What follows belongs to an exercise in optimizing a design on an open flow for small area and a short achievable clock period; a production flow would make more cautious choices.
In this exercise RTL edits were held to simulation tests only and were not proved equivalent to the original.
Some runs may be left out. An edit can pass the tests and still lose a function that they never use.
No activity file was given, so power comes from the tool's default toggle rates.

<file path="flow/flow/run.sh">
#!/bin/bash
# The standard layout (standard.sh), with the port buffers that
# buffer_ports inserts made plain buf_2 cells instead of its default choice
# (clkdlybuf4s50_1, a delay cell). Every port still gets its own buffer.
set -euo pipefail
bash standard.sh BUFFER_PORTS_ARGS="-buffer_cell sky130_fd_sc_hd__buf_2" finish > standard.log 2>&1
</file>
<file path="flow/standard.sh">
#!/bin/bash
# synth_recipe.tcl (not shown) runs the flow's synth.tcl, then flattens the netlist and writes it again
# the make line also repeats each setting of config.mk as NAME=value (left out here)
make -C /OpenROAD-flow-scripts/flow DESIGN_CONFIG=/design/flow/config.mk WORK_HOME=/design/flow/orfs CLKGATE_MAP_FILE= SYNTH_SCRIPT=/design/flow/synth_recipe.tcl "${@:-finish}"
</file>
<file path="flow/config.mk">
export PLATFORM = sky130hd
export DESIGN_NAME = pbl2_datapath
export DESIGN_NICKNAME = pbl2_datapath
export VERILOG_FILES = /design/flow/design.v
export SDC_FILE = /design/flow/constraint.sdc
export NUM_CORES = 4
export LEC_CHECK = 0
export CAP_MARGIN = 20
export CORE_MARGIN = 2
export CORE_UTILIZATION = 40
export SETUP_SLACK_MARGIN = 3
export SLEW_MARGIN = 20
export SYNTH_HIERARCHICAL = 1
export SYNTH_MINIMUM_KEEP_SIZE = 0
export TNS_END_PERCENT = 0
</file>
<file path="flow/constraint.sdc">
create_clock -name core_clock -period 6.0 [get_ports {clk}]
set_input_delay 1.2000 -clock core_clock [delete_from_list [all_inputs] [get_ports {clk}]]
set_output_delay 1.2000 -clock core_clock [all_outputs]
set_load 0.01 [all_outputs]
</file>
<file path="flow/design.v">
module pg_bit(
	input  wire a,
	input  wire b,
	input  wire use_b,
	input  wire sub,
	output wire g,
	output wire p
);
wire x = (b & use_b) ^ sub;
assign g = a & x;
assign p = a ^ x;
endmodule
module ks_carries(
	input  wire        cin,
	input  wire [30:0] g,    
	input  wire [30:0] p,    
	output wire [31:0] cn    
);
wire g1_0;
cell_inv i1_0 (.a(cin), .y(g1_0));
wire g1_1;
pfx_aoi_g u1_1 (.gh(g[0]), .ph(p[0]), .gl(cin), .go(g1_1));
wire g1_2, p1_2;
pfx_aoi_gp u1_2 (.gh(g[1]), .ph(p[1]), .gl(g[0]), .pl(p[0]), .go(g1_2), .po(p1_2));
wire g1_3, p1_3;
pfx_aoi_gp u1_3 (.gh(g[2]), .ph(p[2]), .gl(g[1]), .pl(p[1]), .go(g1_3), .po(p1_3));
wire g1_4, p1_4;
pfx_aoi_gp u1_4 (.gh(g[3]), .ph(p[3]), .gl(g[2]), .pl(p[2]), .go(g1_4), .po(p1_4));
wire g1_5, p1_5;
pfx_aoi_gp u1_5 (.gh(g[4]), .ph(p[4]), .gl(g[3]), .pl(p[3]), .go(g1_5), .po(p1_5));
wire g1_6, p1_6;
pfx_aoi_gp u1_6 (.gh(g[5]), .ph(p[5]), .gl(g[4]), .pl(p[4]), .go(g1_6), .po(p1_6));
wire g1_7, p1_7;
pfx_aoi_gp u1_7 (.gh(g[6]), .ph(p[6]), .gl(g[5]), .pl(p[5]), .go(g1_7), .po(p1_7));
wire g1_8, p1_8;
pfx_aoi_gp u1_8 (.gh(g[7]), .ph(p[7]), .gl(g[6]), .pl(p[6]), .go(g1_8), .po(p1_8));
wire g1_9, p1_9;
pfx_aoi_gp u1_9 (.gh(g[8]), .ph(p[8]), .gl(g[7]), .pl(p[7]), .go(g1_9), .po(p1_9));
wire g1_10, p1_10;
pfx_aoi_gp u1_10 (.gh(g[9]), .ph(p[9]), .gl(g[8]), .pl(p[8]), .go(g1_10), .po(p1_10));
wire g1_11, p1_11;
pfx_aoi_gp u1_11 (.gh(g[10]), .ph(p[10]), .gl(g[9]), .pl(p[9]), .go(g1_11), .po(p1_11));
wire g1_12, p1_12;
pfx_aoi_gp u1_12 (.gh(g[11]), .ph(p[11]), .gl(g[10]), .pl(p[10]), .go(g1_12), .po(p1_12));
wire g1_13, p1_13;
pfx_aoi_gp u1_13 (.gh(g[12]), .ph(p[12]), .gl(g[11]), .pl(p[11]), .go(g1_13), .po(p1_13));
wire g1_14, p1_14;
pfx_aoi_gp u1_14 (.gh(g[13]), .ph(p[13]), .gl(g[12]), .pl(p[12]), .go(g1_14), .po(p1_14));
wire g1_15, p1_15;
pfx_aoi_gp u1_15 (.gh(g[14]), .ph(p[14]), .gl(g[13]), .pl(p[13]), .go(g1_15), .po(p1_15));
wire g1_16, p1_16;
pfx_aoi_gp u1_16 (.gh(g[15]), .ph(p[15]), .gl(g[14]), .pl(p[14]), .go(g1_16), .po(p1_16));
wire g1_17, p1_17;
pfx_aoi_gp u1_17 (.gh(g[16]), .ph(p[16]), .gl(g[15]), .pl(p[15]), .go(g1_17), .po(p1_17));
wire g1_18, p1_18;
pfx_aoi_gp u1_18 (.gh(g[17]), .ph(p[17]), .gl(g[16]), .pl(p[16]), .go(g1_18), .po(p1_18));
wire g1_19, p1_19;
pfx_aoi_gp u1_19 (.gh(g[18]), .ph(p[18]), .gl(g[17]), .pl(p[17]), .go(g1_19), .po(p1_19));
wire g1_20, p1_20;
pfx_aoi_gp u1_20 (.gh(g[19]), .ph(p[19]), .gl(g[18]), .pl(p[18]), .go(g1_20), .po(p1_20));
wire g1_21, p1_21;
pfx_aoi_gp u1_21 (.gh(g[20]), .ph(p[20]), .gl(g[19]), .pl(p[19]), .go(g1_21), .po(p1_21));
wire g1_22, p1_22;
pfx_aoi_gp u1_22 (.gh(g[21]), .ph(p[21]), .gl(g[20]), .pl(p[20]), .go(g1_22), .po(p1_22));
wire g1_23, p1_23;
pfx_aoi_gp u1_23 (.gh(g[22]), .ph(p[22]), .gl(g[21]), .pl(p[21]), .go(g1_23), .po(p1_23));
wire g1_24, p1_24;
pfx_aoi_gp u1_24 (.gh(g[23]), .ph(p[23]), .gl(g[22]), .pl(p[22]), .go(g1_24), .po(p1_24));
wire g1_25, p1_25;
pfx_aoi_gp u1_25 (.gh(g[24]), .ph(p[24]), .gl(g[23]), .pl(p[23]), .go(g1_25), .po(p1_25));
wire g1_26, p1_26;
pfx_aoi_gp u1_26 (.gh(g[25]), .ph(p[25]), .gl(g[24]), .pl(p[24]), .go(g1_26), .po(p1_26));
wire g1_27, p1_27;
pfx_aoi_gp u1_27 (.gh(g[26]), .ph(p[26]), .gl(g[25]), .pl(p[25]), .go(g1_27), .po(p1_27));
wire g1_28, p1_28;
pfx_aoi_gp u1_28 (.gh(g[27]), .ph(p[27]), .gl(g[26]), .pl(p[26]), .go(g1_28), .po(p1_28));
wire g1_29, p1_29;
pfx_aoi_gp u1_29 (.gh(g[28]), .ph(p[28]), .gl(g[27]), .pl(p[27]), .go(g1_29), .po(p1_29));
wire g1_30, p1_30;
pfx_aoi_gp u1_30 (.gh(g[29]), .ph(p[29]), .gl(g[28]), .pl(p[28]), .go(g1_30), .po(p1_30));
wire g1_31, p1_31;
pfx_aoi_gp u1_31 (.gh(g[30]), .ph(p[30]), .gl(g[29]), .pl(p[29]), .go(g1_31), .po(p1_31));
wire g2_0;
cell_inv i2_0 (.a(g1_0), .y(g2_0));
wire g2_1;
cell_inv i2_1 (.a(g1_1), .y(g2_1));
wire g2_2;
pfx_oai_g u2_2 (.gh(g1_2), .ph(p1_2), .gl(g1_0), .go(g2_2));
wire g2_3;
pfx_oai_g u2_3 (.gh(g1_3), .ph(p1_3), .gl(g1_1), .go(g2_3));
wire g2_4, p2_4;
pfx_oai_gp u2_4 (.gh(g1_4), .ph(p1_4), .gl(g1_2), .pl(p1_2), .go(g2_4), .po(p2_4));
wire g2_5, p2_5;
pfx_oai_gp u2_5 (.gh(g1_5), .ph(p1_5), .gl(g1_3), .pl(p1_3), .go(g2_5), .po(p2_5));
wire g2_6, p2_6;
pfx_oai_gp u2_6 (.gh(g1_6), .ph(p1_6), .gl(g1_4), .pl(p1_4), .go(g2_6), .po(p2_6));
wire g2_7, p2_7;
pfx_oai_gp u2_7 (.gh(g1_7), .ph(p1_7), .gl(g1_5), .pl(p1_5), .go(g2_7), .po(p2_7));
wire g2_8, p2_8;
pfx_oai_gp u2_8 (.gh(g1_8), .ph(p1_8), .gl(g1_6), .pl(p1_6), .go(g2_8), .po(p2_8));
wire g2_9, p2_9;
pfx_oai_gp u2_9 (.gh(g1_9), .ph(p1_9), .gl(g1_7), .pl(p1_7), .go(g2_9), .po(p2_9));
wire g2_10, p2_10;
pfx_oai_gp u2_10 (.gh(g1_10), .ph(p1_10), .gl(g1_8), .pl(p1_8), .go(g2_10), .po(p2_10));
wire g2_11, p2_11;
pfx_oai_gp u2_11 (.gh(g1_11), .ph(p1_11), .gl(g1_9), .pl(p1_9), .go(g2_11), .po(p2_11));
wire g2_12, p2_12;
pfx_oai_gp u2_12 (.gh(g1_12), .ph(p1_12), .gl(g1_10), .pl(p1_10), .go(g2_12), .po(p2_12));
wire g2_13, p2_13;
pfx_oai_gp u2_13 (.gh(g1_13), .ph(p1_13), .gl(g1_11), .pl(p1_11), .go(g2_13), .po(p2_13));
wire g2_14, p2_14;
pfx_oai_gp u2_14 (.gh(g1_14), .ph(p1_14), .gl(g1_12), .pl(p1_12), .go(g2_14), .po(p2_14));
wire g2_15, p2_15;
pfx_oai_gp u2_15 (.gh(g1_15), .ph(p1_15), .gl(g1_13), .pl(p1_13), .go(g2_15), .po(p2_15));
wire g2_16, p2_16;
pfx_oai_gp u2_16 (.gh(g1_16), .ph(p1_16), .gl(g1_14), .pl(p1_14), .go(g2_16), .po(p2_16));
wire g2_17, p2_17;
pfx_oai_gp u2_17 (.gh(g1_17), .ph(p1_17), .gl(g1_15), .pl(p1_15), .go(g2_17), .po(p2_17));
wire g2_18, p2_18;
pfx_oai_gp u2_18 (.gh(g1_18), .ph(p1_18), .gl(g1_16), .pl(p1_16), .go(g2_18), .po(p2_18));
wire g2_19, p2_19;
pfx_oai_gp u2_19 (.gh(g1_19), .ph(p1_19), .gl(g1_17), .pl(p1_17), .go(g2_19), .po(p2_19));
wire g2_20, p2_20;
pfx_oai_gp u2_20 (.gh(g1_20), .ph(p1_20), .gl(g1_18), .pl(p1_18), .go(g2_20), .po(p2_20));
wire g2_21, p2_21;
pfx_oai_gp u2_21 (.gh(g1_21), .ph(p1_21), .gl(g1_19), .pl(p1_19), .go(g2_21), .po(p2_21));
wire g2_22, p2_22;
pfx_oai_gp u2_22 (.gh(g1_22), .ph(p1_22), .gl(g1_20), .pl(p1_20), .go(g2_22), .po(p2_22));
wire g2_23, p2_23;
pfx_oai_gp u2_23 (.gh(g1_23), .ph(p1_23), .gl(g1_21), .pl(p1_21), .go(g2_23), .po(p2_23));
wire g2_24, p2_24;
pfx_oai_gp u2_24 (.gh(g1_24), .ph(p1_24), .gl(g1_22), .pl(p1_22), .go(g2_24), .po(p2_24));
wire g2_25, p2_25;
pfx_oai_gp u2_25 (.gh(g1_25), .ph(p1_25), .gl(g1_23), .pl(p1_23), .go(g2_25), .po(p2_25));
wire g2_26, p2_26;
pfx_oai_gp u2_26 (.gh(g1_26), .ph(p1_26), .gl(g1_24), .pl(p1_24), .go(g2_26), .po(p2_26));
wire g2_27, p2_27;
pfx_oai_gp u2_27 (.gh(g1_27), .ph(p1_27), .gl(g1_25), .pl(p1_25), .go(g2_27), .po(p2_27));
wire g2_28, p2_28;
pfx_oai_gp u2_28 (.gh(g1_28), .ph(p1_28), .gl(g1_26), .pl(p1_26), .go(g2_28), .po(p2_28));
wire g2_29, p2_29;
pfx_oai_gp u2_29 (.gh(g1_29), .ph(p1_29), .gl(g1_27), .pl(p1_27), .go(g2_29), .po(p2_29));
wire g2_30, p2_30;
pfx_oai_gp u2_30 (.gh(g1_30), .ph(p1_30), .gl(g1_28), .pl(p1_28), .go(g2_30), .po(p2_30));
wire g2_31, p2_31;
pfx_oai_gp u2_31 (.gh(g1_31), .ph(p1_31), .gl(g1_29), .pl(p1_29), .go(g2_31), .po(p2_31));
wire g3_0;
cell_inv i3_0 (.a(g2_0), .y(g3_0));
wire g3_1;
cell_inv i3_1 (.a(g2_1), .y(g3_1));
wire g3_2;
cell_inv i3_2 (.a(g2_2), .y(g3_2));
wire g3_3;
cell_inv i3_3 (.a(g2_3), .y(g3_3));
wire g3_4;
pfx_aoi_g u3_4 (.gh(g2_4), .ph(p2_4), .gl(g2_0), .go(g3_4));
wire g3_5;
pfx_aoi_g u3_5 (.gh(g2_5), .ph(p2_5), .gl(g2_1), .go(g3_5));
wire g3_6;
pfx_aoi_g u3_6 (.gh(g2_6), .ph(p2_6), .gl(g2_2), .go(g3_6));
wire g3_7;
pfx_aoi_g u3_7 (.gh(g2_7), .ph(p2_7), .gl(g2_3), .go(g3_7));
wire g3_8, p3_8;
pfx_aoi_gp u3_8 (.gh(g2_8), .ph(p2_8), .gl(g2_4), .pl(p2_4), .go(g3_8), .po(p3_8));
wire g3_9, p3_9;
pfx_aoi_gp u3_9 (.gh(g2_9), .ph(p2_9), .gl(g2_5), .pl(p2_5), .go(g3_9), .po(p3_9));
wire g3_10, p3_10;
pfx_aoi_gp u3_10 (.gh(g2_10), .ph(p2_10), .gl(g2_6), .pl(p2_6), .go(g3_10), .po(p3_10));
wire g3_11, p3_11;
pfx_aoi_gp u3_11 (.gh(g2_11), .ph(p2_11), .gl(g2_7), .pl(p2_7), .go(g3_11), .po(p3_11));
wire g3_12, p3_12;
pfx_aoi_gp u3_12 (.gh(g2_12), .ph(p2_12), .gl(g2_8), .pl(p2_8), .go(g3_12), .po(p3_12));
wire g3_13, p3_13;
pfx_aoi_gp u3_13 (.gh(g2_13), .ph(p2_13), .gl(g2_9), .pl(p2_9), .go(g3_13), .po(p3_13));
wire g3_14, p3_14;
pfx_aoi_gp u3_14 (.gh(g2_14), .ph(p2_14), .gl(g2_10), .pl(p2_10), .go(g3_14), .po(p3_14));
wire g3_15, p3_15;
pfx_aoi_gp u3_15 (.gh(g2_15), .ph(p2_15), .gl(g2_11), .pl(p2_11), .go(g3_15), .po(p3_15));
wire g3_16, p3_16;
pfx_aoi_gp u3_16 (.gh(g2_16), .ph(p2_16), .gl(g2_12), .pl(p2_12), .go(g3_16), .po(p3_16));
wire g3_17, p3_17;
pfx_aoi_gp u3_17 (.gh(g2_17), .ph(p2_17), .gl(g2_13), .pl(p2_13), .go(g3_17), .po(p3_17));
wire g3_18, p3_18;
pfx_aoi_gp u3_18 (.gh(g2_18), .ph(p2_18), .gl(g2_14), .pl(p2_14), .go(g3_18), .po(p3_18));
wire g3_19, p3_19;
pfx_aoi_gp u3_19 (.gh(g2_19), .ph(p2_19), .gl(g2_15), .pl(p2_15), .go(g3_19), .po(p3_19));
wire g3_20, p3_20;
pfx_aoi_gp u3_20 (.gh(g2_20), .ph(p2_20), .gl(g2_16), .pl(p2_16), .go(g3_20), .po(p3_20));
wire g3_21, p3_21;
pfx_aoi_gp u3_21 (.gh(g2_21), .ph(p2_21), .gl(g2_17), .pl(p2_17), .go(g3_21), .po(p3_21));
wire g3_22, p3_22;
pfx_aoi_gp u3_22 (.gh(g2_22), .ph(p2_22), .gl(g2_18), .pl(p2_18), .go(g3_22), .po(p3_22));
wire g3_23, p3_23;
pfx_aoi_gp u3_23 (.gh(g2_23), .ph(p2_23), .gl(g2_19), .pl(p2_19), .go(g3_23), .po(p3_23));
wire g3_24, p3_24;
pfx_aoi_gp u3_24 (.gh(g2_24), .ph(p2_24), .gl(g2_20), .pl(p2_20), .go(g3_24), .po(p3_24));
wire g3_25, p3_25;
pfx_aoi_gp u3_25 (.gh(g2_25), .ph(p2_25), .gl(g2_21), .pl(p2_21), .go(g3_25), .po(p3_25));
wire g3_26, p3_26;
pfx_aoi_gp u3_26 (.gh(g2_26), .ph(p2_26), .gl(g2_22), .pl(p2_22), .go(g3_26), .po(p3_26));
wire g3_27, p3_27;
pfx_aoi_gp u3_27 (.gh(g2_27), .ph(p2_27), .gl(g2_23), .pl(p2_23), .go(g3_27), .po(p3_27));
wire g3_28, p3_28;
pfx_aoi_gp u3_28 (.gh(g2_28), .ph(p2_28), .gl(g2_24), .pl(p2_24), .go(g3_28), .po(p3_28));
wire g3_29, p3_29;
pfx_aoi_gp u3_29 (.gh(g2_29), .ph(p2_29), .gl(g2_25), .pl(p2_25), .go(g3_29), .po(p3_29));
wire g3_30, p3_30;
pfx_aoi_gp u3_30 (.gh(g2_30), .ph(p2_30), .gl(g2_26), .pl(p2_26), .go(g3_30), .po(p3_30));
wire g3_31, p3_31;
pfx_aoi_gp u3_31 (.gh(g2_31), .ph(p2_31), .gl(g2_27), .pl(p2_27), .go(g3_31), .po(p3_31));
wire g4_0;
cell_inv i4_0 (.a(g3_0), .y(g4_0));
wire g4_1;
cell_inv i4_1 (.a(g3_1), .y(g4_1));
wire g4_2;
cell_inv i4_2 (.a(g3_2), .y(g4_2));
wire g4_3;
cell_inv i4_3 (.a(g3_3), .y(g4_3));
wire g4_4;
cell_inv i4_4 (.a(g3_4), .y(g4_4));
wire g4_5;
cell_inv i4_5 (.a(g3_5), .y(g4_5));
wire g4_6;
cell_inv i4_6 (.a(g3_6), .y(g4_6));
wire g4_7;
cell_inv i4_7 (.a(g3_7), .y(g4_7));
wire g4_8;
pfx_oai_g u4_8 (.gh(g3_8), .ph(p3_8), .gl(g3_0), .go(g4_8));
wire g4_9;
pfx_oai_g u4_9 (.gh(g3_9), .ph(p3_9), .gl(g3_1), .go(g4_9));
wire g4_10;
pfx_oai_g u4_10 (.gh(g3_10), .ph(p3_10), .gl(g3_2), .go(g4_10));
wire g4_11;
pfx_oai_g u4_11 (.gh(g3_11), .ph(p3_11), .gl(g3_3), .go(g4_11));
wire g4_12;
pfx_oai_g u4_12 (.gh(g3_12), .ph(p3_12), .gl(g3_4), .go(g4_12));
wire g4_13;
pfx_oai_g u4_13 (.gh(g3_13), .ph(p3_13), .gl(g3_5), .go(g4_13));
wire g4_14;
pfx_oai_g u4_14 (.gh(g3_14), .ph(p3_14), .gl(g3_6), .go(g4_14));
wire g4_15;
pfx_oai_g u4_15 (.gh(g3_15), .ph(p3_15), .gl(g3_7), .go(g4_15));
wire g4_16, p4_16;
pfx_oai_gp u4_16 (.gh(g3_16), .ph(p3_16), .gl(g3_8), .pl(p3_8), .go(g4_16), .po(p4_16));
wire g4_17, p4_17;
pfx_oai_gp u4_17 (.gh(g3_17), .ph(p3_17), .gl(g3_9), .pl(p3_9), .go(g4_17), .po(p4_17));
wire g4_18, p4_18;
pfx_oai_gp u4_18 (.gh(g3_18), .ph(p3_18), .gl(g3_10), .pl(p3_10), .go(g4_18), .po(p4_18));
wire g4_19, p4_19;
pfx_oai_gp u4_19 (.gh(g3_19), .ph(p3_19), .gl(g3_11), .pl(p3_11), .go(g4_19), .po(p4_19));
wire g4_20, p4_20;
pfx_oai_gp u4_20 (.gh(g3_20), .ph(p3_20), .gl(g3_12), .pl(p3_12), .go(g4_20), .po(p4_20));
wire g4_21, p4_21;
pfx_oai_gp u4_21 (.gh(g3_21), .ph(p3_21), .gl(g3_13), .pl(p3_13), .go(g4_21), .po(p4_21));
wire g4_22, p4_22;
pfx_oai_gp u4_22 (.gh(g3_22), .ph(p3_22), .gl(g3_14), .pl(p3_14), .go(g4_22), .po(p4_22));
wire g4_23, p4_23;
pfx_oai_gp u4_23 (.gh(g3_23), .ph(p3_23), .gl(g3_15), .pl(p3_15), .go(g4_23), .po(p4_23));
wire g4_24, p4_24;
pfx_oai_gp u4_24 (.gh(g3_24), .ph(p3_24), .gl(g3_16), .pl(p3_16), .go(g4_24), .po(p4_24));
wire g4_25, p4_25;
pfx_oai_gp u4_25 (.gh(g3_25), .ph(p3_25), .gl(g3_17), .pl(p3_17), .go(g4_25), .po(p4_25));
wire g4_26, p4_26;
pfx_oai_gp u4_26 (.gh(g3_26), .ph(p3_26), .gl(g3_18), .pl(p3_18), .go(g4_26), .po(p4_26));
wire g4_27, p4_27;
pfx_oai_gp u4_27 (.gh(g3_27), .ph(p3_27), .gl(g3_19), .pl(p3_19), .go(g4_27), .po(p4_27));
wire g4_28, p4_28;
pfx_oai_gp u4_28 (.gh(g3_28), .ph(p3_28), .gl(g3_20), .pl(p3_20), .go(g4_28), .po(p4_28));
wire g4_29, p4_29;
pfx_oai_gp u4_29 (.gh(g3_29), .ph(p3_29), .gl(g3_21), .pl(p3_21), .go(g4_29), .po(p4_29));
wire g4_30, p4_30;
pfx_oai_gp u4_30 (.gh(g3_30), .ph(p3_30), .gl(g3_22), .pl(p3_22), .go(g4_30), .po(p4_30));
wire g4_31, p4_31;
pfx_oai_gp u4_31 (.gh(g3_31), .ph(p3_31), .gl(g3_23), .pl(p3_23), .go(g4_31), .po(p4_31));
cell_inv i5_0 (.a(g4_0), .y(cn[0]));
cell_inv i5_1 (.a(g4_1), .y(cn[1]));
cell_inv i5_2 (.a(g4_2), .y(cn[2]));
cell_inv i5_3 (.a(g4_3), .y(cn[3]));
cell_inv i5_4 (.a(g4_4), .y(cn[4]));
cell_inv i5_5 (.a(g4_5), .y(cn[5]));
cell_inv i5_6 (.a(g4_6), .y(cn[6]));
cell_inv i5_7 (.a(g4_7), .y(cn[7]));
cell_inv i5_8 (.a(g4_8), .y(cn[8]));
cell_inv i5_9 (.a(g4_9), .y(cn[9]));
cell_inv i5_10 (.a(g4_10), .y(cn[10]));
cell_inv i5_11 (.a(g4_11), .y(cn[11]));
cell_inv i5_12 (.a(g4_12), .y(cn[12]));
cell_inv i5_13 (.a(g4_13), .y(cn[13]));
cell_inv i5_14 (.a(g4_14), .y(cn[14]));
cell_inv i5_15 (.a(g4_15), .y(cn[15]));
pfx_aoi_g u5_16 (.gh(g4_16), .ph(p4_16), .gl(g4_0), .go(cn[16]));
pfx_aoi_g u5_17 (.gh(g4_17), .ph(p4_17), .gl(g4_1), .go(cn[17]));
pfx_aoi_g u5_18 (.gh(g4_18), .ph(p4_18), .gl(g4_2), .go(cn[18]));
pfx_aoi_g u5_19 (.gh(g4_19), .ph(p4_19), .gl(g4_3), .go(cn[19]));
pfx_aoi_g u5_20 (.gh(g4_20), .ph(p4_20), .gl(g4_4), .go(cn[20]));
pfx_aoi_g u5_21 (.gh(g4_21), .ph(p4_21), .gl(g4_5), .go(cn[21]));
pfx_aoi_g u5_22 (.gh(g4_22), .ph(p4_22), .gl(g4_6), .go(cn[22]));
pfx_aoi_g u5_23 (.gh(g4_23), .ph(p4_23), .gl(g4_7), .go(cn[23]));
pfx_aoi_g u5_24 (.gh(g4_24), .ph(p4_24), .gl(g4_8), .go(cn[24]));
pfx_aoi_g u5_25 (.gh(g4_25), .ph(p4_25), .gl(g4_9), .go(cn[25]));
pfx_aoi_g u5_26 (.gh(g4_26), .ph(p4_26), .gl(g4_10), .go(cn[26]));
pfx_aoi_g u5_27 (.gh(g4_27), .ph(p4_27), .gl(g4_11), .go(cn[27]));
pfx_aoi_g u5_28 (.gh(g4_28), .ph(p4_28), .gl(g4_12), .go(cn[28]));
pfx_aoi_g u5_29 (.gh(g4_29), .ph(p4_29), .gl(g4_13), .go(cn[29]));
pfx_aoi_g u5_30 (.gh(g4_30), .ph(p4_30), .gl(g4_14), .go(cn[30]));
pfx_aoi_g u5_31 (.gh(g4_31), .ph(p4_31), .gl(g4_15), .go(cn[31]));
endmodule
module cell_inv(input wire a, output wire y);
assign y = ~a;
endmodule
module pfx_aoi_gp(input wire gh, ph, gl, pl, output wire go, po);
assign go = ~(gh | (ph & gl));
assign po = ~(ph & pl);
endmodule
module pfx_aoi_g(input wire gh, ph, gl, output wire go);
assign go = ~(gh | (ph & gl));
endmodule
module pfx_oai_gp(input wire gh, ph, gl, pl, output wire go, po);
assign go = ~(gh & (ph | gl));
assign po = ~(ph | pl);
endmodule
module pfx_oai_g(input wire gh, ph, gl, output wire go);
assign go = ~(gh & (ph | gl));
endmodule
module mux_cell(input wire s, d1, d0, output wire y);
assign y = s ? d1 : d0;
endmodule
module alu_ctl(input wire [3:0] op, output wire sub, use_b, cin);
assign sub   = ~op[3] & (op[1] ? op[0] : op[2]);
assign use_b = ~((~op[2] & op[1] & ~op[0]) | (op[2] & ~op[1] & op[0]));
assign cin   = ~op[3] & (op[0] ? ~(op[1] | op[2]) : (op[1] ^ op[2]));
endmodule
module zx_cell(input wire p, g, q, output wire e);
assign e = ~(p ^ (g | q));
endmodule
module nand4_cell(input wire a, b, c, d, output wire y);
assign y = ~(a & b & c & d);
endmodule
module nor2_cell(input wire a, b, output wire y);
assign y = ~(a | b);
endmodule
module zfin_cell(input wire zn, en, o, output wire y);
assign y = (en & ~zn) | o;
endmodule
module pbl2_datapath(
	input wire        clk,
	input wire        rst,
	input wire [3:0]  rf_read_a,
	input wire [3:0]  rf_read_b,
	input wire [3:0]  rf_write_addr,
	input wire        rf_read_en,
	input wire        rf_write_en,
	input wire        wb_from_mem,
	input wire [31:0] mem_data,
	input wire [4:0]  opula,
	input wire        alu_src_imm,
	input wire [15:0] imm,
	input wire        alu_en,
	output reg [31:0] alu_result,
	output reg        flag_zero,
	output reg        flag_carry,
	output reg        flag_sign,
	output reg        flag_overflow,
	output reg        alu_ready,
	output reg [31:0] rf_out_a,
	output reg [31:0] rf_out_b
);
genvar i;
integer k;
wire [31:0]  wdata = wb_from_mem ? mem_data : alu_result;
wire [31:0]  wd    = rst ? 32'd0 : wdata;
wire [511:0] regs;
generate
	for (i = 0; i < 16; i = i + 1) begin : g_reg
		reg [31:0] q;
		wire en = rst | (rf_write_en & (rf_write_addr == i));
		always @(posedge clk)
			if (en) q <= (i == 1) ? {wd[31:1], wd[0] | rst} : wd;
		assign regs[32*i +: 32] = q;
	end
endgenerate
reg [31:0] ma, mb;
always @(*) begin
	ma = 32'd0;
	mb = 32'd0;
	for (k = 0; k < 16; k = k + 1) begin
		ma = ma | ({32{~rst & (rf_read_a == k)}} & regs[32*k +: 32]);
		mb = mb | ({32{~rst & (rf_read_b == k)}} & regs[32*k +: 32]);
	end
end
always @(posedge clk)
	if (rst | rf_read_en) begin
		rf_out_a <= ma;
		rf_out_b <= mb;
	end
reg       arith;     
reg       ovf_inc;   
reg       ovf_dec;   
reg       shl, shr;
reg       logic_op;
reg [3:0] lut;       
reg       nop;       
always @(*) begin
	arith = 1'b0;
	ovf_inc = 1'b0; ovf_dec = 1'b0; shl = 1'b0; shr = 1'b0;
	logic_op = 1'b0; lut = 4'b0000; nop = 1'b0;
	case (opula)
		5'd0, 5'd8, 5'd12, 5'd22: arith = 1'b1;                            
		5'd1, 5'd3, 5'd4: arith = 1'b1;                                   
		5'd2:  begin arith = 1'b1; ovf_inc = 1'b1; end                     
		5'd5:  begin arith = 1'b1; ovf_dec = 1'b1; end                     
		5'd6:  shl = 1'b1;
		5'd7:  shr = 1'b1;
		5'd9:  begin logic_op = 1'b1; lut = 4'b1000; end  
		5'd10: begin logic_op = 1'b1; lut = 4'b0010; end  
		5'd11: begin logic_op = 1'b1; lut = 4'b0100; end  
		5'd13, 5'd15: begin logic_op = 1'b1; lut = 4'b1110; end  
		5'd14: begin logic_op = 1'b1; lut = 4'b0110; end  
		5'd16: begin logic_op = 1'b1; lut = 4'b0111; end  
		5'd17: begin logic_op = 1'b1; lut = 4'b1001; end  
		5'd18: begin logic_op = 1'b1; lut = 4'b0011; end  
		5'd19: begin logic_op = 1'b1; lut = 4'b1011; end  
		5'd20: begin logic_op = 1'b1; lut = 4'b1101; end  
		5'd21: begin logic_op = 1'b1; lut = 4'b0001; end  
		default: nop = 1'b1;
	endcase
end
wire sub, use_b, cin;
alu_ctl u_ctl (.op(opula[3:0]), .sub(sub), .use_b(use_b), .cin(cin));
wire [31:0] a = rf_out_a;
wire [31:0] b = alu_src_imm ? {{16{imm[15]}}, imm} : rf_out_b;
wire [31:0] g, p;
generate
	for (i = 0; i < 32; i = i + 1) begin : g_pg
		pg_bit u_pg (.a(a[i]), .b(b[i]), .use_b(use_b), .sub(sub), .g(g[i]), .p(p[i]));
	end
endgenerate
wire [31:0] cn;    
ks_carries u_ks (.cin(cin), .g(g[30:0]), .p(p[30:0]), .cn(cn));
wire [31:0] ze;
zx_cell u_zx0 (.p(p[0]), .g(cin), .q(1'b0), .e(ze[0]));
generate
	for (i = 1; i < 32; i = i + 1) begin : g_zx
		zx_cell u_zx (.p(p[i]), .g(g[i-1]), .q(p[i-1]), .e(ze[i]));
	end
endgenerate
wire [7:0] zn4;
wire [3:0] z8;
wire       sum_zero_n;
generate
	for (i = 0; i < 8; i = i + 1) begin : g_z4
		nand4_cell u_z4 (.a(ze[4*i]), .b(ze[4*i+1]), .c(ze[4*i+2]), .d(ze[4*i+3]), .y(zn4[i]));
	end
	for (i = 0; i < 4; i = i + 1) begin : g_z8
		nor2_cell u_z8 (.a(zn4[2*i]), .b(zn4[2*i+1]), .y(z8[i]));
	end
endgenerate
nand4_cell u_z32 (.a(z8[0]), .b(z8[1]), .c(z8[2]), .d(z8[3]), .y(sum_zero_n));
function [31:0] rev(input [31:0] v);
	integer n;
	for (n = 0; n < 32; n = n + 1) rev[n] = v[31-n];
endfunction
wire        big = |b[31:5];
wire [31:0] shr_out = a >> b[4:0];
wire [31:0] shl_out = a << b[4:0];
reg  [31:0] keep_r;    
always @(*)
	for (k = 0; k < 32; k = k + 1)
		keep_r[k] = (k >= b[4:0]);
wire zshr = ~|(a & keep_r);
wire zshl = ~|(a & rev(keep_r));
wire [31:0] lg = ({32{lut[3]}} &  a &  b) | ({32{lut[2]}} &  a & ~b) |
                 ({32{lut[1]}} & ~a &  b) | ({32{lut[0]}} & ~a & ~b);
wire        sh_ok   = ~big & ~rst;
wire [31:0] r_other = ({32{shr & sh_ok}} & shr_out) |
                      ({32{shl & sh_ok}} & shl_out) |
                      ({32{logic_op & ~rst}} & lg);
wire        sel_sum = arith & ~rst;
wire [31:0] r_new;
generate
	for (i = 0; i < 32; i = i + 1) begin : g_res
		mux_cell u_r (.s(cn[i]), .d1(( sel_sum & p[i]) | r_other[i]),
		              .d0((sel_sum & ~p[i]) | r_other[i]), .y(r_new[i]));
	end
endgenerate
wire z_other = ~rst & (nop ? ~|alu_result :
                       logic_op ? ~|lg :
                       (shl | shr) ? (big | (shl ? zshl : zshr)) : 1'b0);
wire z_new;
zfin_cell u_zfin (.zn(sum_zero_n), .en(arith & ~rst), .o(z_other), .y(z_new));
function ovf_of(input ar, input sb, input inc, input dec, input a31, input b31, input r31);
	ovf_of = ar & (
		(~sb & ~a31 & ~b31 &  r31) | (~sb & a31 &  b31 & ~r31) |
		( sb & ~a31 &  b31 &  r31) | ( sb & a31 & ~b31 & ~r31) |
		(inc & ~a31 & r31) | (dec & a31 & ~r31));
endfunction
wire ovf, carry, sign;
mux_cell u_ovf (.s(cn[31]),
	.d1(~rst & ovf_of(arith, sub, ovf_inc, ovf_dec, a[31], b[31],  p[31])),
	.d0(~rst & ovf_of(arith, sub, ovf_inc, ovf_dec, a[31], b[31], ~p[31])), .y(ovf));
mux_cell u_carry (.s(cn[31]), .d1(~rst & (g[31] ^ sub)),
	.d0(~rst & ((g[31] | p[31]) ^ sub)), .y(carry));
mux_cell u_sign (.s(cn[31]), .d1(~rst & p[31]), .d0(~rst & ~p[31]), .y(sign));
always @(posedge clk) begin
	if (rst | (alu_en & ~nop))
		alu_result <= r_new;
	if (rst | alu_en) begin
		flag_zero     <= z_new;
		flag_overflow <= ovf;
	end
	if (rst | (alu_en & arith)) begin
		flag_carry <= carry;
		flag_sign  <= sign;
	end
	alu_ready <= ~rst & alu_en;
end
endmodule
</file>
==> results.yml, run 1 <==
run_status:
  outcome: "timing/DRC/antenna clean"
drt:
  postRouteWirelength_um: 178300
  drt-vias-per-instance: 7.076
  ant_nets: 0
  dr_total_vias: 31860
  drc: 0
  firstDrtPassIters: 9
  drt_iter0_markers: 5305
min_path:
  hold_start: "g_reg[11].q[12]"
  hp-class: "flop to flop"
  hold_depth: 1
  hold-path-endpoint: "rf_out_a[12]"
floorplan:
  die_h_um: 300.1
  core_um2: 86890
  dieArea_um2: 90060
  rows: 108
  initial_core_util_pct: 40.36
  io_pins: 173
  chipWidth_um: 300.1
sta:
  holdWs_ns: 0.5690
  finalSetupTns_ns: 0
  max_freq_mhz: 276.2
  fin_crit_ns: 3.621
  tightest_slew_ns: 1.252
  rsz0062_at_grt: "true"
  report.final.slew_viol_count: 0
  relSlewSlack_pct: 16.33
  fin_crit_sh_pct: 60.34
  hold_viol_final: 0
flow_run:
  maxCapViolCount: 0
pwr:
  total_power_mw: 13.90
  p_leak_nw: 16.35
  vdd_drop_max_mv: 0.1993
  p_per_area_nw_per_um2: 317.2
placement:
  gp_congestion: 1.042
  dp_hpwl_um: 115400
  io_buffers: 172
  placed_area_um2: 37760
  place_inst: 4225
  pre_cts_ws_ns: 0.4943
final_layout:
  finish.net_count: 3399
  design_area_um2: 43820
  largest_reg_flops: 512
  drive_above_1_share_pct: 32.81
  final_cell_mix: "edfxtp_1, buf_4, nand2_1"
  antennaDiodeCount: 0
  final_common_cell: "edfxtp_1"
  largest-register: "g.q"
  multi_input_area_um2: 18020
  layout.cells.non_filler: 4502
  fillCellCount: 7579
  area_growth_pct: 24.95
cts:
  cts_root_buf: "clkbuf_16"
  htree_levels: 3
  cts.clk_slew.worst_paths_ns: 0.07
  cts.sinks: 613
  cts_resized: 374
  postCtsSetupRepairBufs: 95
  cts_tree: "built"
  cts-hold-fix-buffers: 0
  cts_made_buffers: 70
setup_path:
  reg2reg_from: "alu_result[5]"
  path_cells: "buf_12 > buf_2 > maj3_2 > a22oi_2 > buf_12 > nand2_1 > a32oi_2 > nand4_1 > nor3_1 > nand2_1 > o41ai_2 > a21o_4"
  cp.required_ns: 6.45
  cp-end-kind: "flop"
  rr_endpoint: "flag_zero"
  critPathSlowestCell: "a32oi_2"
  worstPathMaxFanout: 31
  r2r_slack_ns: 2.54
  r2r_cells: 9
  worst_path_largest_cell_delay_ns: 0.43
  path_depth: 12
  worst-path-buf-inv: 3
logic_synthesis:
  synth_simple_gate_area_share_pct: 9.544
  synthDistinctLibCells: 79
  synth_xor_area_share_pct: 1.673
  avgSynthCellArea_um2: 11.68
  yosysWarnings: 7
  yosysSeqAreaShare_pct: 52.46
  synthCells: 3003
  synth_ff_type: "edfxtp_1"
  synth_edf_count: 612
  syn-cell-area_um2: 35070
  synthAdderAreaFrac_pct: 1.281
global_route:
  grt_max_degree: 65
  grt_pass1_vias: 30150
  antenna_found_initial: 6
  grt_pass1_wl_um: 240300
run 1: per-module statistics from Yosys (local to each module, per instance), a selection:
| module | flops+latches | cells | area, um^2 |
|---|---|---|---|
| pbl2_datapath | 613 | 2525 | 31600 |
| alu_ctl | 0 | 10 | 82.58 |
| pg_bit | 0 | 3 | 25.02 |
| mux_cell | 0 | 1 | 15.01 |
| zx_cell | 0 | 2 | 12.51 |
| pfx_oai_gp | 0 | 2 | 12.51 |
| pfx_aoi_gp | 0 | 2 | 12.51 |
| zfin_cell | 0 | 2 | 11.26 |
| pfx_aoi_g | 0 | 1 | 8.758 |
| nand4_cell | 0 | 1 | 6.256 |
| pfx_oai_g | 0 | 1 | 5.005 |
run 1: cells in the mapped netlist (68+ instances only):
master,number,area share [%]
a21oi_1,72,1.0
edfxtp_1,612,52
o21ai_0,85,1.2
nand3_1,68,0.97
clkbuf_1,162,1.7
mux2i_1,200,5.7
nand2_1,259,2.8
nor2_1,234,2.5
a22oi_1,77,1.6
a22o_1,164,4.1
a221oi_1,176,4.4
a21oi_2,75,1.9
run 1: cells by family (layout without fill, tap and decap cells):
kind of cell | after synthesis | after routing
AO/OA/AOI/OAI | 945 | 945
XOR/XNOR | 67 | 67
adder cells (fa/ha/maj) | 36 | 36
buffers and inverters | 291 | 632
flip-flops | 613 | 613
multiplexers | 308 | 308
other | 1 | 1
AND/OR/NAND/NOR | 742 | 745
run 1: layer usage:
layer	global-route usage, %	wire, um
met1	46.72	61970
met2	59.45	78550
met3	11.11	23030
met4	23.54	14720
met5	0	53
run 1: worst max path at each step:
stage	slack (ns)	endpoint	from
floorplan	1.99	alu_result[31]	alu_src_imm
global placement	0.45	alu_result[24]	alu_src_imm
detailed placement	0.49	alu_result[24]	alu_src_imm
CTS	2.55	alu_result[17]	alu_src_imm
global route	2.43	alu_result[17]	alu_src_imm
finish	2.38	flag_zero	opula[1]
run 1: layout make-up:
type,instances,area share (%)
sequential,613,41.98
multi-input combinational,2102,41.13
timing repair buffer,445,7.964
clock buffer,80,4.083
tap,1155,3.298
clock inverter,47,0.9708
inverter,60,0.5654
run 1: power breakdown:
group / internal (mW) / total [mW] / switching (mW)
Combinational: 1.52 / 4.05 / 2.53
Clock: 2.26 / 4.19 / 1.93
Sequential: 5.22 / 5.66 / 0.440
Total: 9.00 / 13.9 / 4.90
### Clock network drawn from the DEF, run 1

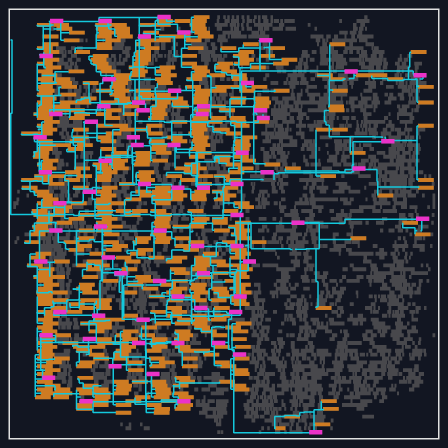
cells driving clock nets: in magenta, count 70. clock wires: in cyan, length 8040 um. flip-flops: in orange, count 613.
There are 71 routed clock nets.
Layout Skew: 0.04958 ns
clock latency (worst-skew pair): 0.64 ns

### Where the registers sit, run 1

Bar = 100 um. Other sequential cells in the stronger gray, the rest of the logic in the fainter gray.
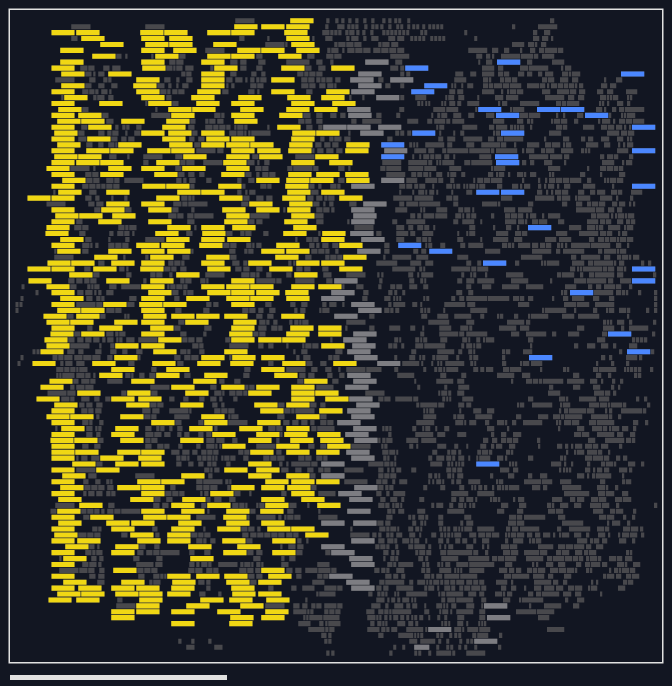
g_reg.q: in yellow, sequential cells 512. alu_result: in blue, sequential cells 32.
Final Util: 50.43%
register area: 18400 um^2
sequential cell power: 5.66 mW
sequential share of cell area: 41.98%

### Routing congestion map, run 1

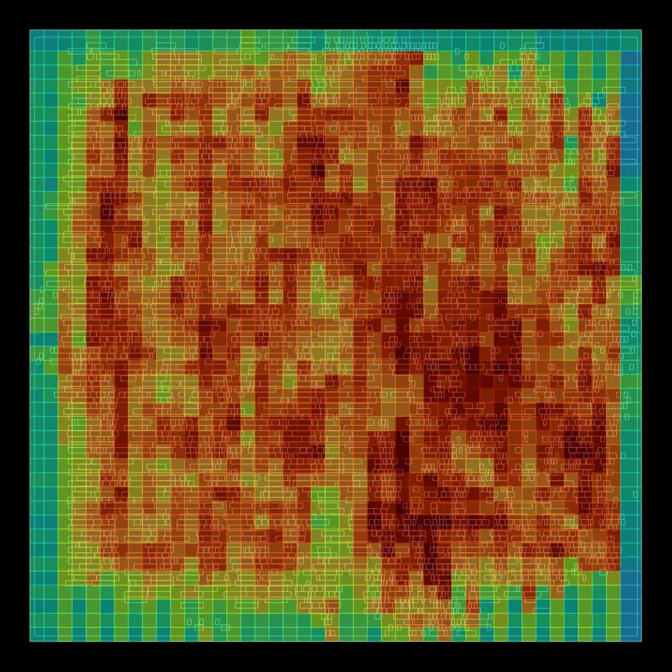
met3 Usage GRT: 11.11%
global-route usage over all layers: 38.14%
GR Layer Usage met2: 59.45%

### Wires at chosen ports, followed through buffers, run 1

Bar = 100 um.
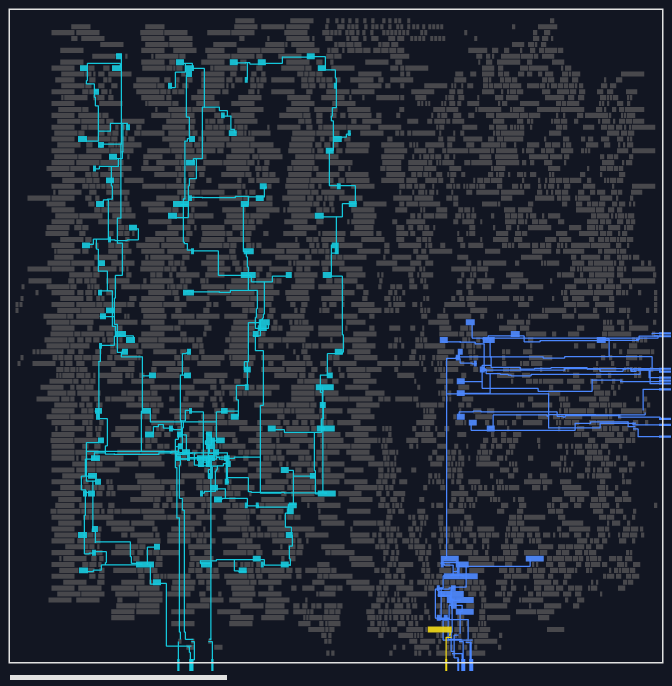

==> run 1 -> run 2 <==
==> flow/run.sh (new file) <==
#!/bin/bash
# synth_recipe.tcl (not shown) runs the flow's synth.tcl, then flattens the netlist and writes it again
# the make line also repeats each setting of config.mk as NAME=value (left out here)
make -C /OpenROAD-flow-scripts/flow DESIGN_CONFIG=/design/flow/config.mk WORK_HOME=/design/flow/orfs CLKGATE_MAP_FILE= SYNTH_SCRIPT=/design/flow/synth_recipe.tcl finish
removed: flow/flow/run.sh
removed: flow/standard.sh
### Wires at chosen ports, followed through buffers, run 2

Bar = 100 um.
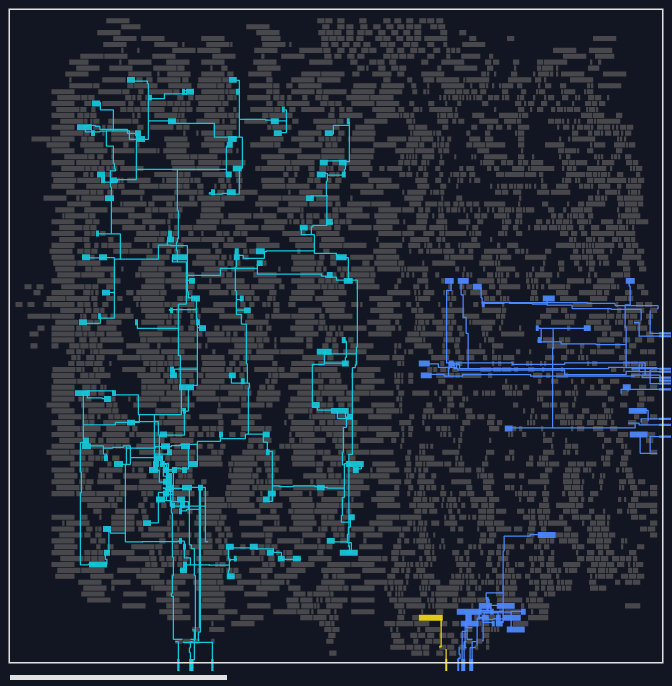
rf_read_a: in cyan, direction input, edge bottom, end cells 135, buffers 6, wire 2850 um. imm: in blue, direction input, edge 11 right, 5 bottom, end cells 34, buffers 16, wire 1390 um. flag_zero: in yellow, direction output, edge bottom, end cells 1, buffers 1, wire 19.3 um.
port bufs: 172
# IOs: 173

### Pin placement, run 2

Bar = 100 um. Pins as bars across the die edge, other pins in gray.
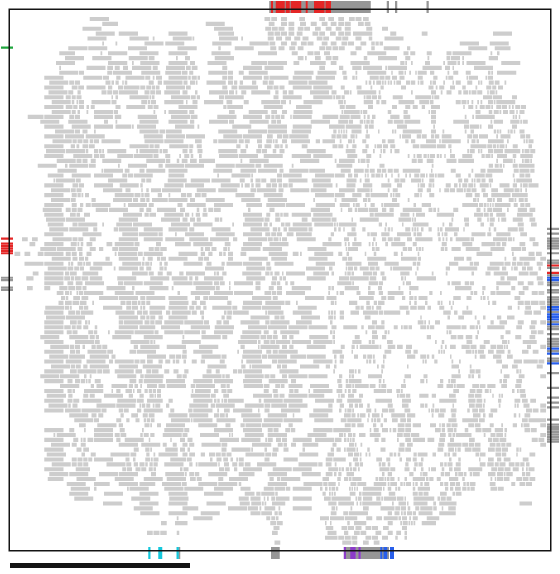
opula: in purple, pins 5, direction input, edge bottom. clk: in green, pins 1, direction input, edge left. mem_data: in red, pins 32, direction input, edge 24 top, 6 left, 2 right. rf_read_a: in cyan, pins 4, direction input, edge bottom. imm: in blue, pins 16, direction input, edge 11 right, 5 bottom.
All pins by edge: 64 top, 59 right, 39 bottom, 11 left.
Die Wd: 300.1 um
height of the die: 300.1 um

### Clock network drawn from the DEF, run 2

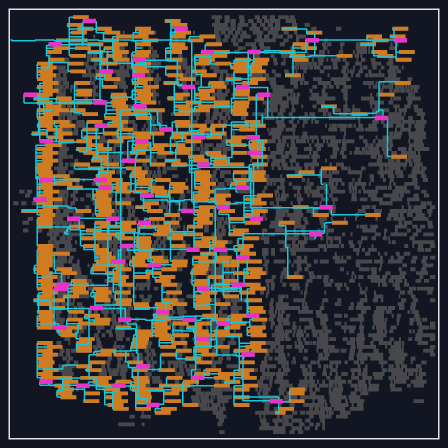
cells driving clock nets: in magenta, count 66. flip-flops: in orange, count 613. clock wires: in cyan, length 7600 um.
There are 67 routed clock nets.
clock latency (worst-skew pair): 0.66 ns
Layout Skew: 0.05091 ns
P_clk: 4.15 mW
clock share of power: 30.4%

### Critical path on the layout, run 2

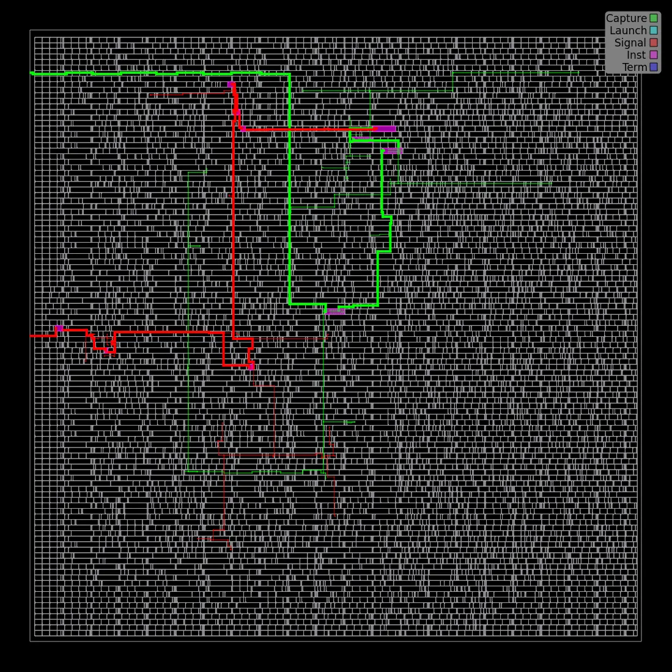
TNS Setup: 0 ns
Tmin final: 3.684 ns
final non-filler cell total: 4441

==> results.yml, run 2 <==
pwr:
  internal_power_mw: 9.011
  p_leak_nw: 15.87
  p_per_area_nw_per_um2: 314.2
  total_power_mw: 13.66
  vdd_drop_max_mv: 0.1982
  swShare_pct: 34.02
  combPwrFrac_pct: 27.7
  p_seq_share_pct: 41.9
  power_switching_mw: 4.647
logic_synthesis:
  avgSynthCellArea_um2: 11.68
  synthDistinctLibCells: 79
  synthMuxAreaShare_pct: 10.49
  ys_ff_latch: 613
  yosysWarnings: 7
  ys_async_sr_fraction_pct: 0
  synth_simple_gate_area_share_pct: 9.544
  yosysSeqAreaShare_pct: 52.46
  ys_top_cells_by_area: "edfxtp_1, mux2i_1, a221oi_1"
  synth_xor_area_share_pct: 1.673
  synth_edf_count: 612
  yosysMostFrequentCell: "edfxtp_1"
  synth_top_family_by_area: "compound AO/OA/AOI/OAI gates"
  synthTopCellsByCount: "edfxtp_1, nand2_1, nor2_1"
  synth_compound_area_share_pct: 21.11
  synthAdderAreaFrac_pct: 1.281
  yosysTopAreaCell: "edfxtp_1"
  syn-cell-area_um2: 35070
  synth_nets: 3110
  synth_ff_type: "edfxtp_1"
  synthCells: 3003
  yosys.area.top_type_share_pct: 52.40
floorplan:
  rows: 108
  initial_core_util_pct: 40.36
  dieArea_um2: 90060
  core_um2: 86890
sta:
  fin_crit_sh_pct: 61.40
  setup_viol: 0
  holdWs_ns: 0.6070
  max_freq_mhz: 271.4
  setup_ws_ns: 2.316
  tightest_slew_ns: 1.291
  rsz0062_at_grt: "true"
  report.final.slew_viol_count: 0
  relSlewSlack_pct: 13.83
  hold_viol_final: 0
final_layout:
  final_common_cell: "edfxtp_1"
  area_growth_pct: 23.98
  design_area_um2: 43480
  finish.net_count: 3338
  largest-register: "g.q"
  final_cell_mix: "edfxtp_1, nand2_1, nor2_1"
  post-route-util_pct: 50.04
  largest_reg_flops: 512
  drive_above_1_share_pct: 24.90
global_route:
  grt-busiest-layer: "met2"
  grt_use_total_pct: 37.26
  grt_util_met1_pct: 45.41
  grt_pass1_wl_um: 235500
  grt_pass1_vias: 30220
  use_met3_pct: 10.11
  grt_use_met2_pct: 57.77
  grt_max_degree: 65
  antenna_found_initial: 12
  overflow: 0
drt:
  wl_per_cell_um: 39.27
  ant_nets: 0
  dr_total_vias: 31680
  routed-wl-met2_um: 76310
  met1_length_um: 60760
  postRouteWirelength_um: 174400
  drt-vias-per-instance: 7.133
  wl_met3_um: 21840
  topRoutingLayerUsed: "met5"
  drt_iter0_markers: 5421
  drc: 0
  firstDrtPassIters: 9
cts:
  cts_made_buffers: 66
  cts_root_buf: "clkbuf_16"
  cts.sinks: 613
  cts-hold-fix-buffers: 0
  cts.clk_slew.worst_paths_ns: 0.06
  cts_tree: "built"
  cts_buffer_depth: 3
  htree_levels: 3
min_path:
  hold_depth: 1
  hold_start: "g_reg[15].q[29]"
  hp-class: "flop to flop"
  hold-path-endpoint: "rf_out_a[29]"
placement:
  gp_congestion: 1.066
  placed_area_um2: 38530
  pre_cts_ws_ns: 0.5593
  dp_hpwl_um: 113200
  place_inst: 4214
setup_path:
  cp-end-kind: "flop"
  worstPathMaxFanout: 12
  reg2reg_from: "rf_out_b[0]"
  worstSetupPathType: "primary input to flop"
  r2r_cells: 10
  critPathLaunchType: "primary input"
  cp.required_ns: 6.48
  crit_path_start: "rf_read_b[1]"
  r2r_slack_ns: 2.53
  rr_endpoint: "alu_result[8]"
  arrival_ns: 4.16
run_status:
  outcome: "timing/DRC/antenna clean"
flow_run:
  maxCapViolCount: 0
[run 2: changes by cell type in the layout (fill, tap and decap cells not counted), sizes merged, moves of 3 or more]
cell           before  now
clkdlybuf4s50       0  154
dlygate4sd2         0    4
diode               0    5
clkinvlp            9    2
bufinv              1    6
clkinv             28   31
dlymetal6s2s        0    4
inv                69   62
buf               438  218
[run 2: power groups by stage]
stage	clock network [mW]	registers [mW]	logic, mW
after CTS	4.17	5.69	3.45
final	4.15	5.73	3.78
after detailed placement	0	5.77	3.09
after global placement	0	5.77	3.08
after global routing	4.36	5.73	3.90
after floorplan	0	5.52	1.88
[run 2: per-module statistics from Yosys (local to each module, per instance), a selection]
module | cell area, um^2 | copies in the design | flops+latches | cells inside
nor2_cell | 3.754 | 4 | 0 | 1
pfx_oai_g | 5.005 | 10 | 0 | 1
pfx_oai_gp | 12.51 | 44 | 0 | 2
cell_inv | 3.754 | 31 | 0 | 1
zx_cell | 12.51 | 32 | 0 | 2
pbl2_datapath | 31600 | 1 | 613 | 2525
mux_cell | 15.01 | 35 | 0 | 1
zfin_cell | 11.26 | 1 | 0 | 2
pfx_aoi_g | 8.758 | 21 | 0 | 1
pfx_aoi_gp | 12.51 | 54 | 0 | 2
nand4_cell | 6.256 | 9 | 0 | 1
alu_ctl | 82.58 | 1 | 0 | 10
pg_bit | 25.02 | 32 | 0 | 3
[run 2: worst max-delay path by stage]
stage	to	slack, ns	depth (start not counted)
after floorplan	alu_result[31]	1.99	16
after global placement	alu_result[3]	0.46	10
after detailed placement	flag_overflow	0.56	12
after CTS	flag_zero	2.41	13
after global routing	rf_out_a[3]	2.40	9
final	rf_out_b[9]	2.32	6
[run 2: worst max-delay path: stages]
cell and delay (ns):
clkdlybuf4s50_1 0.72, nand2_1 0.48, nor2_2 1.14, a22o_1 0.31
a221oi_1 0.06, nand4_1 0.25
[run 2: area by class of cell]
class / instances / area, um^2
Inverter: 60 / 249.0
Timing Repair Buffer: 387 / 3900
Antenna cell: 5 / 12.51
Fill cell: 7548 / 43410
Tap cell: 1155 / 1445
Clock buffer: 77 / 1693
Sequential cell: 613 / 18400
Clock inverter: 41 / 484.2
Multi-Input combinational cell: 2103 / 17300
[run 2: timing repair]
action / in CTS / in global routing
gates cloned: 7 / 6
pin swaps: 30 / 51
gates resized for setup: 243 / 160
endpoints found under the setup margin: 376 / 460
buffers inserted: 52 / 39
### Routing congestion map, run 2

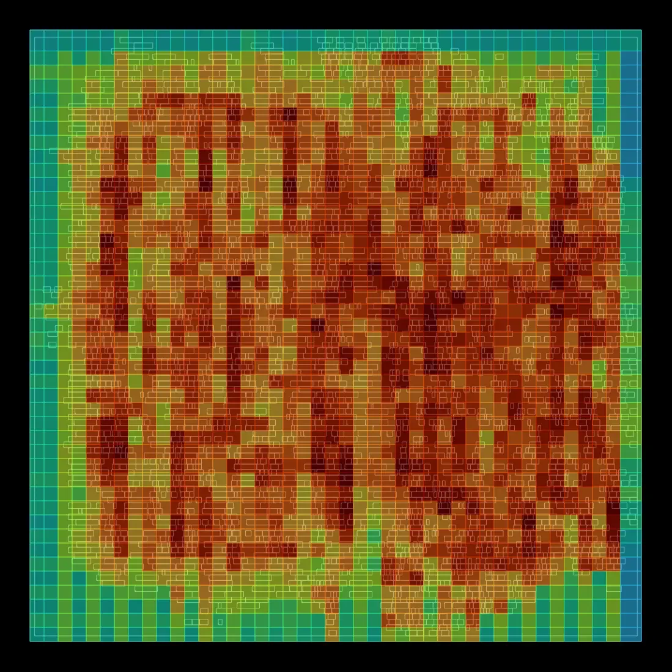

==> run 2 -> run 3 <==
--- a/flow/design.v
+++ b/flow/design.v
@@ -8,5 +8,19 @@
 );
-wire x = (b & use_b) ^ sub;
-assign g = a & x;
-assign p = a ^ x;
+wire nb, x;
+nand2_cell u_nb (.a(b), .b(use_b), .y(nb));
+xnor2_cell u_x  (.a(nb), .b(sub), .y(x));
+xor2_cell  u_p  (.a(a), .b(x), .y(p));
+and2_cell  u_g  (.a(a), .b(x), .y(g));
+endmodule
+module nand2_cell(input wire a, b, output wire y);
+assign y = ~(a & b);
+endmodule
+module xnor2_cell(input wire a, b, output wire y);
+assign y = ~(a ^ b);
+endmodule
+module xor2_cell(input wire a, b, output wire y);
+assign y = a ^ b;
+endmodule
+module and2_cell(input wire a, b, output wire y);
+assign y = a & b;
 endmodule
@@ -327,6 +341,10 @@
 endmodule
-module alu_ctl(input wire [3:0] op, output wire sub, use_b, cin);
-assign sub   = ~op[3] & (op[1] ? op[0] : op[2]);
-assign use_b = ~((~op[2] & op[1] & ~op[0]) | (op[2] & ~op[1] & op[0]));
-assign cin   = ~op[3] & (op[0] ? ~(op[1] | op[2]) : (op[1] ^ op[2]));
+module sub_ctl(input wire [3:0] op, output wire y);
+assign y = ~op[3] & (op[1] ? op[0] : op[2]);
+endmodule
+module useb_ctl(input wire [3:0] op, output wire y);
+assign y = ~((~op[2] & op[1] & ~op[0]) | (op[2] & ~op[1] & op[0]));
+endmodule
+module cin_ctl(input wire [3:0] op, output wire y);
+assign y = ~op[3] & (op[0] ? ~(op[1] | op[2]) : (op[1] ^ op[2]));
 endmodule
@@ -428,3 +446,5 @@
 wire sub, use_b, cin;
-alu_ctl u_ctl (.op(opula[3:0]), .sub(sub), .use_b(use_b), .cin(cin));
+sub_ctl  u_sub  (.op(opula[3:0]), .y(sub));
+useb_ctl u_useb (.op(opula[3:0]), .y(use_b));
+cin_ctl  u_cin  (.op(opula[3:0]), .y(cin));
 wire [31:0] a = rf_out_a;
@@ -462,11 +482,10 @@
 endfunction
-wire        big = |b[31:5];
-wire [31:0] shr_out = a >> b[4:0];
-wire [31:0] shl_out = a << b[4:0];
-reg  [31:0] keep_r;    
+wire        big = |b[31:5];    
+wire [31:0] sh_in  = opula[0] ? a : rev(a);
+wire [31:0] sh_out = sh_in >> b[4:0];
+reg  [31:0] keep;
 always @(*)
 	for (k = 0; k < 32; k = k + 1)
-		keep_r[k] = (k >= b[4:0]);
-wire zshr = ~|(a & keep_r);
-wire zshl = ~|(a & rev(keep_r));
+		keep[k] = (k >= b[4:0]);
+wire zsh = ~|(sh_in & keep);
 wire [31:0] lg = ({32{lut[3]}} &  a &  b) | ({32{lut[2]}} &  a & ~b) |
@@ -474,4 +493,4 @@
 wire        sh_ok   = ~big & ~rst;
-wire [31:0] r_other = ({32{shr & sh_ok}} & shr_out) |
-                      ({32{shl & sh_ok}} & shl_out) |
+wire [31:0] r_other = ({32{shr & sh_ok}} & sh_out) |
+                      ({32{shl & sh_ok}} & rev(sh_out)) |
                       ({32{logic_op & ~rst}} & lg);
@@ -487,3 +506,3 @@
                        logic_op ? ~|lg :
-                       (shl | shr) ? (big | (shl ? zshl : zshr)) : 1'b0);
+                       (shl | shr) ? (big | zsh) : 1'b0);
 wire z_new;
### Routing congestion map, run 3

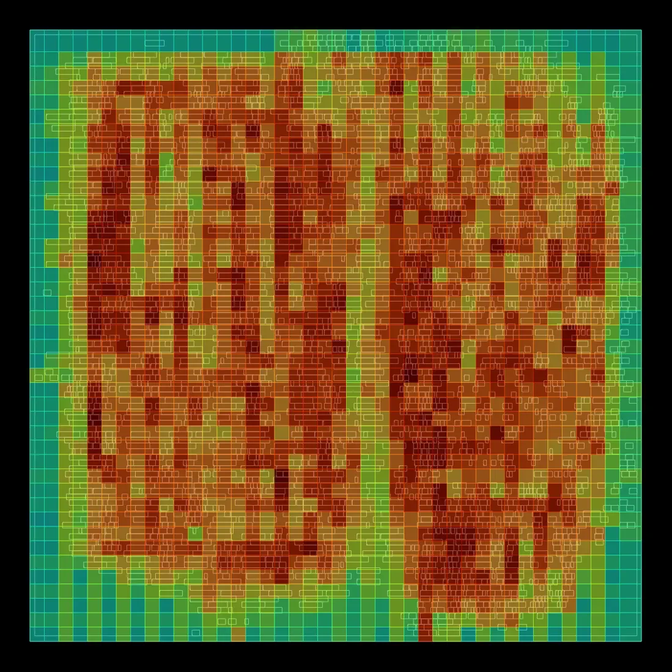
WL/cell: 37.86 um
GR Layer Usage met2: 56.86%
met1 usage: 45.45%
GR peak layer: met2

### Wires at chosen ports, followed through buffers, run 3

Bar = 100 um.
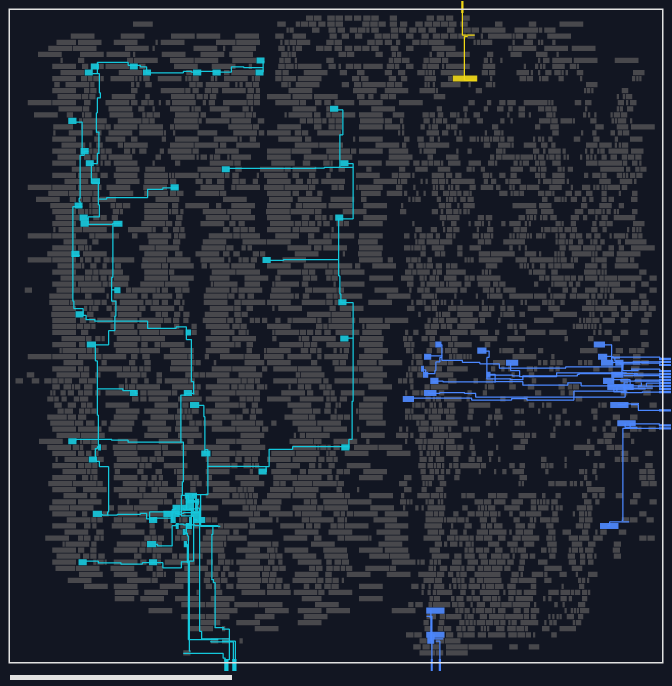
rf_read_a: in cyan, direction input, edge bottom, end cells 61, buffers 6, wire 1700 um. imm: in blue, direction input, edge 14 right, 2 bottom, end cells 24, buffers 16, wire 1040 um. flag_zero: in yellow, direction output, edge top, end cells 1, buffers 1, wire 43.0 um.

### Where the registers sit, run 3

Bar = 100 um. Other sequential cells in the stronger gray, the rest of the logic in the fainter gray.
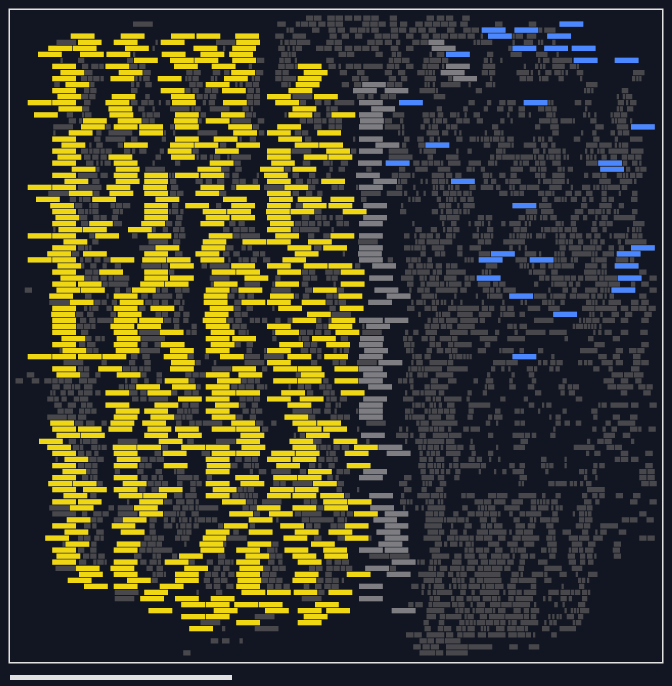
g_reg.q: in yellow, sequential cells 512. alu_result: in blue, sequential cells 32.
Another 69 sequential cells are not colored.
Final Util: 50.85%
sequential cell power: 5.67 mW
sequential share of cell area: 43.44%

### Clock network drawn from the DEF, run 3

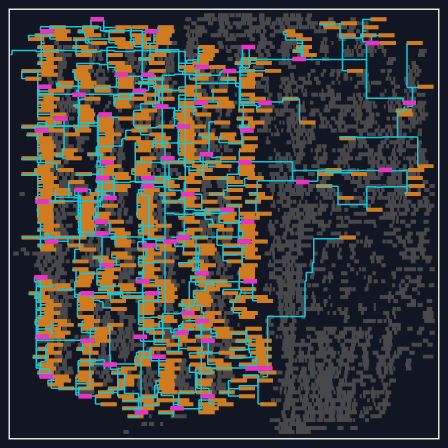
cells driving clock nets: in magenta, count 67. flip-flops: in orange, count 613. clock wires: in cyan, length 7580 um.
There are 68 routed clock nets.
Layout Skew: 0.03104 ns
P_clk: 4.20 mW

==> results.yml, run 3 <==
logic_synthesis:
  synth_ff_type: "edfxtp_1"
  synth_simple_gate_area_share_pct: 9.383
  ys_top_cells_by_area: "edfxtp_1, a221oi_1, mux2i_1"
  synthTopCellsByCount: "edfxtp_1, nand2_1, a221oi_1"
  yosysWarnings: 7
  syn-cell-area_um2: 33480
  synth_nets: 2844
  synth_edf_count: 612
  yosysMostFrequentCell: "edfxtp_1"
  synthAdderAreaFrac_pct: 0.07100
  synth_top_family_by_area: "compound AO/OA/AOI/OAI gates"
  synth_xor_area_share_pct: 2.616
  avgSynthCellArea_um2: 12.08
drt:
  postRouteWirelength_um: 161000
  dr_total_vias: 29650
floorplan:
  rows: 106
  dieArea_um2: 86040
  io_pins: 173
  chipWidth_um: 293.3
final_layout:
  antennaDiodeCount: 0
  layout.cells.non_filler: 4252
  finish.net_count: 3198
  largest_reg_flops: 512
  drive_above_1_share_pct: 28.15
  final_cell_mix: "edfxtp_1, nand2_1, buf_4"
  area_growth_pct: 26.49
setup_path:
  worst_path_largest_cell_delay_ns: 0.61
  cp.required_ns: 6.43
  crit_family: "simple AND/OR/NAND/NOR gates"
  arrival_ns: 3.96
  worst-path-buf-inv: 3
  cp_common_cell: "buf_4"
  cp-end-kind: "flop"
placement:
  dp_hpwl_um: 106100
  gp_congestion: 1.027
  placed_area_um2: 37260
  io_buffers: 172
pwr:
  p_per_area_nw_per_um2: 314.6
  swShare_pct: 32.76
  vdd_drop_max_mv: 0.1895
  p_comb_mw: 3.45
  maxPowerGroup: "sequential cells"
  power_switching_mw: 4.365
global_route:
  grt_max_degree: 65
  grt_pass1_vias: 28050
  overflow: 0
  grt_pass1_wl_um: 218700
cts:
  cts_made_buffers: 67
  htree_levels: 3
  clock_latency_ns: 0.63
  cts_buffer_depth: 3
sta:
  hold_viol_final: 0
  fin_crit_sh_pct: 58.85
  setup_ws_ns: 2.469
  finalSetupTns_ns: 0
  tightest_slew_ns: 1.248
  fin_crit_ns: 3.531
  report.final.slew_viol_count: 0
min_path:
  hp-class: "flop to flop"
run_status:
  outcome: "timing/DRC/antenna clean"
## run 3: final cells by class
type	count	area [um^2]
tap	1080	1351
fill	7157	40940
inverter	54	256.5
timing repair buffer	454	4217
multi-input combinational	1931	15900
clock buffer	79	1743
timing repair inverter	4	37.54
sequential	613	18400
clock inverter	37	450.4
## run 3: stage by stage
stage,util (%),hold slack (ns),power [mW]
after floorplan,-,0.5211,7.130
final,50.85,0.5651,13.32
after CTS,49.47,0.5608,13.00
after global routing,50.85,0.5949,13.67
after global placement,44.72,0.5439,8.495
after detailed placement,44.74,0.5435,8.499
## run 3: timing repair
action,CTS,global route
setup buffers,90,41
resized for setup,214,149
hold endpoints to repair,0,0
endpoints found under the setup margin,360,393
cloned,10,5
pin swaps,47,43
## run 3: worst paths after layout
path,startpoint,to,slack [ns],cells after the start
worst max-delay path,rf_read_a[3],rf_out_a[19],2.47,8
worst min-delay path,g_reg[14].q[18],rf_out_a[18],0.57,1
worst max register to register,rf_out_a[10],alu_result[6],2.51,9
worst min register to register,g_reg[14].q[18],rf_out_a[18],0.57,1
## run 3: cell families after synthesis
group | count (synthesis)
adders and majority gates | 2
xor gates and xnor gates | 100
and+or+nand+nor | 689
buffers and inverters | 232
other | 1
DFF | 613
AOI/OAI and AO/OA | 875
muxes | 259
## run 3: per-layer routing
layer / track usage (%) / part of all wire, % / vias up
met2: 56.86 / 45 / 2626
met1: 45.45 / 36 / 14520
met3: 9.070 / 12 / 630
met5: 0 / 0.019 / -
li1: - / - / 11870
met4: 21.50 / 7.2 / 4
## run 3: Yosys stat by module (local to each module, per instance), excerpt
module,flip-flops and latches,cells inside,area [um^2]
and2_cell,0,1,6.256
cell_inv,0,1,3.754
mux_cell,0,1,15.01
nand4_cell,0,1,6.256
nor2_cell,0,1,3.754
pbl2_datapath,613,2261,29950
pfx_aoi_g,0,1,8.758
pfx_oai_gp,0,2,12.51
sub_ctl,0,2,13.76
useb_ctl,0,3,18.77
xnor2_cell,0,1,8.758
xor2_cell,0,1,8.758
## run 3: worst register-to-register path, stage by stage (launching register included)
cell and delay, ns:
edfxtp_1 0.73, mux2i_1 0.60, mux2_2 0.31, mux4_2 0.28, nor2_1 0.06, a211oi_2 0.33
a21oi_2 0.10, a221oi_4 0.42, o21ai_1 0.13, mux2_4 0.30
### Pin placement, run 3

Bar = 100 um. Pins as bars across the die edge, other pins in gray.
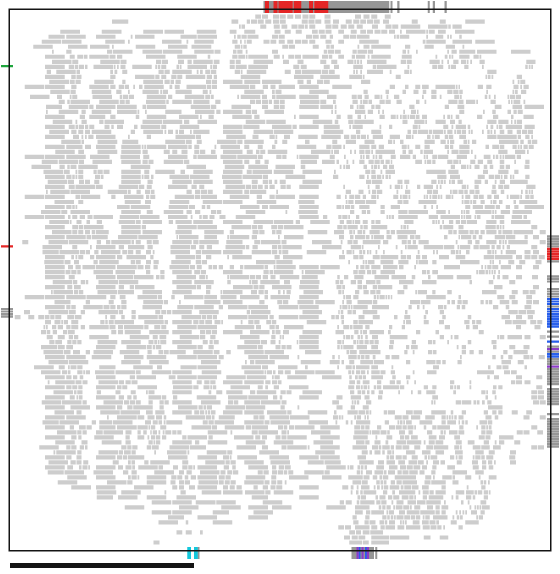

==> run 3 -> run 4 <==
--- a/flow/config.mk
+++ b/flow/config.mk
@@ -9,3 +9,3 @@
 export CORE_MARGIN = 2
-export CORE_UTILIZATION = 40
+export CORE_UTILIZATION = 55
 export SETUP_SLACK_MARGIN = 3
### Pin placement, run 4

Bar = 100 um. Pins as bars across the die edge, other pins in gray.
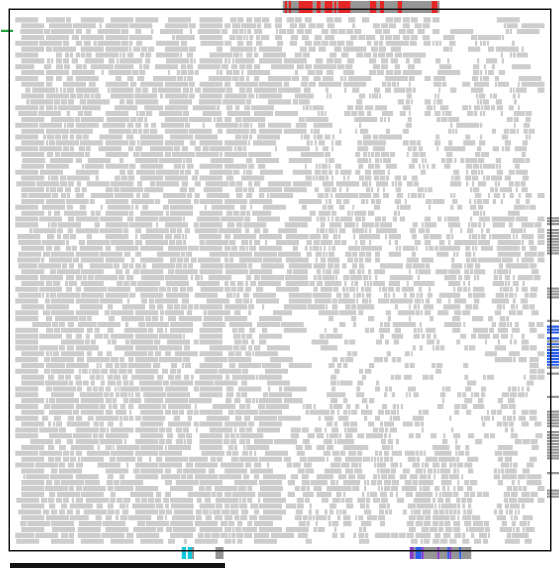
opula: in purple, pins 5, direction input, edge bottom. imm: in blue, pins 16, direction input, edge 11 right, 5 bottom. mem_data: in red, pins 32, direction input, edge top. clk: in green, pins 1, direction input, edge left. rf_read_a: in cyan, pins 4, direction input, edge bottom.
All pins by edge: 79 top, 53 right, 40 bottom, 1 left.
Die Wd: 250.7 um
height of the die: 250.7 um

### Wires at chosen ports, followed through buffers, run 4

Bar = 100 um.
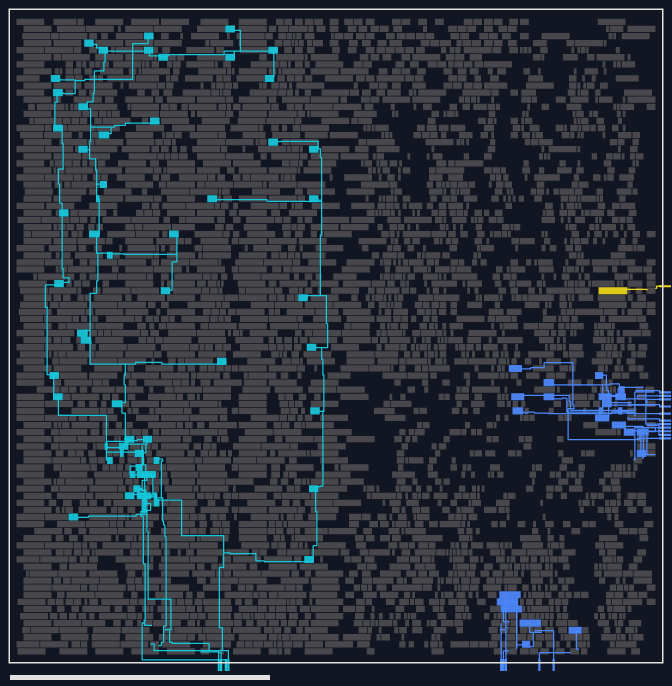
rf_read_a: in cyan, direction input, edge bottom, end cells 61, buffers 6, wire 1570 um. imm: in blue, direction input, edge 11 right, 5 bottom, end cells 23, buffers 16, wire 700 um. flag_zero: in yellow, direction output, edge right, end cells 1, buffers 1, wire 11.4 um.

### Routing congestion map, run 4

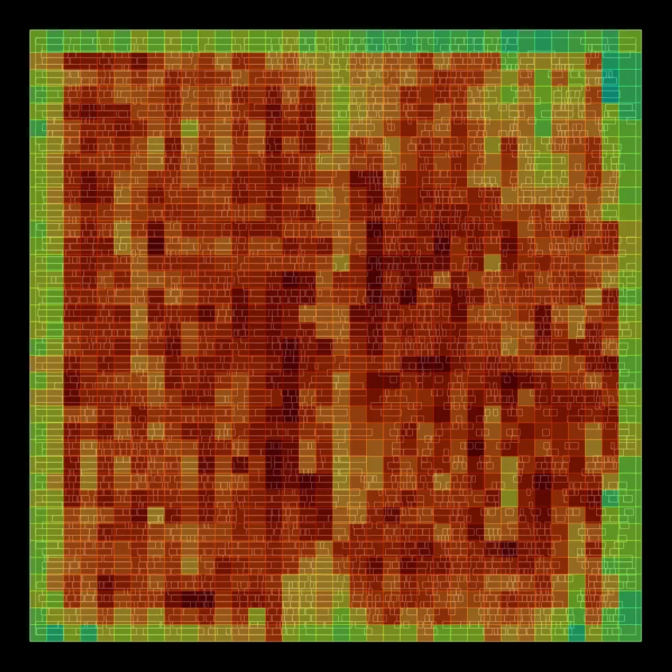
WL/cell: 39.91 um
met3 Usage GRT: 17.55%
GR Layer Usage met2: 73.29%

### Where the registers sit, run 4

Bar = 100 um. Other sequential cells in the stronger gray, the rest of the logic in the fainter gray.
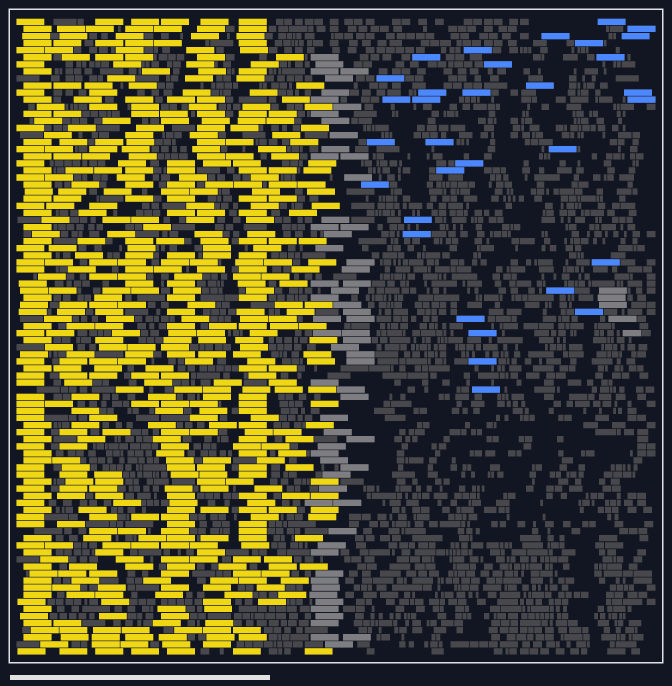
alu_result: in blue, sequential cells 32. g_reg.q: in yellow, sequential cells 512.
Another 69 sequential cells are not colored.
sequential share of cell area: 44.66%
Final Util: 68.38%

==> results.yml, run 4 <==
final_layout:
  final_common_cell: "edfxtp_1"
  multi_input_area_um2: 15600
  finish.net_count: 3146
  largest_reg_flops: 512
  final_cell_mix: "edfxtp_1, nand2_1, buf_4"
  drive_above_1_share_pct: 26.31
  fillCellCount: 4177
  largest-register: "g.q"
  design_area_um2: 41190
  seqCellArea_um2: 18400
  area_growth_pct: 23.03
  layout.cells.non_filler: 3908
drt:
  postRouteWirelength_um: 156000
  dr_total_vias: 30190
  drc: 0
  drt_iter0_markers: 5429
  routed-wl-met2_um: 66930
  wl_met3_um: 23340
  topRoutingLayerUsed: "met5"
  met1_length_um: 49510
  firstDrtPassIters: 10
  drt-vias-per-instance: 7.725
  ant_nets: 0
sta:
  hold_viol_final: 0
  finalSetupTns_ns: 0
  relSlewSlack_pct: 15.39
  fin_crit_sh_pct: 60.55
  finClkSkew_ns: 0.09835
  holdWs_ns: 0.5556
  max_freq_mhz: 275.3
  tightest_slew_ns: 1.234
  setup_viol: 0
  rsz0062_at_grt: "true"
  setup_ws_ns: 2.367
  fin_crit_ns: 3.633
  report.final.slew_viol_count: 0
cts:
  cts_tree: "built"
  cts.sinks: 613
  htree_levels: 2
  clock_latency_ns: 0.69
  cts-hold-fix-buffers: 0
  cts_buffer_depth: 3
  cts_made_buffers: 61
  cts.clk_slew.worst_paths_ns: 0.07
  cts_root_buf: "clkbuf_16"
placement:
  dp_hpwl_um: 102300
  placed_area_um2: 36790
  gp_congestion: 1.079
  place_inst: 3679
  pre_cts_ws_ns: 0.6132
  io_buffers: 172
floorplan:
  dieArea_um2: 62870
  io_pins: 173
  rows: 90
  initial_core_util_pct: 55.58
  core_um2: 60250
pwr:
  p_per_area_nw_per_um2: 317.7
  vdd_drop_max_mv: 0.3254
  p_leak_nw: 15.13
  total_power_mw: 13.09
logic_synthesis:
  synthCells: 2771
  ys_top_cells_by_area: "edfxtp_1, a221oi_1, mux2i_1"
  yosys.area.top_type_share_pct: 54.89
  synth_edf_count: 612
  yosysWarnings: 7
  yosysSeqAreaShare_pct: 54.95
  avgSynthCellArea_um2: 12.08
  syn-cell-area_um2: 33480
  synth_nets: 2844
  synth_ff_type: "edfxtp_1"
  synthDistinctLibCells: 84
  yosysTopAreaCell: "edfxtp_1"
  ys_ff_latch: 613
  yosysMostFrequentCell: "edfxtp_1"
  synthTopCellsByCount: "edfxtp_1, nand2_1, a221oi_1"
  ys_async_sr_fraction_pct: 0
setup_path:
  worstSetupPathType: "primary input to flop"
  cp-end-kind: "flop"
  worstPathMaxFanout: 12
  arrival_ns: 4.13
  cp.required_ns: 6.49
  critPathLaunchType: "primary input"
flow_run:
  maxCapViolCount: 0
global_route:
  grt_pass1_wl_um: 215700
  overflow: 0
  grt_pass1_vias: 28800
  antenna_found_initial: 6
  grt_max_degree: 65
  grt_use_total_pct: 48.67
run_status:
  outcome: "timing/DRC/antenna clean"
min_path:
  hp-class: "flop to flop"
## run 4: cell count changes in the layout (fill, tap and decap cells not counted), moves of 7 or more
cell       delta
clkinv_2     +10
clkbuf_1      -7
mux2i_1       +9
mux2i_4       -8
clkbuf_16    -11
buf_4        -43
## run 4: cells by family after synthesis
kind of cell | count (synthesis) | synth area share, %
other | 1 | 0.01120
buffers and inverters | 232 | 2.907
adder cells (fa/ha/maj) | 2 | 0.07099
AO/OA/AOI/OAI | 875 | 20.72
AND/OR/NAND/NOR | 689 | 9.383
flip-flops | 613 | 54.95
multiplexers | 259 | 9.349
XOR/XNOR | 100 | 2.616
## run 4: what timing repair did
item / 4_1_cts / 5_1_grt
endpoints found under the setup margin: 511 / 665
resized for setup: 231 / 58
setup buffers: 87 / 12
cloned: 11 / 1
pin swaps: 57 / 18
## run 4: metal layers
metal / GRT usage (%) / vias to the layer above
li1: - / 11760
met1: 57.22 / 14330
met2: 73.29 / 3177
met3: 17.55 / 920
met4: 36.92 / 8
met5: 0.6950 / -
## run 4: critical path, cell delays in order
cell and delay (ns):
clkdlybuf4s50_1 0.66, nand2_1 0.57, nor2_4 0.86, buf_4 0.39
a22o_1 0.19, a221oi_1 0.05, nand4_1 0.17
## run 4: path summary, 6_finish.rpt
path / slack (ns) / startpoint / end / depth (start not counted)
worst max-delay path: 2.37 / rf_read_b[1] / rf_out_b[13] / 7
worst min-delay path: 0.56 / g_reg[14].q[5] / rf_out_a[5] / 1
worst max register to register: 2.53 / alu_result[1] / flag_zero / 9
worst min register to register: 0.56 / g_reg[14].q[5] / rf_out_a[5] / 1
## run 4: final cells by class
class | count | share of cell area, %
clock buffer | 65 | 3.742
timing repair inverter | 1 | 0.02126
timing repair buffer | 409 | 9.343
inverter | 54 | 0.5589
antenna | 2 | 0.01215
tap | 782 | 2.375
sequential | 613 | 44.66
clock inverter | 49 | 1.421
multi-input combinational | 1933 | 37.87
## run 4: power breakdown
group / switching, mW / total [mW] / leakage (nW) / internal, mW
clock network: 1.77 / 4.08 / 1.03 / 2.31
logic: 2.08 / 3.33 / 7.75 / 1.26
registers: 0.460 / 5.67 / 6.35 / 5.21
total: 4.31 / 13.1 / 15.1 / 8.78
### Clock network drawn from the DEF, run 4

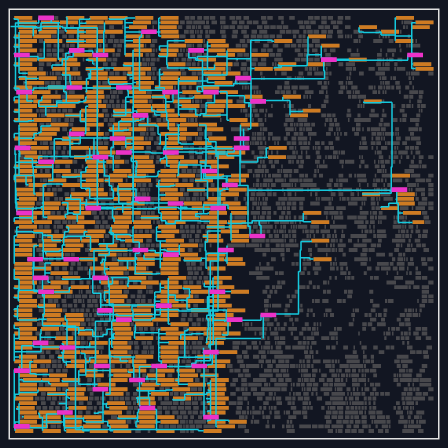

==> run 4 -> run 5 <==
--- a/flow/config.mk
+++ b/flow/config.mk
@@ -9,3 +9,5 @@
 export CORE_MARGIN = 2
-export CORE_UTILIZATION = 55
+export CORE_UTILIZATION = 40
+export CTS_CLUSTER_DIAMETER = 100
+export CTS_CLUSTER_SIZE = 30
 export SETUP_SLACK_MARGIN = 3
### Clock network drawn from the DEF, run 5

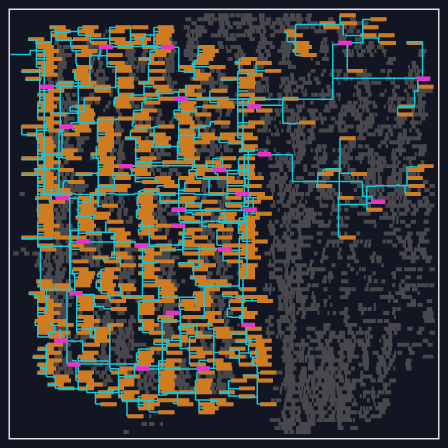
flip-flops: in orange, count 613. clock wires: in cyan, length 6420 um. cells driving clock nets: in magenta, count 27.
There are 28 routed clock nets.
Layout Skew: 0.03123 ns
clock share of power: 20.4%
P_clk: 2.32 mW

### Pin placement, run 5

Bar = 100 um. Pins as bars across the die edge, other pins in gray.
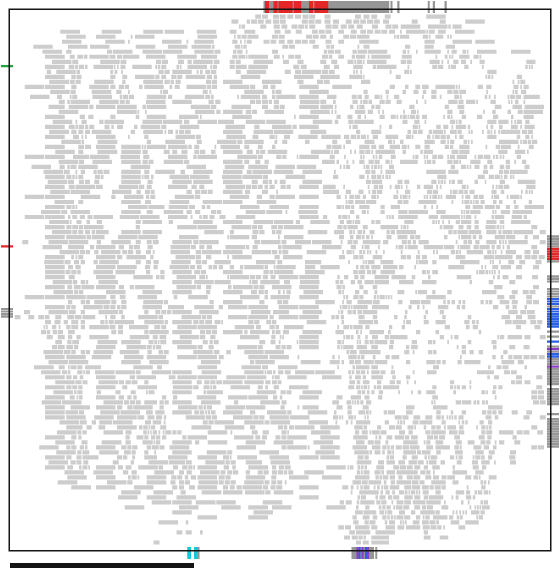
clk: in green, pins 1, direction input, edge left. imm: in blue, pins 16, direction input, edge 14 right, 2 bottom. opula: in purple, pins 5, direction input, edge 3 bottom, 2 right. rf_read_a: in cyan, pins 4, direction input, edge bottom. mem_data: in red, pins 32, direction input, edge 26 top, 5 right, 1 left.
Die Wd: 293.3 um
height of the die: 293.3 um

### Routing congestion map, run 5

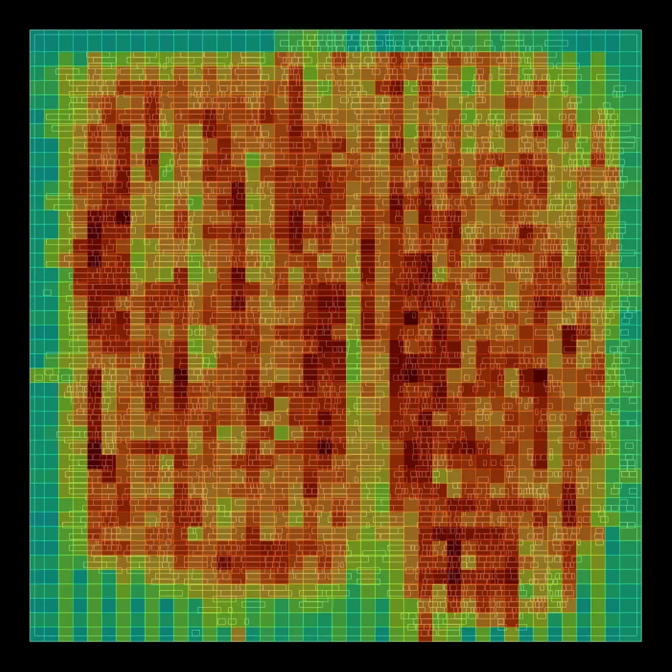
GR Layer Usage met2: 55.77%
global-route usage over all layers: 35.46%

### Where the registers sit, run 5

Bar = 100 um. Other sequential cells in the stronger gray, the rest of the logic in the fainter gray.
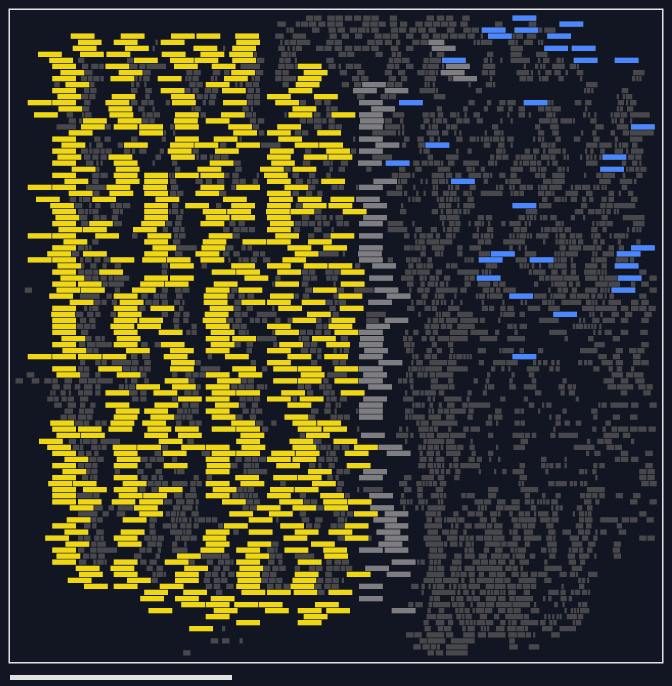
g_reg.q: in yellow, sequential cells 512. alu_result: in blue, sequential cells 32.
Another 69 sequential cells are not colored.
Final Util: 49.02%
sequential cell power: 5.65 mW
sequential share of cell area: 45.06%

==> results.yml, run 5 <==
final_layout:
  finish.net_count: 3149
  drive_above_1_share_pct: 25.85
  layout.cells.non_filler: 4164
  dominant_cells: "flip-flops and latches"
  multi_input_area_share_pct: 38.56
  largest-register: "g.q"
  final_common_cell: "edfxtp_1"
  multi_input_area_um2: 15750
  n_all_buffers: 446
  area_growth_pct: 21.95
cts:
  htree_levels: 1
min_path:
  hold-path-endpoint: "rf_out_a[18]"
  hp-class: "flop to flop"
  hold_depth: 1
global_route:
  grt-busiest-layer: "met2"
  grt_pass1_vias: 27270
  grt_pass1_wl_um: 214900
  antenna_found_initial: 12
  grt_util_met1_pct: 44.81
  overflow: 0
sta:
  max_freq_mhz: 284.2
  rsz0062_at_grt: "true"
  report.final.slew_viol_count: 0
  tightest_slew_ns: 1.198
  holdWs_ns: 0.5841
placement:
  pre_cts_ws_ns: 0.6474
  gp_congestion: 1.027
  placed_area_um2: 37260
  place_inst: 3990
setup_path:
  arrival_ns: 3.93
  critPathLaunchType: "primary input"
  worstSetupPathType: "primary input to flop"
  worstPathMaxFanout: 14
  reg2reg_from: "alu_result[12]"
logic_synthesis:
  avgSynthCellArea_um2: 12.08
  ys_ff_latch: 613
  synth_nets: 2844
  synthTopCellsByCount: "edfxtp_1, nand2_1, a221oi_1"
  yosys.area.top_type_share_pct: 54.89
  synthMuxAreaShare_pct: 9.349
  yosysSeqAreaShare_pct: 54.95
  synth_simple_gate_area_share_pct: 9.383
  ys_async_sr_fraction_pct: 0
  synthAdderAreaFrac_pct: 0.07100
  synth_xor_area_share_pct: 2.616
  yosysWarnings: 7
drt:
  postRouteWirelength_um: 159400
  topRoutingLayerUsed: "met5"
  wl_met3_um: 20260
  dr_total_vias: 29240
floorplan:
  well_tap_count: 1080
  rows: 106
  io_pins: 173
  initial_core_util_pct: 40.20
run_status:
  outcome: "timing/DRC/antenna clean"
pwr:
  p_per_area_nw_per_um2: 278.3
## run 5: cell types whose count changed in the layout (fill, tap and decap cells not counted), moves of 7 or more
cell       previous run  this run
mux2i_4               9        17
xnor2_2              26        18
mux2i_1             138       129
clkbuf_16            61        30
clkinv_1              7         0
clkinv_2             17         0
bufinv_16            10         3
buf_4               205       237
xnor2_1               7        14
## run 5: worst max-delay path, stage by stage
cell     delay [ns]
buf_4          0.18
nor3b_4        0.18
a21oi_4        0.15
buf_12         0.14
buf_6          0.16
nand2_1        0.14
xnor2_4        0.27
xor2_4         0.28
nand2_1        0.18
nor2_2         0.26
nand2_1        0.20
nor2_1         0.18
a21oi_2        0.09
mux2_4         0.32
## run 5: per-module statistics from Yosys, one instance, submodules excluded, a selection
| module | area, um^2 | copies in the design | cells inside | flops+latches |
|---|---|---|---|---|
| cell_inv | 3.754 | 31 | 1 | 0 |
| nor2_cell | 3.754 | 4 | 1 | 0 |
| xnor2_cell | 8.758 | 32 | 1 | 0 |
| pfx_oai_gp | 12.51 | 44 | 2 | 0 |
| pfx_aoi_gp | 12.51 | 54 | 2 | 0 |
| mux_cell | 15.01 | 35 | 1 | 0 |
| nand4_cell | 6.256 | 9 | 1 | 0 |
| xor2_cell | 8.758 | 32 | 1 | 0 |
## run 5: where the power goes
group / switching, mW / total (mW) / leakage (nW) / internal (mW)
Sequential: 0.447 / 5.65 / 6.35 / 5.20
Clock: 1.41 / 2.32 / 0.409 / 0.912
Combinational: 2.09 / 3.39 / 7.97 / 1.30
Total: 3.95 / 11.4 / 14.7 / 7.41
## run 5: what timing repair did
| action | 4_1_cts | 5_1_grt |
|---|---|---|
| gates resized for setup | 169 | 161 |
| buffers inserted | 49 | 75 |
| pin swaps | 32 | 38 |
| endpoints found under the setup margin | 313 | 363 |
| gates cloned | 7 | 6 |
## run 5: worst max-delay path by stage
| stage | from | end | slack [ns] | depth (start not counted) |
|---|---|---|---|---|
| after CTS | imm[4] | flag_zero | 2.48 | 13 |
| after global routing | opula[1] | flag_overflow | 2.45 | 15 |
| after global placement | opula[1] | alu_result[31] | 0.59 | 13 |
| after floorplan | opula[1] | alu_result[31] | 1.93 | 10 |
| final | opula[1] | alu_result[18] | 2.48 | 14 |
| after detailed placement | opula[1] | alu_result[14] | 0.65 | 13 |
### Wires at chosen ports, followed through buffers, run 5

Bar = 100 um.
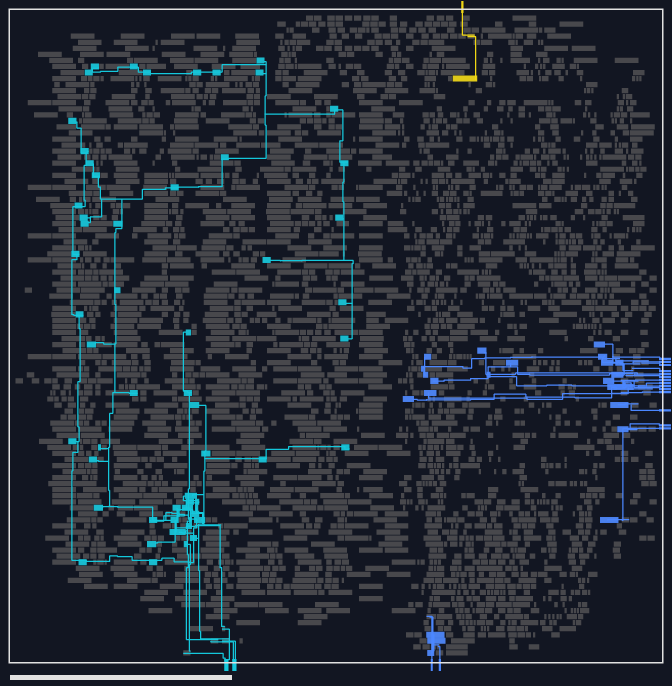

==> run 5 -> run 6 <==
==> flow/flow/run.sh (new file) <==
#!/bin/bash
# The standard layout (standard.sh), with the port buffers that
# buffer_ports inserts made plain buf_2 cells instead of its default choice
# (clkdlybuf4s50_1, a delay cell). Every port still gets its own buffer.
set -euo pipefail
bash standard.sh BUFFER_PORTS_ARGS="-buffer_cell sky130_fd_sc_hd__buf_2" finish > standard.log 2>&1
==> flow/standard.sh (new file) <==
#!/bin/bash
# synth_recipe.tcl (not shown) runs the flow's synth.tcl, then flattens the netlist and writes it again
# the make line also repeats each setting of config.mk as NAME=value (left out here)
make -C /OpenROAD-flow-scripts/flow DESIGN_CONFIG=/design/flow/config.mk WORK_HOME=/design/flow/orfs CLKGATE_MAP_FILE= SYNTH_SCRIPT=/design/flow/synth_recipe.tcl "${@:-finish}"
--- a/flow/config.mk
+++ b/flow/config.mk
@@ -7,3 +7,3 @@
 export LEC_CHECK = 0
-export CAP_MARGIN = 20
+export CAP_MARGIN = 30
 export CORE_MARGIN = 2
@@ -13,3 +13,3 @@
 export SETUP_SLACK_MARGIN = 3
-export SLEW_MARGIN = 20
+export SLEW_MARGIN = 30
 export SYNTH_HIERARCHICAL = 1
removed: flow/run.sh
### Wires at chosen ports, followed through buffers, run 6

Bar = 100 um.
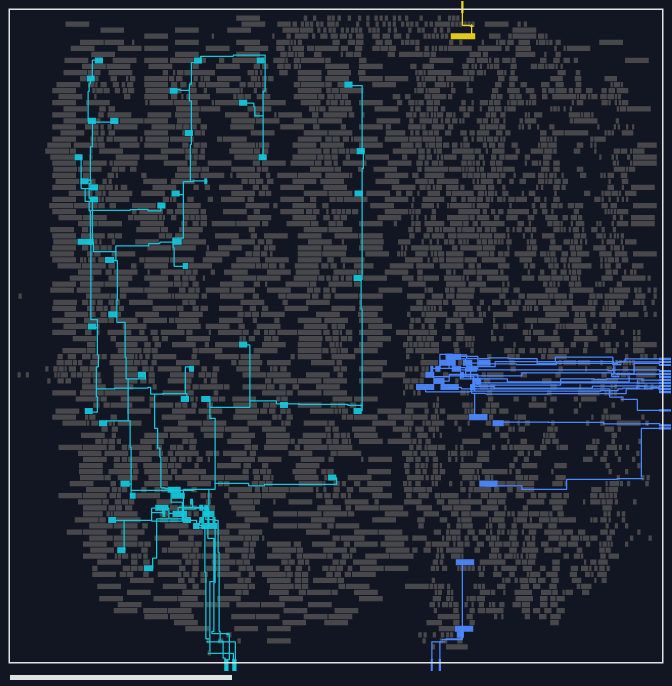
flag_zero: in yellow, direction output, edge top, end cells 1, buffers 1, wire 17.6 um. rf_read_a: in cyan, direction input, edge bottom, end cells 61, buffers 5, wire 1720 um. imm: in blue, direction input, edge 14 right, 2 bottom, end cells 23, buffers 16, wire 1560 um.

### Pin placement, run 6

Bar = 100 um. Pins as bars across the die edge, other pins in gray.
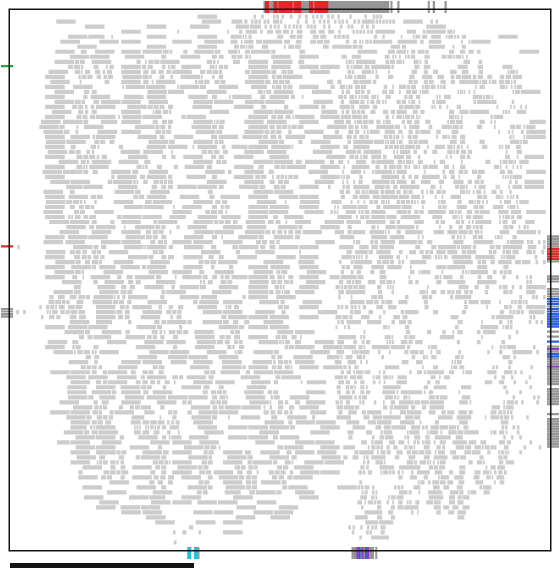
rf_read_a: in cyan, pins 4, direction input, edge bottom. imm: in blue, pins 16, direction input, edge 14 right, 2 bottom. clk: in green, pins 1, direction input, edge left. opula: in purple, pins 5, direction input, edge 3 bottom, 2 right. mem_data: in red, pins 32, direction input, edge 26 top, 5 right, 1 left.

### Routing congestion map, run 6

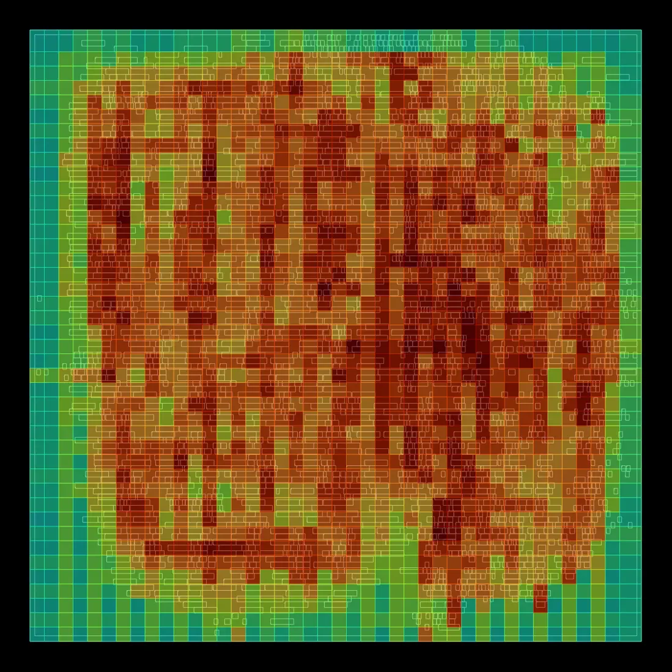
GR Layer Usage met2: 56.97%
global-route usage over all layers: 36.33%
Final Util: 48.65%
WL/cell: 38.95 um

### Where the registers sit, run 6

Bar = 100 um. Other sequential cells in the stronger gray, the rest of the logic in the fainter gray.
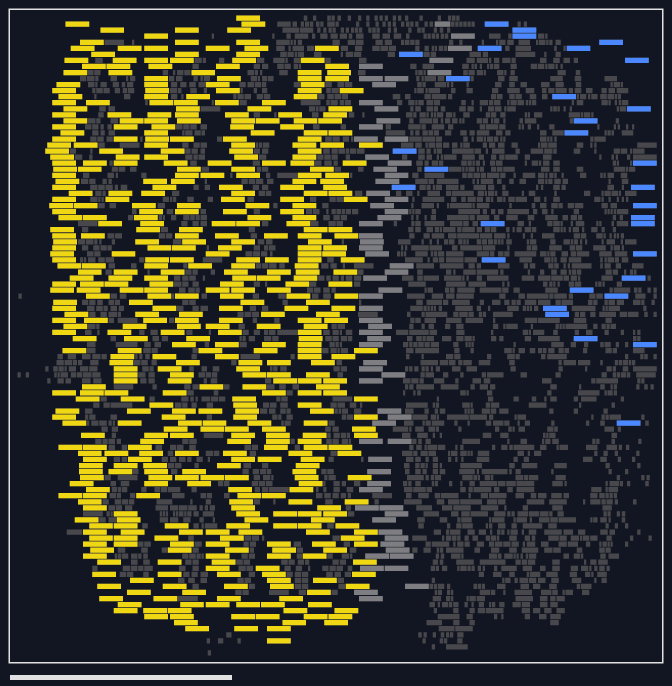
g_reg.q: in yellow, sequential cells 512. alu_result: in blue, sequential cells 32.
sequential cell power: 5.67 mW
sequential share of cell area: 45.41%

==> results.yml, run 6 <==
run_status:
  outcome: "timing/DRC/antenna clean"
logic_synthesis:
  synth_nets: 2844
  synthDistinctLibCells: 84
  synth_edf_count: 612
  yosys.area.top_type_share_pct: 54.89
  ys_ff_latch: 613
  yosysSeqAreaShare_pct: 54.95
  yosysWarnings: 7
  synthCells: 2771
  ys_async_sr_fraction_pct: 0
  avgSynthCellArea_um2: 12.08
  yosysTopAreaCell: "edfxtp_1"
  synthTopCellsByCount: "edfxtp_1, nand2_1, a221oi_1"
setup_path:
  arrival_ns: 4.01
  critPathSlowestCell: "mux2_2"
  path_cells: "buf_16 > mux2i_4 > buf_6 > clkinv_8 > buf_8 > buf_4 > mux2_2 > mux2_2 > mux2_2 > o211ai_1 > o21a_1 > a21oi_2 > buf_4 > o21ai_2 > mux2_4"
  cp.required_ns: 6.52
  reg2reg_from: "rf_out_a[6]"
  worst_path_largest_cell_delay_ns: 0.31
  critPathLaunchType: "primary input"
  worstPathMaxFanout: 7
  cp_common_cell: "mux2_2"
  worstSetupPathType: "primary input to flop"
pwr:
  p_seq_share_pct: 49.3
  combPwrFrac_pct: 30.1
  power_switching_mw: 4.125
  p_per_area_nw_per_um2: 283.9
  pwr-share-clk_pct: 20.7
  internal_power_mw: 7.378
  p_leak_nw: 14.86
  swShare_pct: 35.86
final_layout:
  layout.cells.non_filler: 4151
  drive_above_1_share_pct: 32.45
  largest-register: "g.q"
  area_growth_pct: 21.01
  finish.net_count: 3130
  final_common_cell: "edfxtp_1"
global_route:
  grt_util_met1_pct: 43.92
  grt-busiest-layer: "met2"
  overflow: 0
  antenna_found_initial: 14
  use_met3_pct: 10.25
  grt_pass1_vias: 28250
  grt_pass1_wl_um: 219600
floorplan:
  rows: 106
  initial_core_util_pct: 40.20
  die_h_um: 293.3
  chipWidth_um: 293.3
  io_pins: 173
cts:
  clock_latency_ns: 0.70
  htree_levels: 1
  cts_buffer_depth: 3
  cts_root_buf: "clkbuf_16"
min_path:
  hold_depth: 1
  hold-path-endpoint: "rf_out_a[28]"
  hp-class: "flop to flop"
  hold_start: "g_reg[14].q[28]"
drt:
  postRouteWirelength_um: 161700
  dr_total_vias: 29310
  drc: 0
  drt-vias-per-instance: 7.060
sta:
  fin_crit_ns: 3.486
  holdWs_ns: 0.5853
  setup_viol: 0
  tightest_slew_ns: 1.132
  max_freq_mhz: 286.9
  finClkSkew_ns: 0.08666
  report.final.slew_viol_count: 0
  rsz0062_at_grt: "true"
  fin_crit_sh_pct: 58.09
flow_run:
  maxCapViolCount: 0
placement:
  place_inst: 3963
  gp_congestion: 1.011
  placed_area_um2: 36330
  pre_cts_ws_ns: 0.8394
## run 6: cell counts after synthesis
No cell type changed its count.
## run 6: kinds of logic (layout without fill, tap and decap cells)
kind of cell | Yosys count | in the layout | share of synthesized area, %
other | 1 | 9 | 0.01120
flip-flops | 613 | 613 | 54.95
AO/OA/AOI/OAI | 875 | 876 | 20.72
XOR/XNOR | 100 | 100 | 2.616
adder cells (fa/ha/maj) | 2 | 2 | 0.07099
AND/OR/NAND/NOR | 689 | 689 | 9.383
buffers and inverters | 232 | 523 | 2.907
multiplexers | 259 | 259 | 9.349
## run 6: routing by layer
layer	wire [um]	share of wire, %
met1	56430	35
met2	72380	45
met3	19710	12
met4	13130	8.1
met5	41	0.025
## run 6: worst max-delay path by stage
stage                           start             end  cells after the start
after floorplan              opula[1]  alu_result[31]                     10
after detailed placement  alu_src_imm   flag_overflow                     13
after global routing      alu_src_imm  alu_result[13]                     12
after global placement    alu_src_imm   flag_overflow                     13
after CTS                 alu_src_imm  alu_result[31]                     13
final                     alu_src_imm  alu_result[31]                     15
## run 6: power groups by stage
stage	logic, mW	registers, mW	clock network, mW
2_1_floorplan	1.61	5.52	0
3_3_place_gp	2.69	5.70	0
3_5_place_dp	2.70	5.71	0
4_1_cts	3.12	5.63	2.40
5_1_grt	3.58	5.68	2.53
6_report	3.46	5.67	2.38
## run 6: critical path: cells and delay by family
family / cells / cell delay (ns)
multiplexers: 5 / 1.28
buffers and inverters: 6 / 0.77
AO/OA/AOI/OAI: 4 / 0.73
## run 6: area by class of cell
type	instances	area (um^2)
fillers	7329	42770
flip-flops and latches	613	18400
multi-input cells	1927	16250
repair buffers	430	3351
well taps	1080	1351
clock buffers	28	700.7
inverters	54	230.2
clock inverters	8	197.7
diodes	8	20.02
repair inverters	3	17.52
## run 6: what timing repair did
action | in CTS | in global routing
setup buffers | 97 | 29
gates cloned | 10 | 5
hold buffers | 0 | 0
gates resized for setup | 223 | 171
pin swaps | 52 | 57
setup endpoints to repair | 210 | 258
## run 6: modules after synthesis (local to each module, per instance), excerpt
module      cells inside  cell area, um^2  times used  flip-flops and latches
mux_cell               1            15.01          35                       0
zfin_cell              2            11.26           1                       0
xnor2_cell             1            8.758          32                       0
nor2_cell              1            3.754           4                       0
and2_cell              1            6.256          32                       0
pfx_oai_gp             2            12.51          44                       0
### Clock network drawn from the DEF, run 6

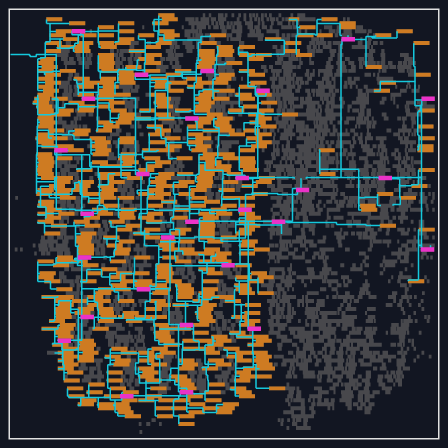

==> run 6 -> run 7 <==
--- a/flow/design.v
+++ b/flow/design.v
@@ -399,16 +399,16 @@
 endgenerate
+wire rd_hold = ~rst & ~rf_read_en;
 reg [31:0] ma, mb;
 always @(*) begin
-	ma = 32'd0;
-	mb = 32'd0;
+	ma = {32{rd_hold}} & rf_out_a;
+	mb = {32{rd_hold}} & rf_out_b;
 	for (k = 0; k < 16; k = k + 1) begin
-		ma = ma | ({32{~rst & (rf_read_a == k)}} & regs[32*k +: 32]);
-		mb = mb | ({32{~rst & (rf_read_b == k)}} & regs[32*k +: 32]);
+		ma = ma | ({32{~rst & rf_read_en & (rf_read_a == k)}} & regs[32*k +: 32]);
+		mb = mb | ({32{~rst & rf_read_en & (rf_read_b == k)}} & regs[32*k +: 32]);
 	end
 end
-always @(posedge clk)
-	if (rst | rf_read_en) begin
-		rf_out_a <= ma;
-		rf_out_b <= mb;
-	end
+always @(posedge clk) begin
+	rf_out_a <= ma;
+	rf_out_b <= mb;
+end
 reg       arith;     
### Clock network drawn from the DEF, run 7

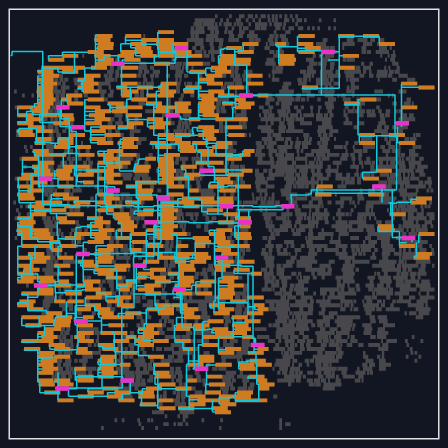
flip-flops: in orange, count 613. clock wires: in cyan, length 6760 um. cells driving clock nets: in magenta, count 28.
There are 29 routed clock nets.
clock latency (worst-skew pair): 0.70 ns
P_clk: 2.43 mW

### Routing congestion map, run 7

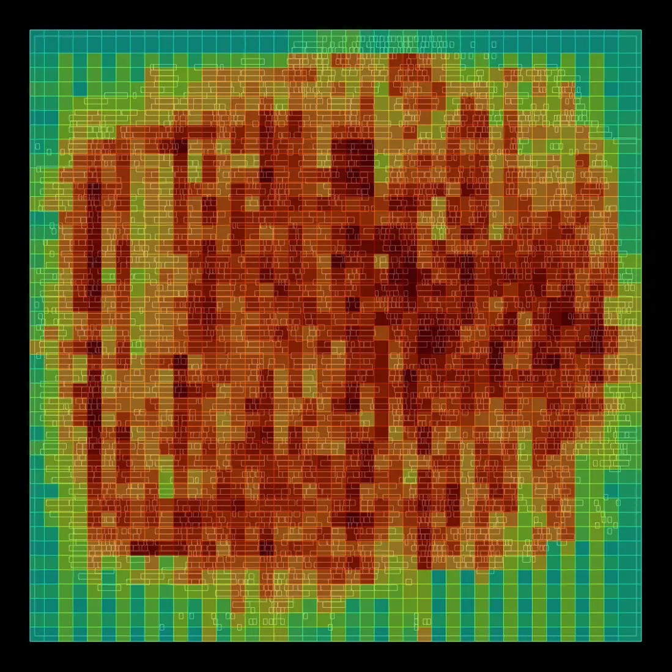
Final Util: 49.35%
global-route usage over all layers: 38.87%
met1 usage: 45.79%

==> results.yml, run 7 <==
run_status:
  outcome: "timing/DRC/antenna clean"
floorplan:
  chipWidth_um: 294.0
  io_pins: 173
  initial_core_util_pct: 40.33
  rows: 106
  die_h_um: 294.0
final_layout:
  drive_above_1_share_pct: 33.08
  final_common_cell: "edfxtp_1"
  largest-register: "g.q"
  area_growth_pct: 22.38
  seqCellArea_um2: 17770
  finish.net_count: 3297
  fillCellCount: 7348
  multi_input_area_um2: 17270
placement:
  pre_cts_ws_ns: 0.8191
  placed_area_um2: 36690
  place_inst: 4121
  gp_congestion: 1.011
drt:
  postRouteWirelength_um: 172600
  drc: 0
  wl_per_cell_um: 39.84
  dr_total_vias: 31370
  drt-vias-per-instance: 7.242
sta:
  tightest_slew_ns: 1.075
  max_freq_mhz: 277.9
  holdWs_ns: 0.4966
  rsz0062_at_grt: "true"
logic_synthesis:
  yosys.area.top_type_share_pct: 48.92
  synthDistinctLibCells: 82
  yosysSeqAreaShare_pct: 52.78
  synth_nets: 3002
  avgSynthCellArea_um2: 11.49
  synthCells: 2929
  ys_async_sr_fraction_pct: 0
  ys_ff_latch: 613
  synth_edf_count: 548
  yosysTopAreaCell: "edfxtp_1"
setup_path:
  worstSetupPathType: "primary input to flop"
  arrival_ns: 4.20
  critPathLaunchType: "primary input"
  worstPathMaxFanout: 19
  cp.required_ns: 6.60
flow_run:
  maxCapViolCount: 0
cts:
  cts_buffer_depth: 3
  htree_levels: 1
  cts_root_buf: "clkbuf_16"
global_route:
  overflow: 0
  grt_pass1_vias: 30360
  grt_pass1_wl_um: 236300
  antenna_found_initial: 12
min_path:
  hold_start: "g_reg[7].q[27]"
  hp-class: "flop to flop"
pwr:
  p_leak_nw: 14.91
### Critical path on the layout, run 7

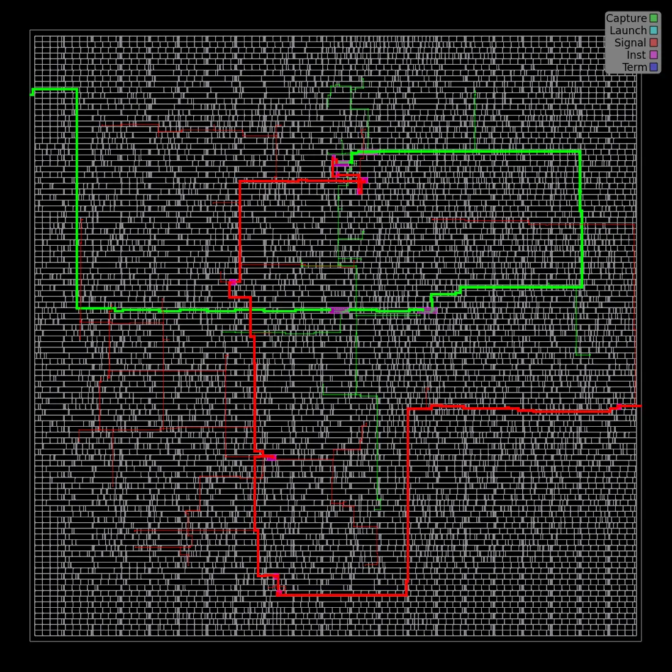
final non-filler cell total: 4332
Tmin final: 3.598 ns
Setup WS post-layout: 2.402 ns

### Wires at chosen ports, followed through buffers, run 7

Bar = 100 um.
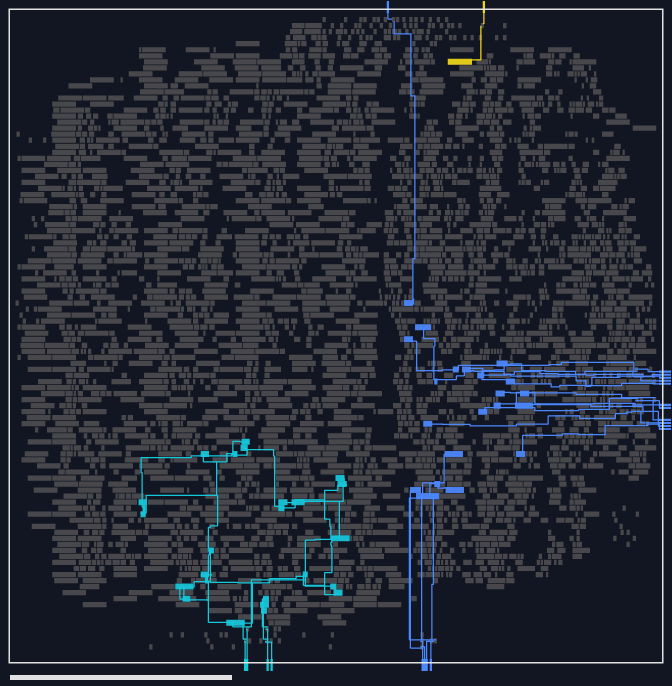
flag_zero: in yellow, direction output, edge top, end cells 1, buffers 1, wire 26.1 um. imm: in blue, direction input, edge 11 right, 4 bottom, 1 top, end cells 23, buffers 16, wire 1640 um. rf_read_a: in cyan, direction input, edge bottom, end cells 27, buffers 4, wire 792 um.

## run 7: cell families after synthesis
logic type               share of synthesized area [%]
buffers and inverters                            2.983
AO/OA/AOI/OAI                                    20.65
XOR/XNOR                                         2.603
AND/OR/NAND/NOR                                  11.47
other                                          0.01115
flip-flops                                       52.78
adder cells (fa/ha/maj)                        0.06694
multiplexers                                     9.436
## run 7: routing by layer
layer / GRT usage (%) / wire, um / up-vias
li1: - / - / 12250
met5: 0.2269 / 31 / -
met3: 12.85 / 23750 / 891
met1: 45.79 / 57600 / 15300
met2: 58.80 / 74530 / 2927
met4: 29.67 / 16700 / 6
## run 7: cell type report
type	count	share of cell area [%]
Sequential cell	613	43.15
Tap cell	1080	3.282
Inverter	55	0.5562
Clock inverter	10	0.4802
Timing Repair Buffer	448	8.725
Multi-Input combinational cell	2078	41.94
Antenna cell	8	0.04863
Clock buffer	40	1.811
## run 7: repair_timing
item / in CTS / in global routing
cloned: 16 / 0
gates resized for setup: 375 / 22
buffers inserted: 117 / 17
setup endpoints to repair: 189 / 110
pin swaps: 111 / 7
## run 7: critical path: stages
cell and delay, ns:
buf_2 0.27, nand2b_1 0.25, or3_1 0.70, nor2_4 0.97
buf_4 0.43, a22oi_1 0.11, nand3_1 0.12, nor2_1 0.06
nand2_1 0.05
## run 7: power breakdown
part	internal (mW)	switching (mW)	total, mW	leakage [nW]
logic	1.04	1.88	2.92	8.29
clock network	0.937	1.50	2.43	0.437
registers	5.08	0.377	5.45	6.18
total	7.06	3.75	10.8	14.9
## run 7: worst paths after layout
check,endpoint,slack (ns)
setup / recovery,rf_out_b[28],2.40
hold / removal,rf_out_b[27],0.50
setup reg to reg,alu_result[21],2.50
hold reg to reg,rf_out_b[27],0.50
## run 7: per-module statistics from Yosys, one instance, submodules excluded, a selection
module	cell area (um^2)	cells inside	copies in the design
zfin_cell	11.26	2	1
and2_cell	6.256	1	32
pfx_aoi_g	8.758	1	21
cin_ctl	33.78	5	1
useb_ctl	18.77	3	1
pbl2_datapath	30110	2419	1
xnor2_cell	8.758	1	32
nand2_cell	3.754	1	32
xor2_cell	8.758	1	32
nand4_cell	6.256	1	9
nor2_cell	3.754	1	4
cell_inv	3.754	1	31
zx_cell	12.51	2	32
### Pin placement, run 7

Bar = 100 um. Pins as bars across the die edge, other pins in gray.
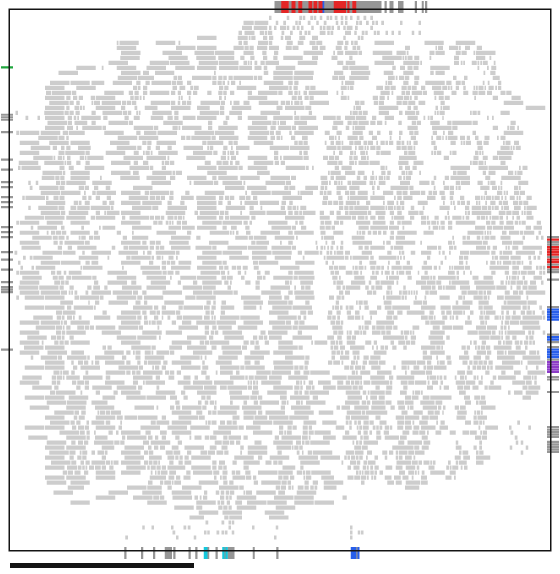

==> run 7 -> run 8 <==
==> flow/run.sh (new file) <==
#!/bin/bash
# synth_recipe.tcl (not shown) runs the flow's synth.tcl, then flattens the netlist and writes it again
# the make line also repeats each setting of config.mk as NAME=value (left out here)
make -C /OpenROAD-flow-scripts/flow DESIGN_CONFIG=/design/flow/config.mk WORK_HOME=/design/flow/orfs CLKGATE_MAP_FILE= SYNTH_SCRIPT=/design/flow/synth_recipe.tcl finish
--- a/flow/config.mk
+++ b/flow/config.mk
@@ -7,9 +7,7 @@
 export LEC_CHECK = 0
-export CAP_MARGIN = 30
+export CAP_MARGIN = 20
 export CORE_MARGIN = 2
 export CORE_UTILIZATION = 40
-export CTS_CLUSTER_DIAMETER = 100
-export CTS_CLUSTER_SIZE = 30
 export SETUP_SLACK_MARGIN = 3
-export SLEW_MARGIN = 30
+export SLEW_MARGIN = 20
 export SYNTH_HIERARCHICAL = 1
removed: flow/flow/run.sh
removed: flow/standard.sh
### Pin placement, run 8

Bar = 100 um. Pins as bars across the die edge, other pins in gray.
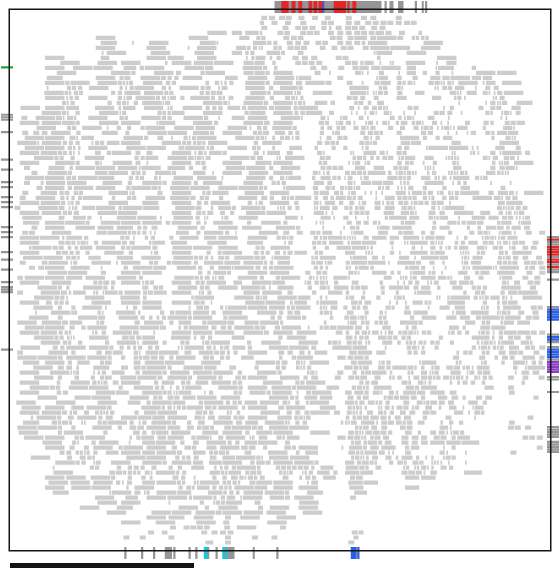
mem_data: in red, pins 32, direction input, edge 24 top, 8 right. imm: in blue, pins 16, direction input, edge 11 right, 4 bottom, 1 top. rf_read_a: in cyan, pins 4, direction input, edge bottom. opula: in purple, pins 5, direction input, edge right. clk: in green, pins 1, direction input, edge left.
All pins by edge: 72 top, 50 right, 28 bottom, 23 left.
Die Wd: 294.0 um
height of the die: 294.0 um

### Where the registers sit, run 8

Bar = 100 um. Other sequential cells in the stronger gray, the rest of the logic in the fainter gray.
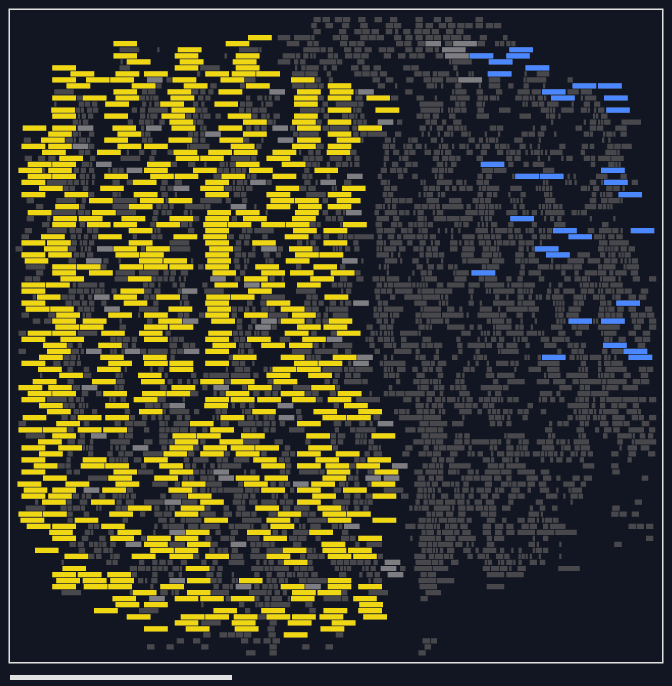
g_reg.q: in yellow, sequential cells 512. alu_result: in blue, sequential cells 32.
sequential share of cell area: 41.37%
sequential cell power: 5.45 mW
Final Util: 51.45%
register area: 17760 um^2

### Wires at chosen ports, followed through buffers, run 8

Bar = 100 um.
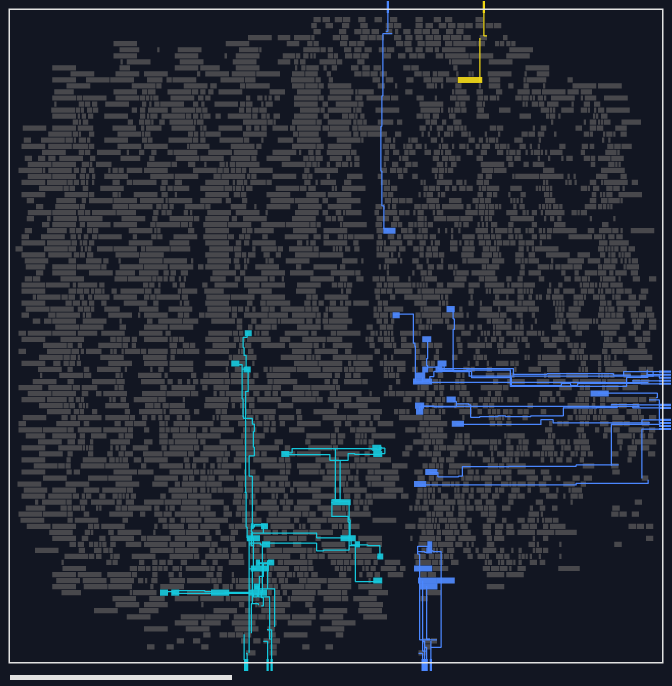
flag_zero: in yellow, direction output, edge top, end cells 1, buffers 1, wire 32.8 um. rf_read_a: in cyan, direction input, edge bottom, end cells 27, buffers 6, wire 921 um. imm: in blue, direction input, edge 11 right, 4 bottom, 1 top, end cells 24, buffers 16, wire 1650 um.

### Critical path on the layout, run 8

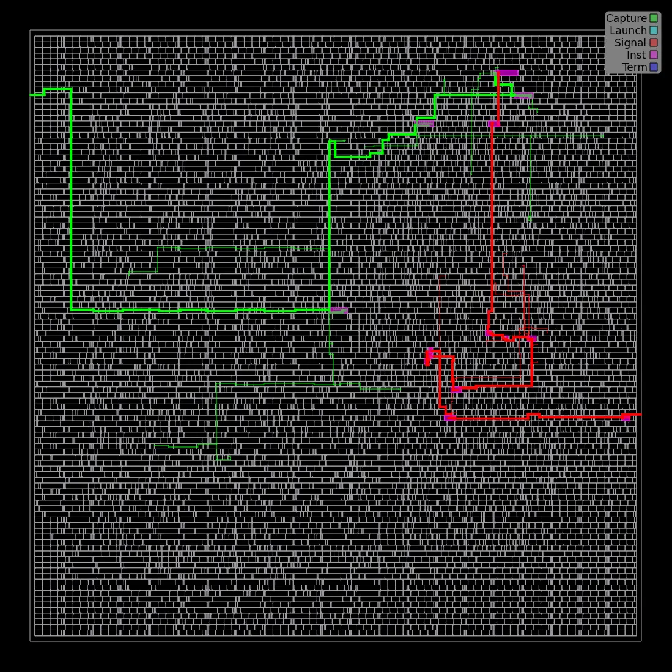
Setup WS post-layout: 2.360 ns
final non-filler cell total: 4423
Tmin final: 3.640 ns

==> results.yml, run 8 <==
run_status:
  outcome: "timing/DRC/antenna clean"
logic_synthesis:
  ys_async_sr_fraction_pct: 0
  synth_edf_count: 548
  synth_xor_area_share_pct: 2.603
  yosysSeqAreaShare_pct: 52.78
  yosysTopAreaCell: "edfxtp_1"
  synthCells: 2929
  synth_simple_gate_area_share_pct: 11.47
global_route:
  overflow: 0
  grt_use_met2_pct: 58.63
pwr:
  power_switching_mw: 4.031
final_layout:
  multi_input_area_um2: 16650
  largest-register: "g.q"
setup_path:
  worst-path-buf-inv: 2
  crit_family: "simple AND/OR/NAND/NOR gates"
  critPathSlowestCell: "or4b_4"
  worstPathMaxFanout: 11
drt:
  dr_total_vias: 31690
  postRouteWirelength_um: 172000
  met1_length_um: 59070
  wl_per_cell_um: 38.89
sta:
  rsz0062_at_grt: "true"
  tightest_slew_ns: 1.138
  holdWs_ns: 0.4605
floorplan:
  initial_core_util_pct: 40.33
## run 8: kinds of logic (layout without fill, tap and decap cells)
family | count (synthesis) | in the layout
flip-flops | 613 | 613
buffers and inverters | 244 | 649
AND/OR/NAND/NOR | 827 | 834
other | 1 | 3
AO/OA/AOI/OAI | 896 | 896
XOR/XNOR | 100 | 100
adder cells (fa/ha/maj) | 2 | 2
multiplexers | 246 | 246
## run 8: repair_timing
item	CTS	global route
gates cloned	12	3
resized for setup	229	68
pin swaps	57	31
hold endpoints to repair	0	0
setup buffers	111	21
setup endpoints to repair	600	860
## run 8: final cells by class
| type | count | area share, % |
|---|---|---|
| diodes | 2 | 0.01166 |
| clock buffers | 94 | 4.474 |
| clock inverters | 31 | 0.8919 |
| inverters | 55 | 0.5597 |
| multi-input cells | 2079 | 38.79 |
| flip-flops and latches | 613 | 41.37 |
| well taps | 1080 | 3.148 |
| repair buffers | 467 | 10.72 |
| repair inverters | 2 | 0.03498 |
## run 8: final timing paths
kind,from,to,slack [ns],cells after the start
max,imm[10],alu_result[25],2.36,10
min,g_reg[2].q[19],rf_out_a[19],0.46,2
max reg2reg,rf_out_b[23],alu_result[25],2.45,8
min reg2reg,g_reg[2].q[19],rf_out_a[19],0.46,2

==> afterwards: timing with drivers on the ports <==
No port has a modelled driver above. Below, the same layouts with a new extraction and two added sets of constraints.
Step 1 sets driving cells, clkbuf_16 on the clock port and buf_2 on the other inputs (assumed; they add their load-dependent delay and slew).
Step 2, shift: input delay + t, output delay - t, t = (earliest + latest rising clock arrival at the registers) / 2. This alone moves slack from input paths to output paths.
Slacks: no drivers / after step 1 / after step 2; pairs: no drivers / after step 1.
run	t, ns	setup WS [ns]	worst setup path at the end	slew at the worst register clock pin (ns)
run 1	0.681	2.379 / 2.287 / 1.606	input to register	0.07 / 0.07
run 2	0.702	2.316 / 2.265 / 1.653	input to register	0.07 / 0.07
run 3	0.683	2.469 / 2.367 / 1.683	input to register	0.08 / 0.08
run 4	0.708	2.367 / 2.400 / 1.693	input to register	0.09 / 0.09
run 5	0.718	2.481 / 2.314 / 1.596	input to register	0.12 / 0.12
run 6	0.738	2.514 / 2.390 / 1.652	input to register	0.12 / 0.12
run 7	0.731	2.402 / 2.405 / 1.674	input to register	0.12 / 0.12
run 8	0.694	2.360 / 2.373 / 1.679	input to register	0.07 / 0.07
After both steps setup and hold are still met in every run listed. For run 5, which loses most, drivers alone change the setup slack by -0.167 ns; drivers and shift together by -0.885 ns.
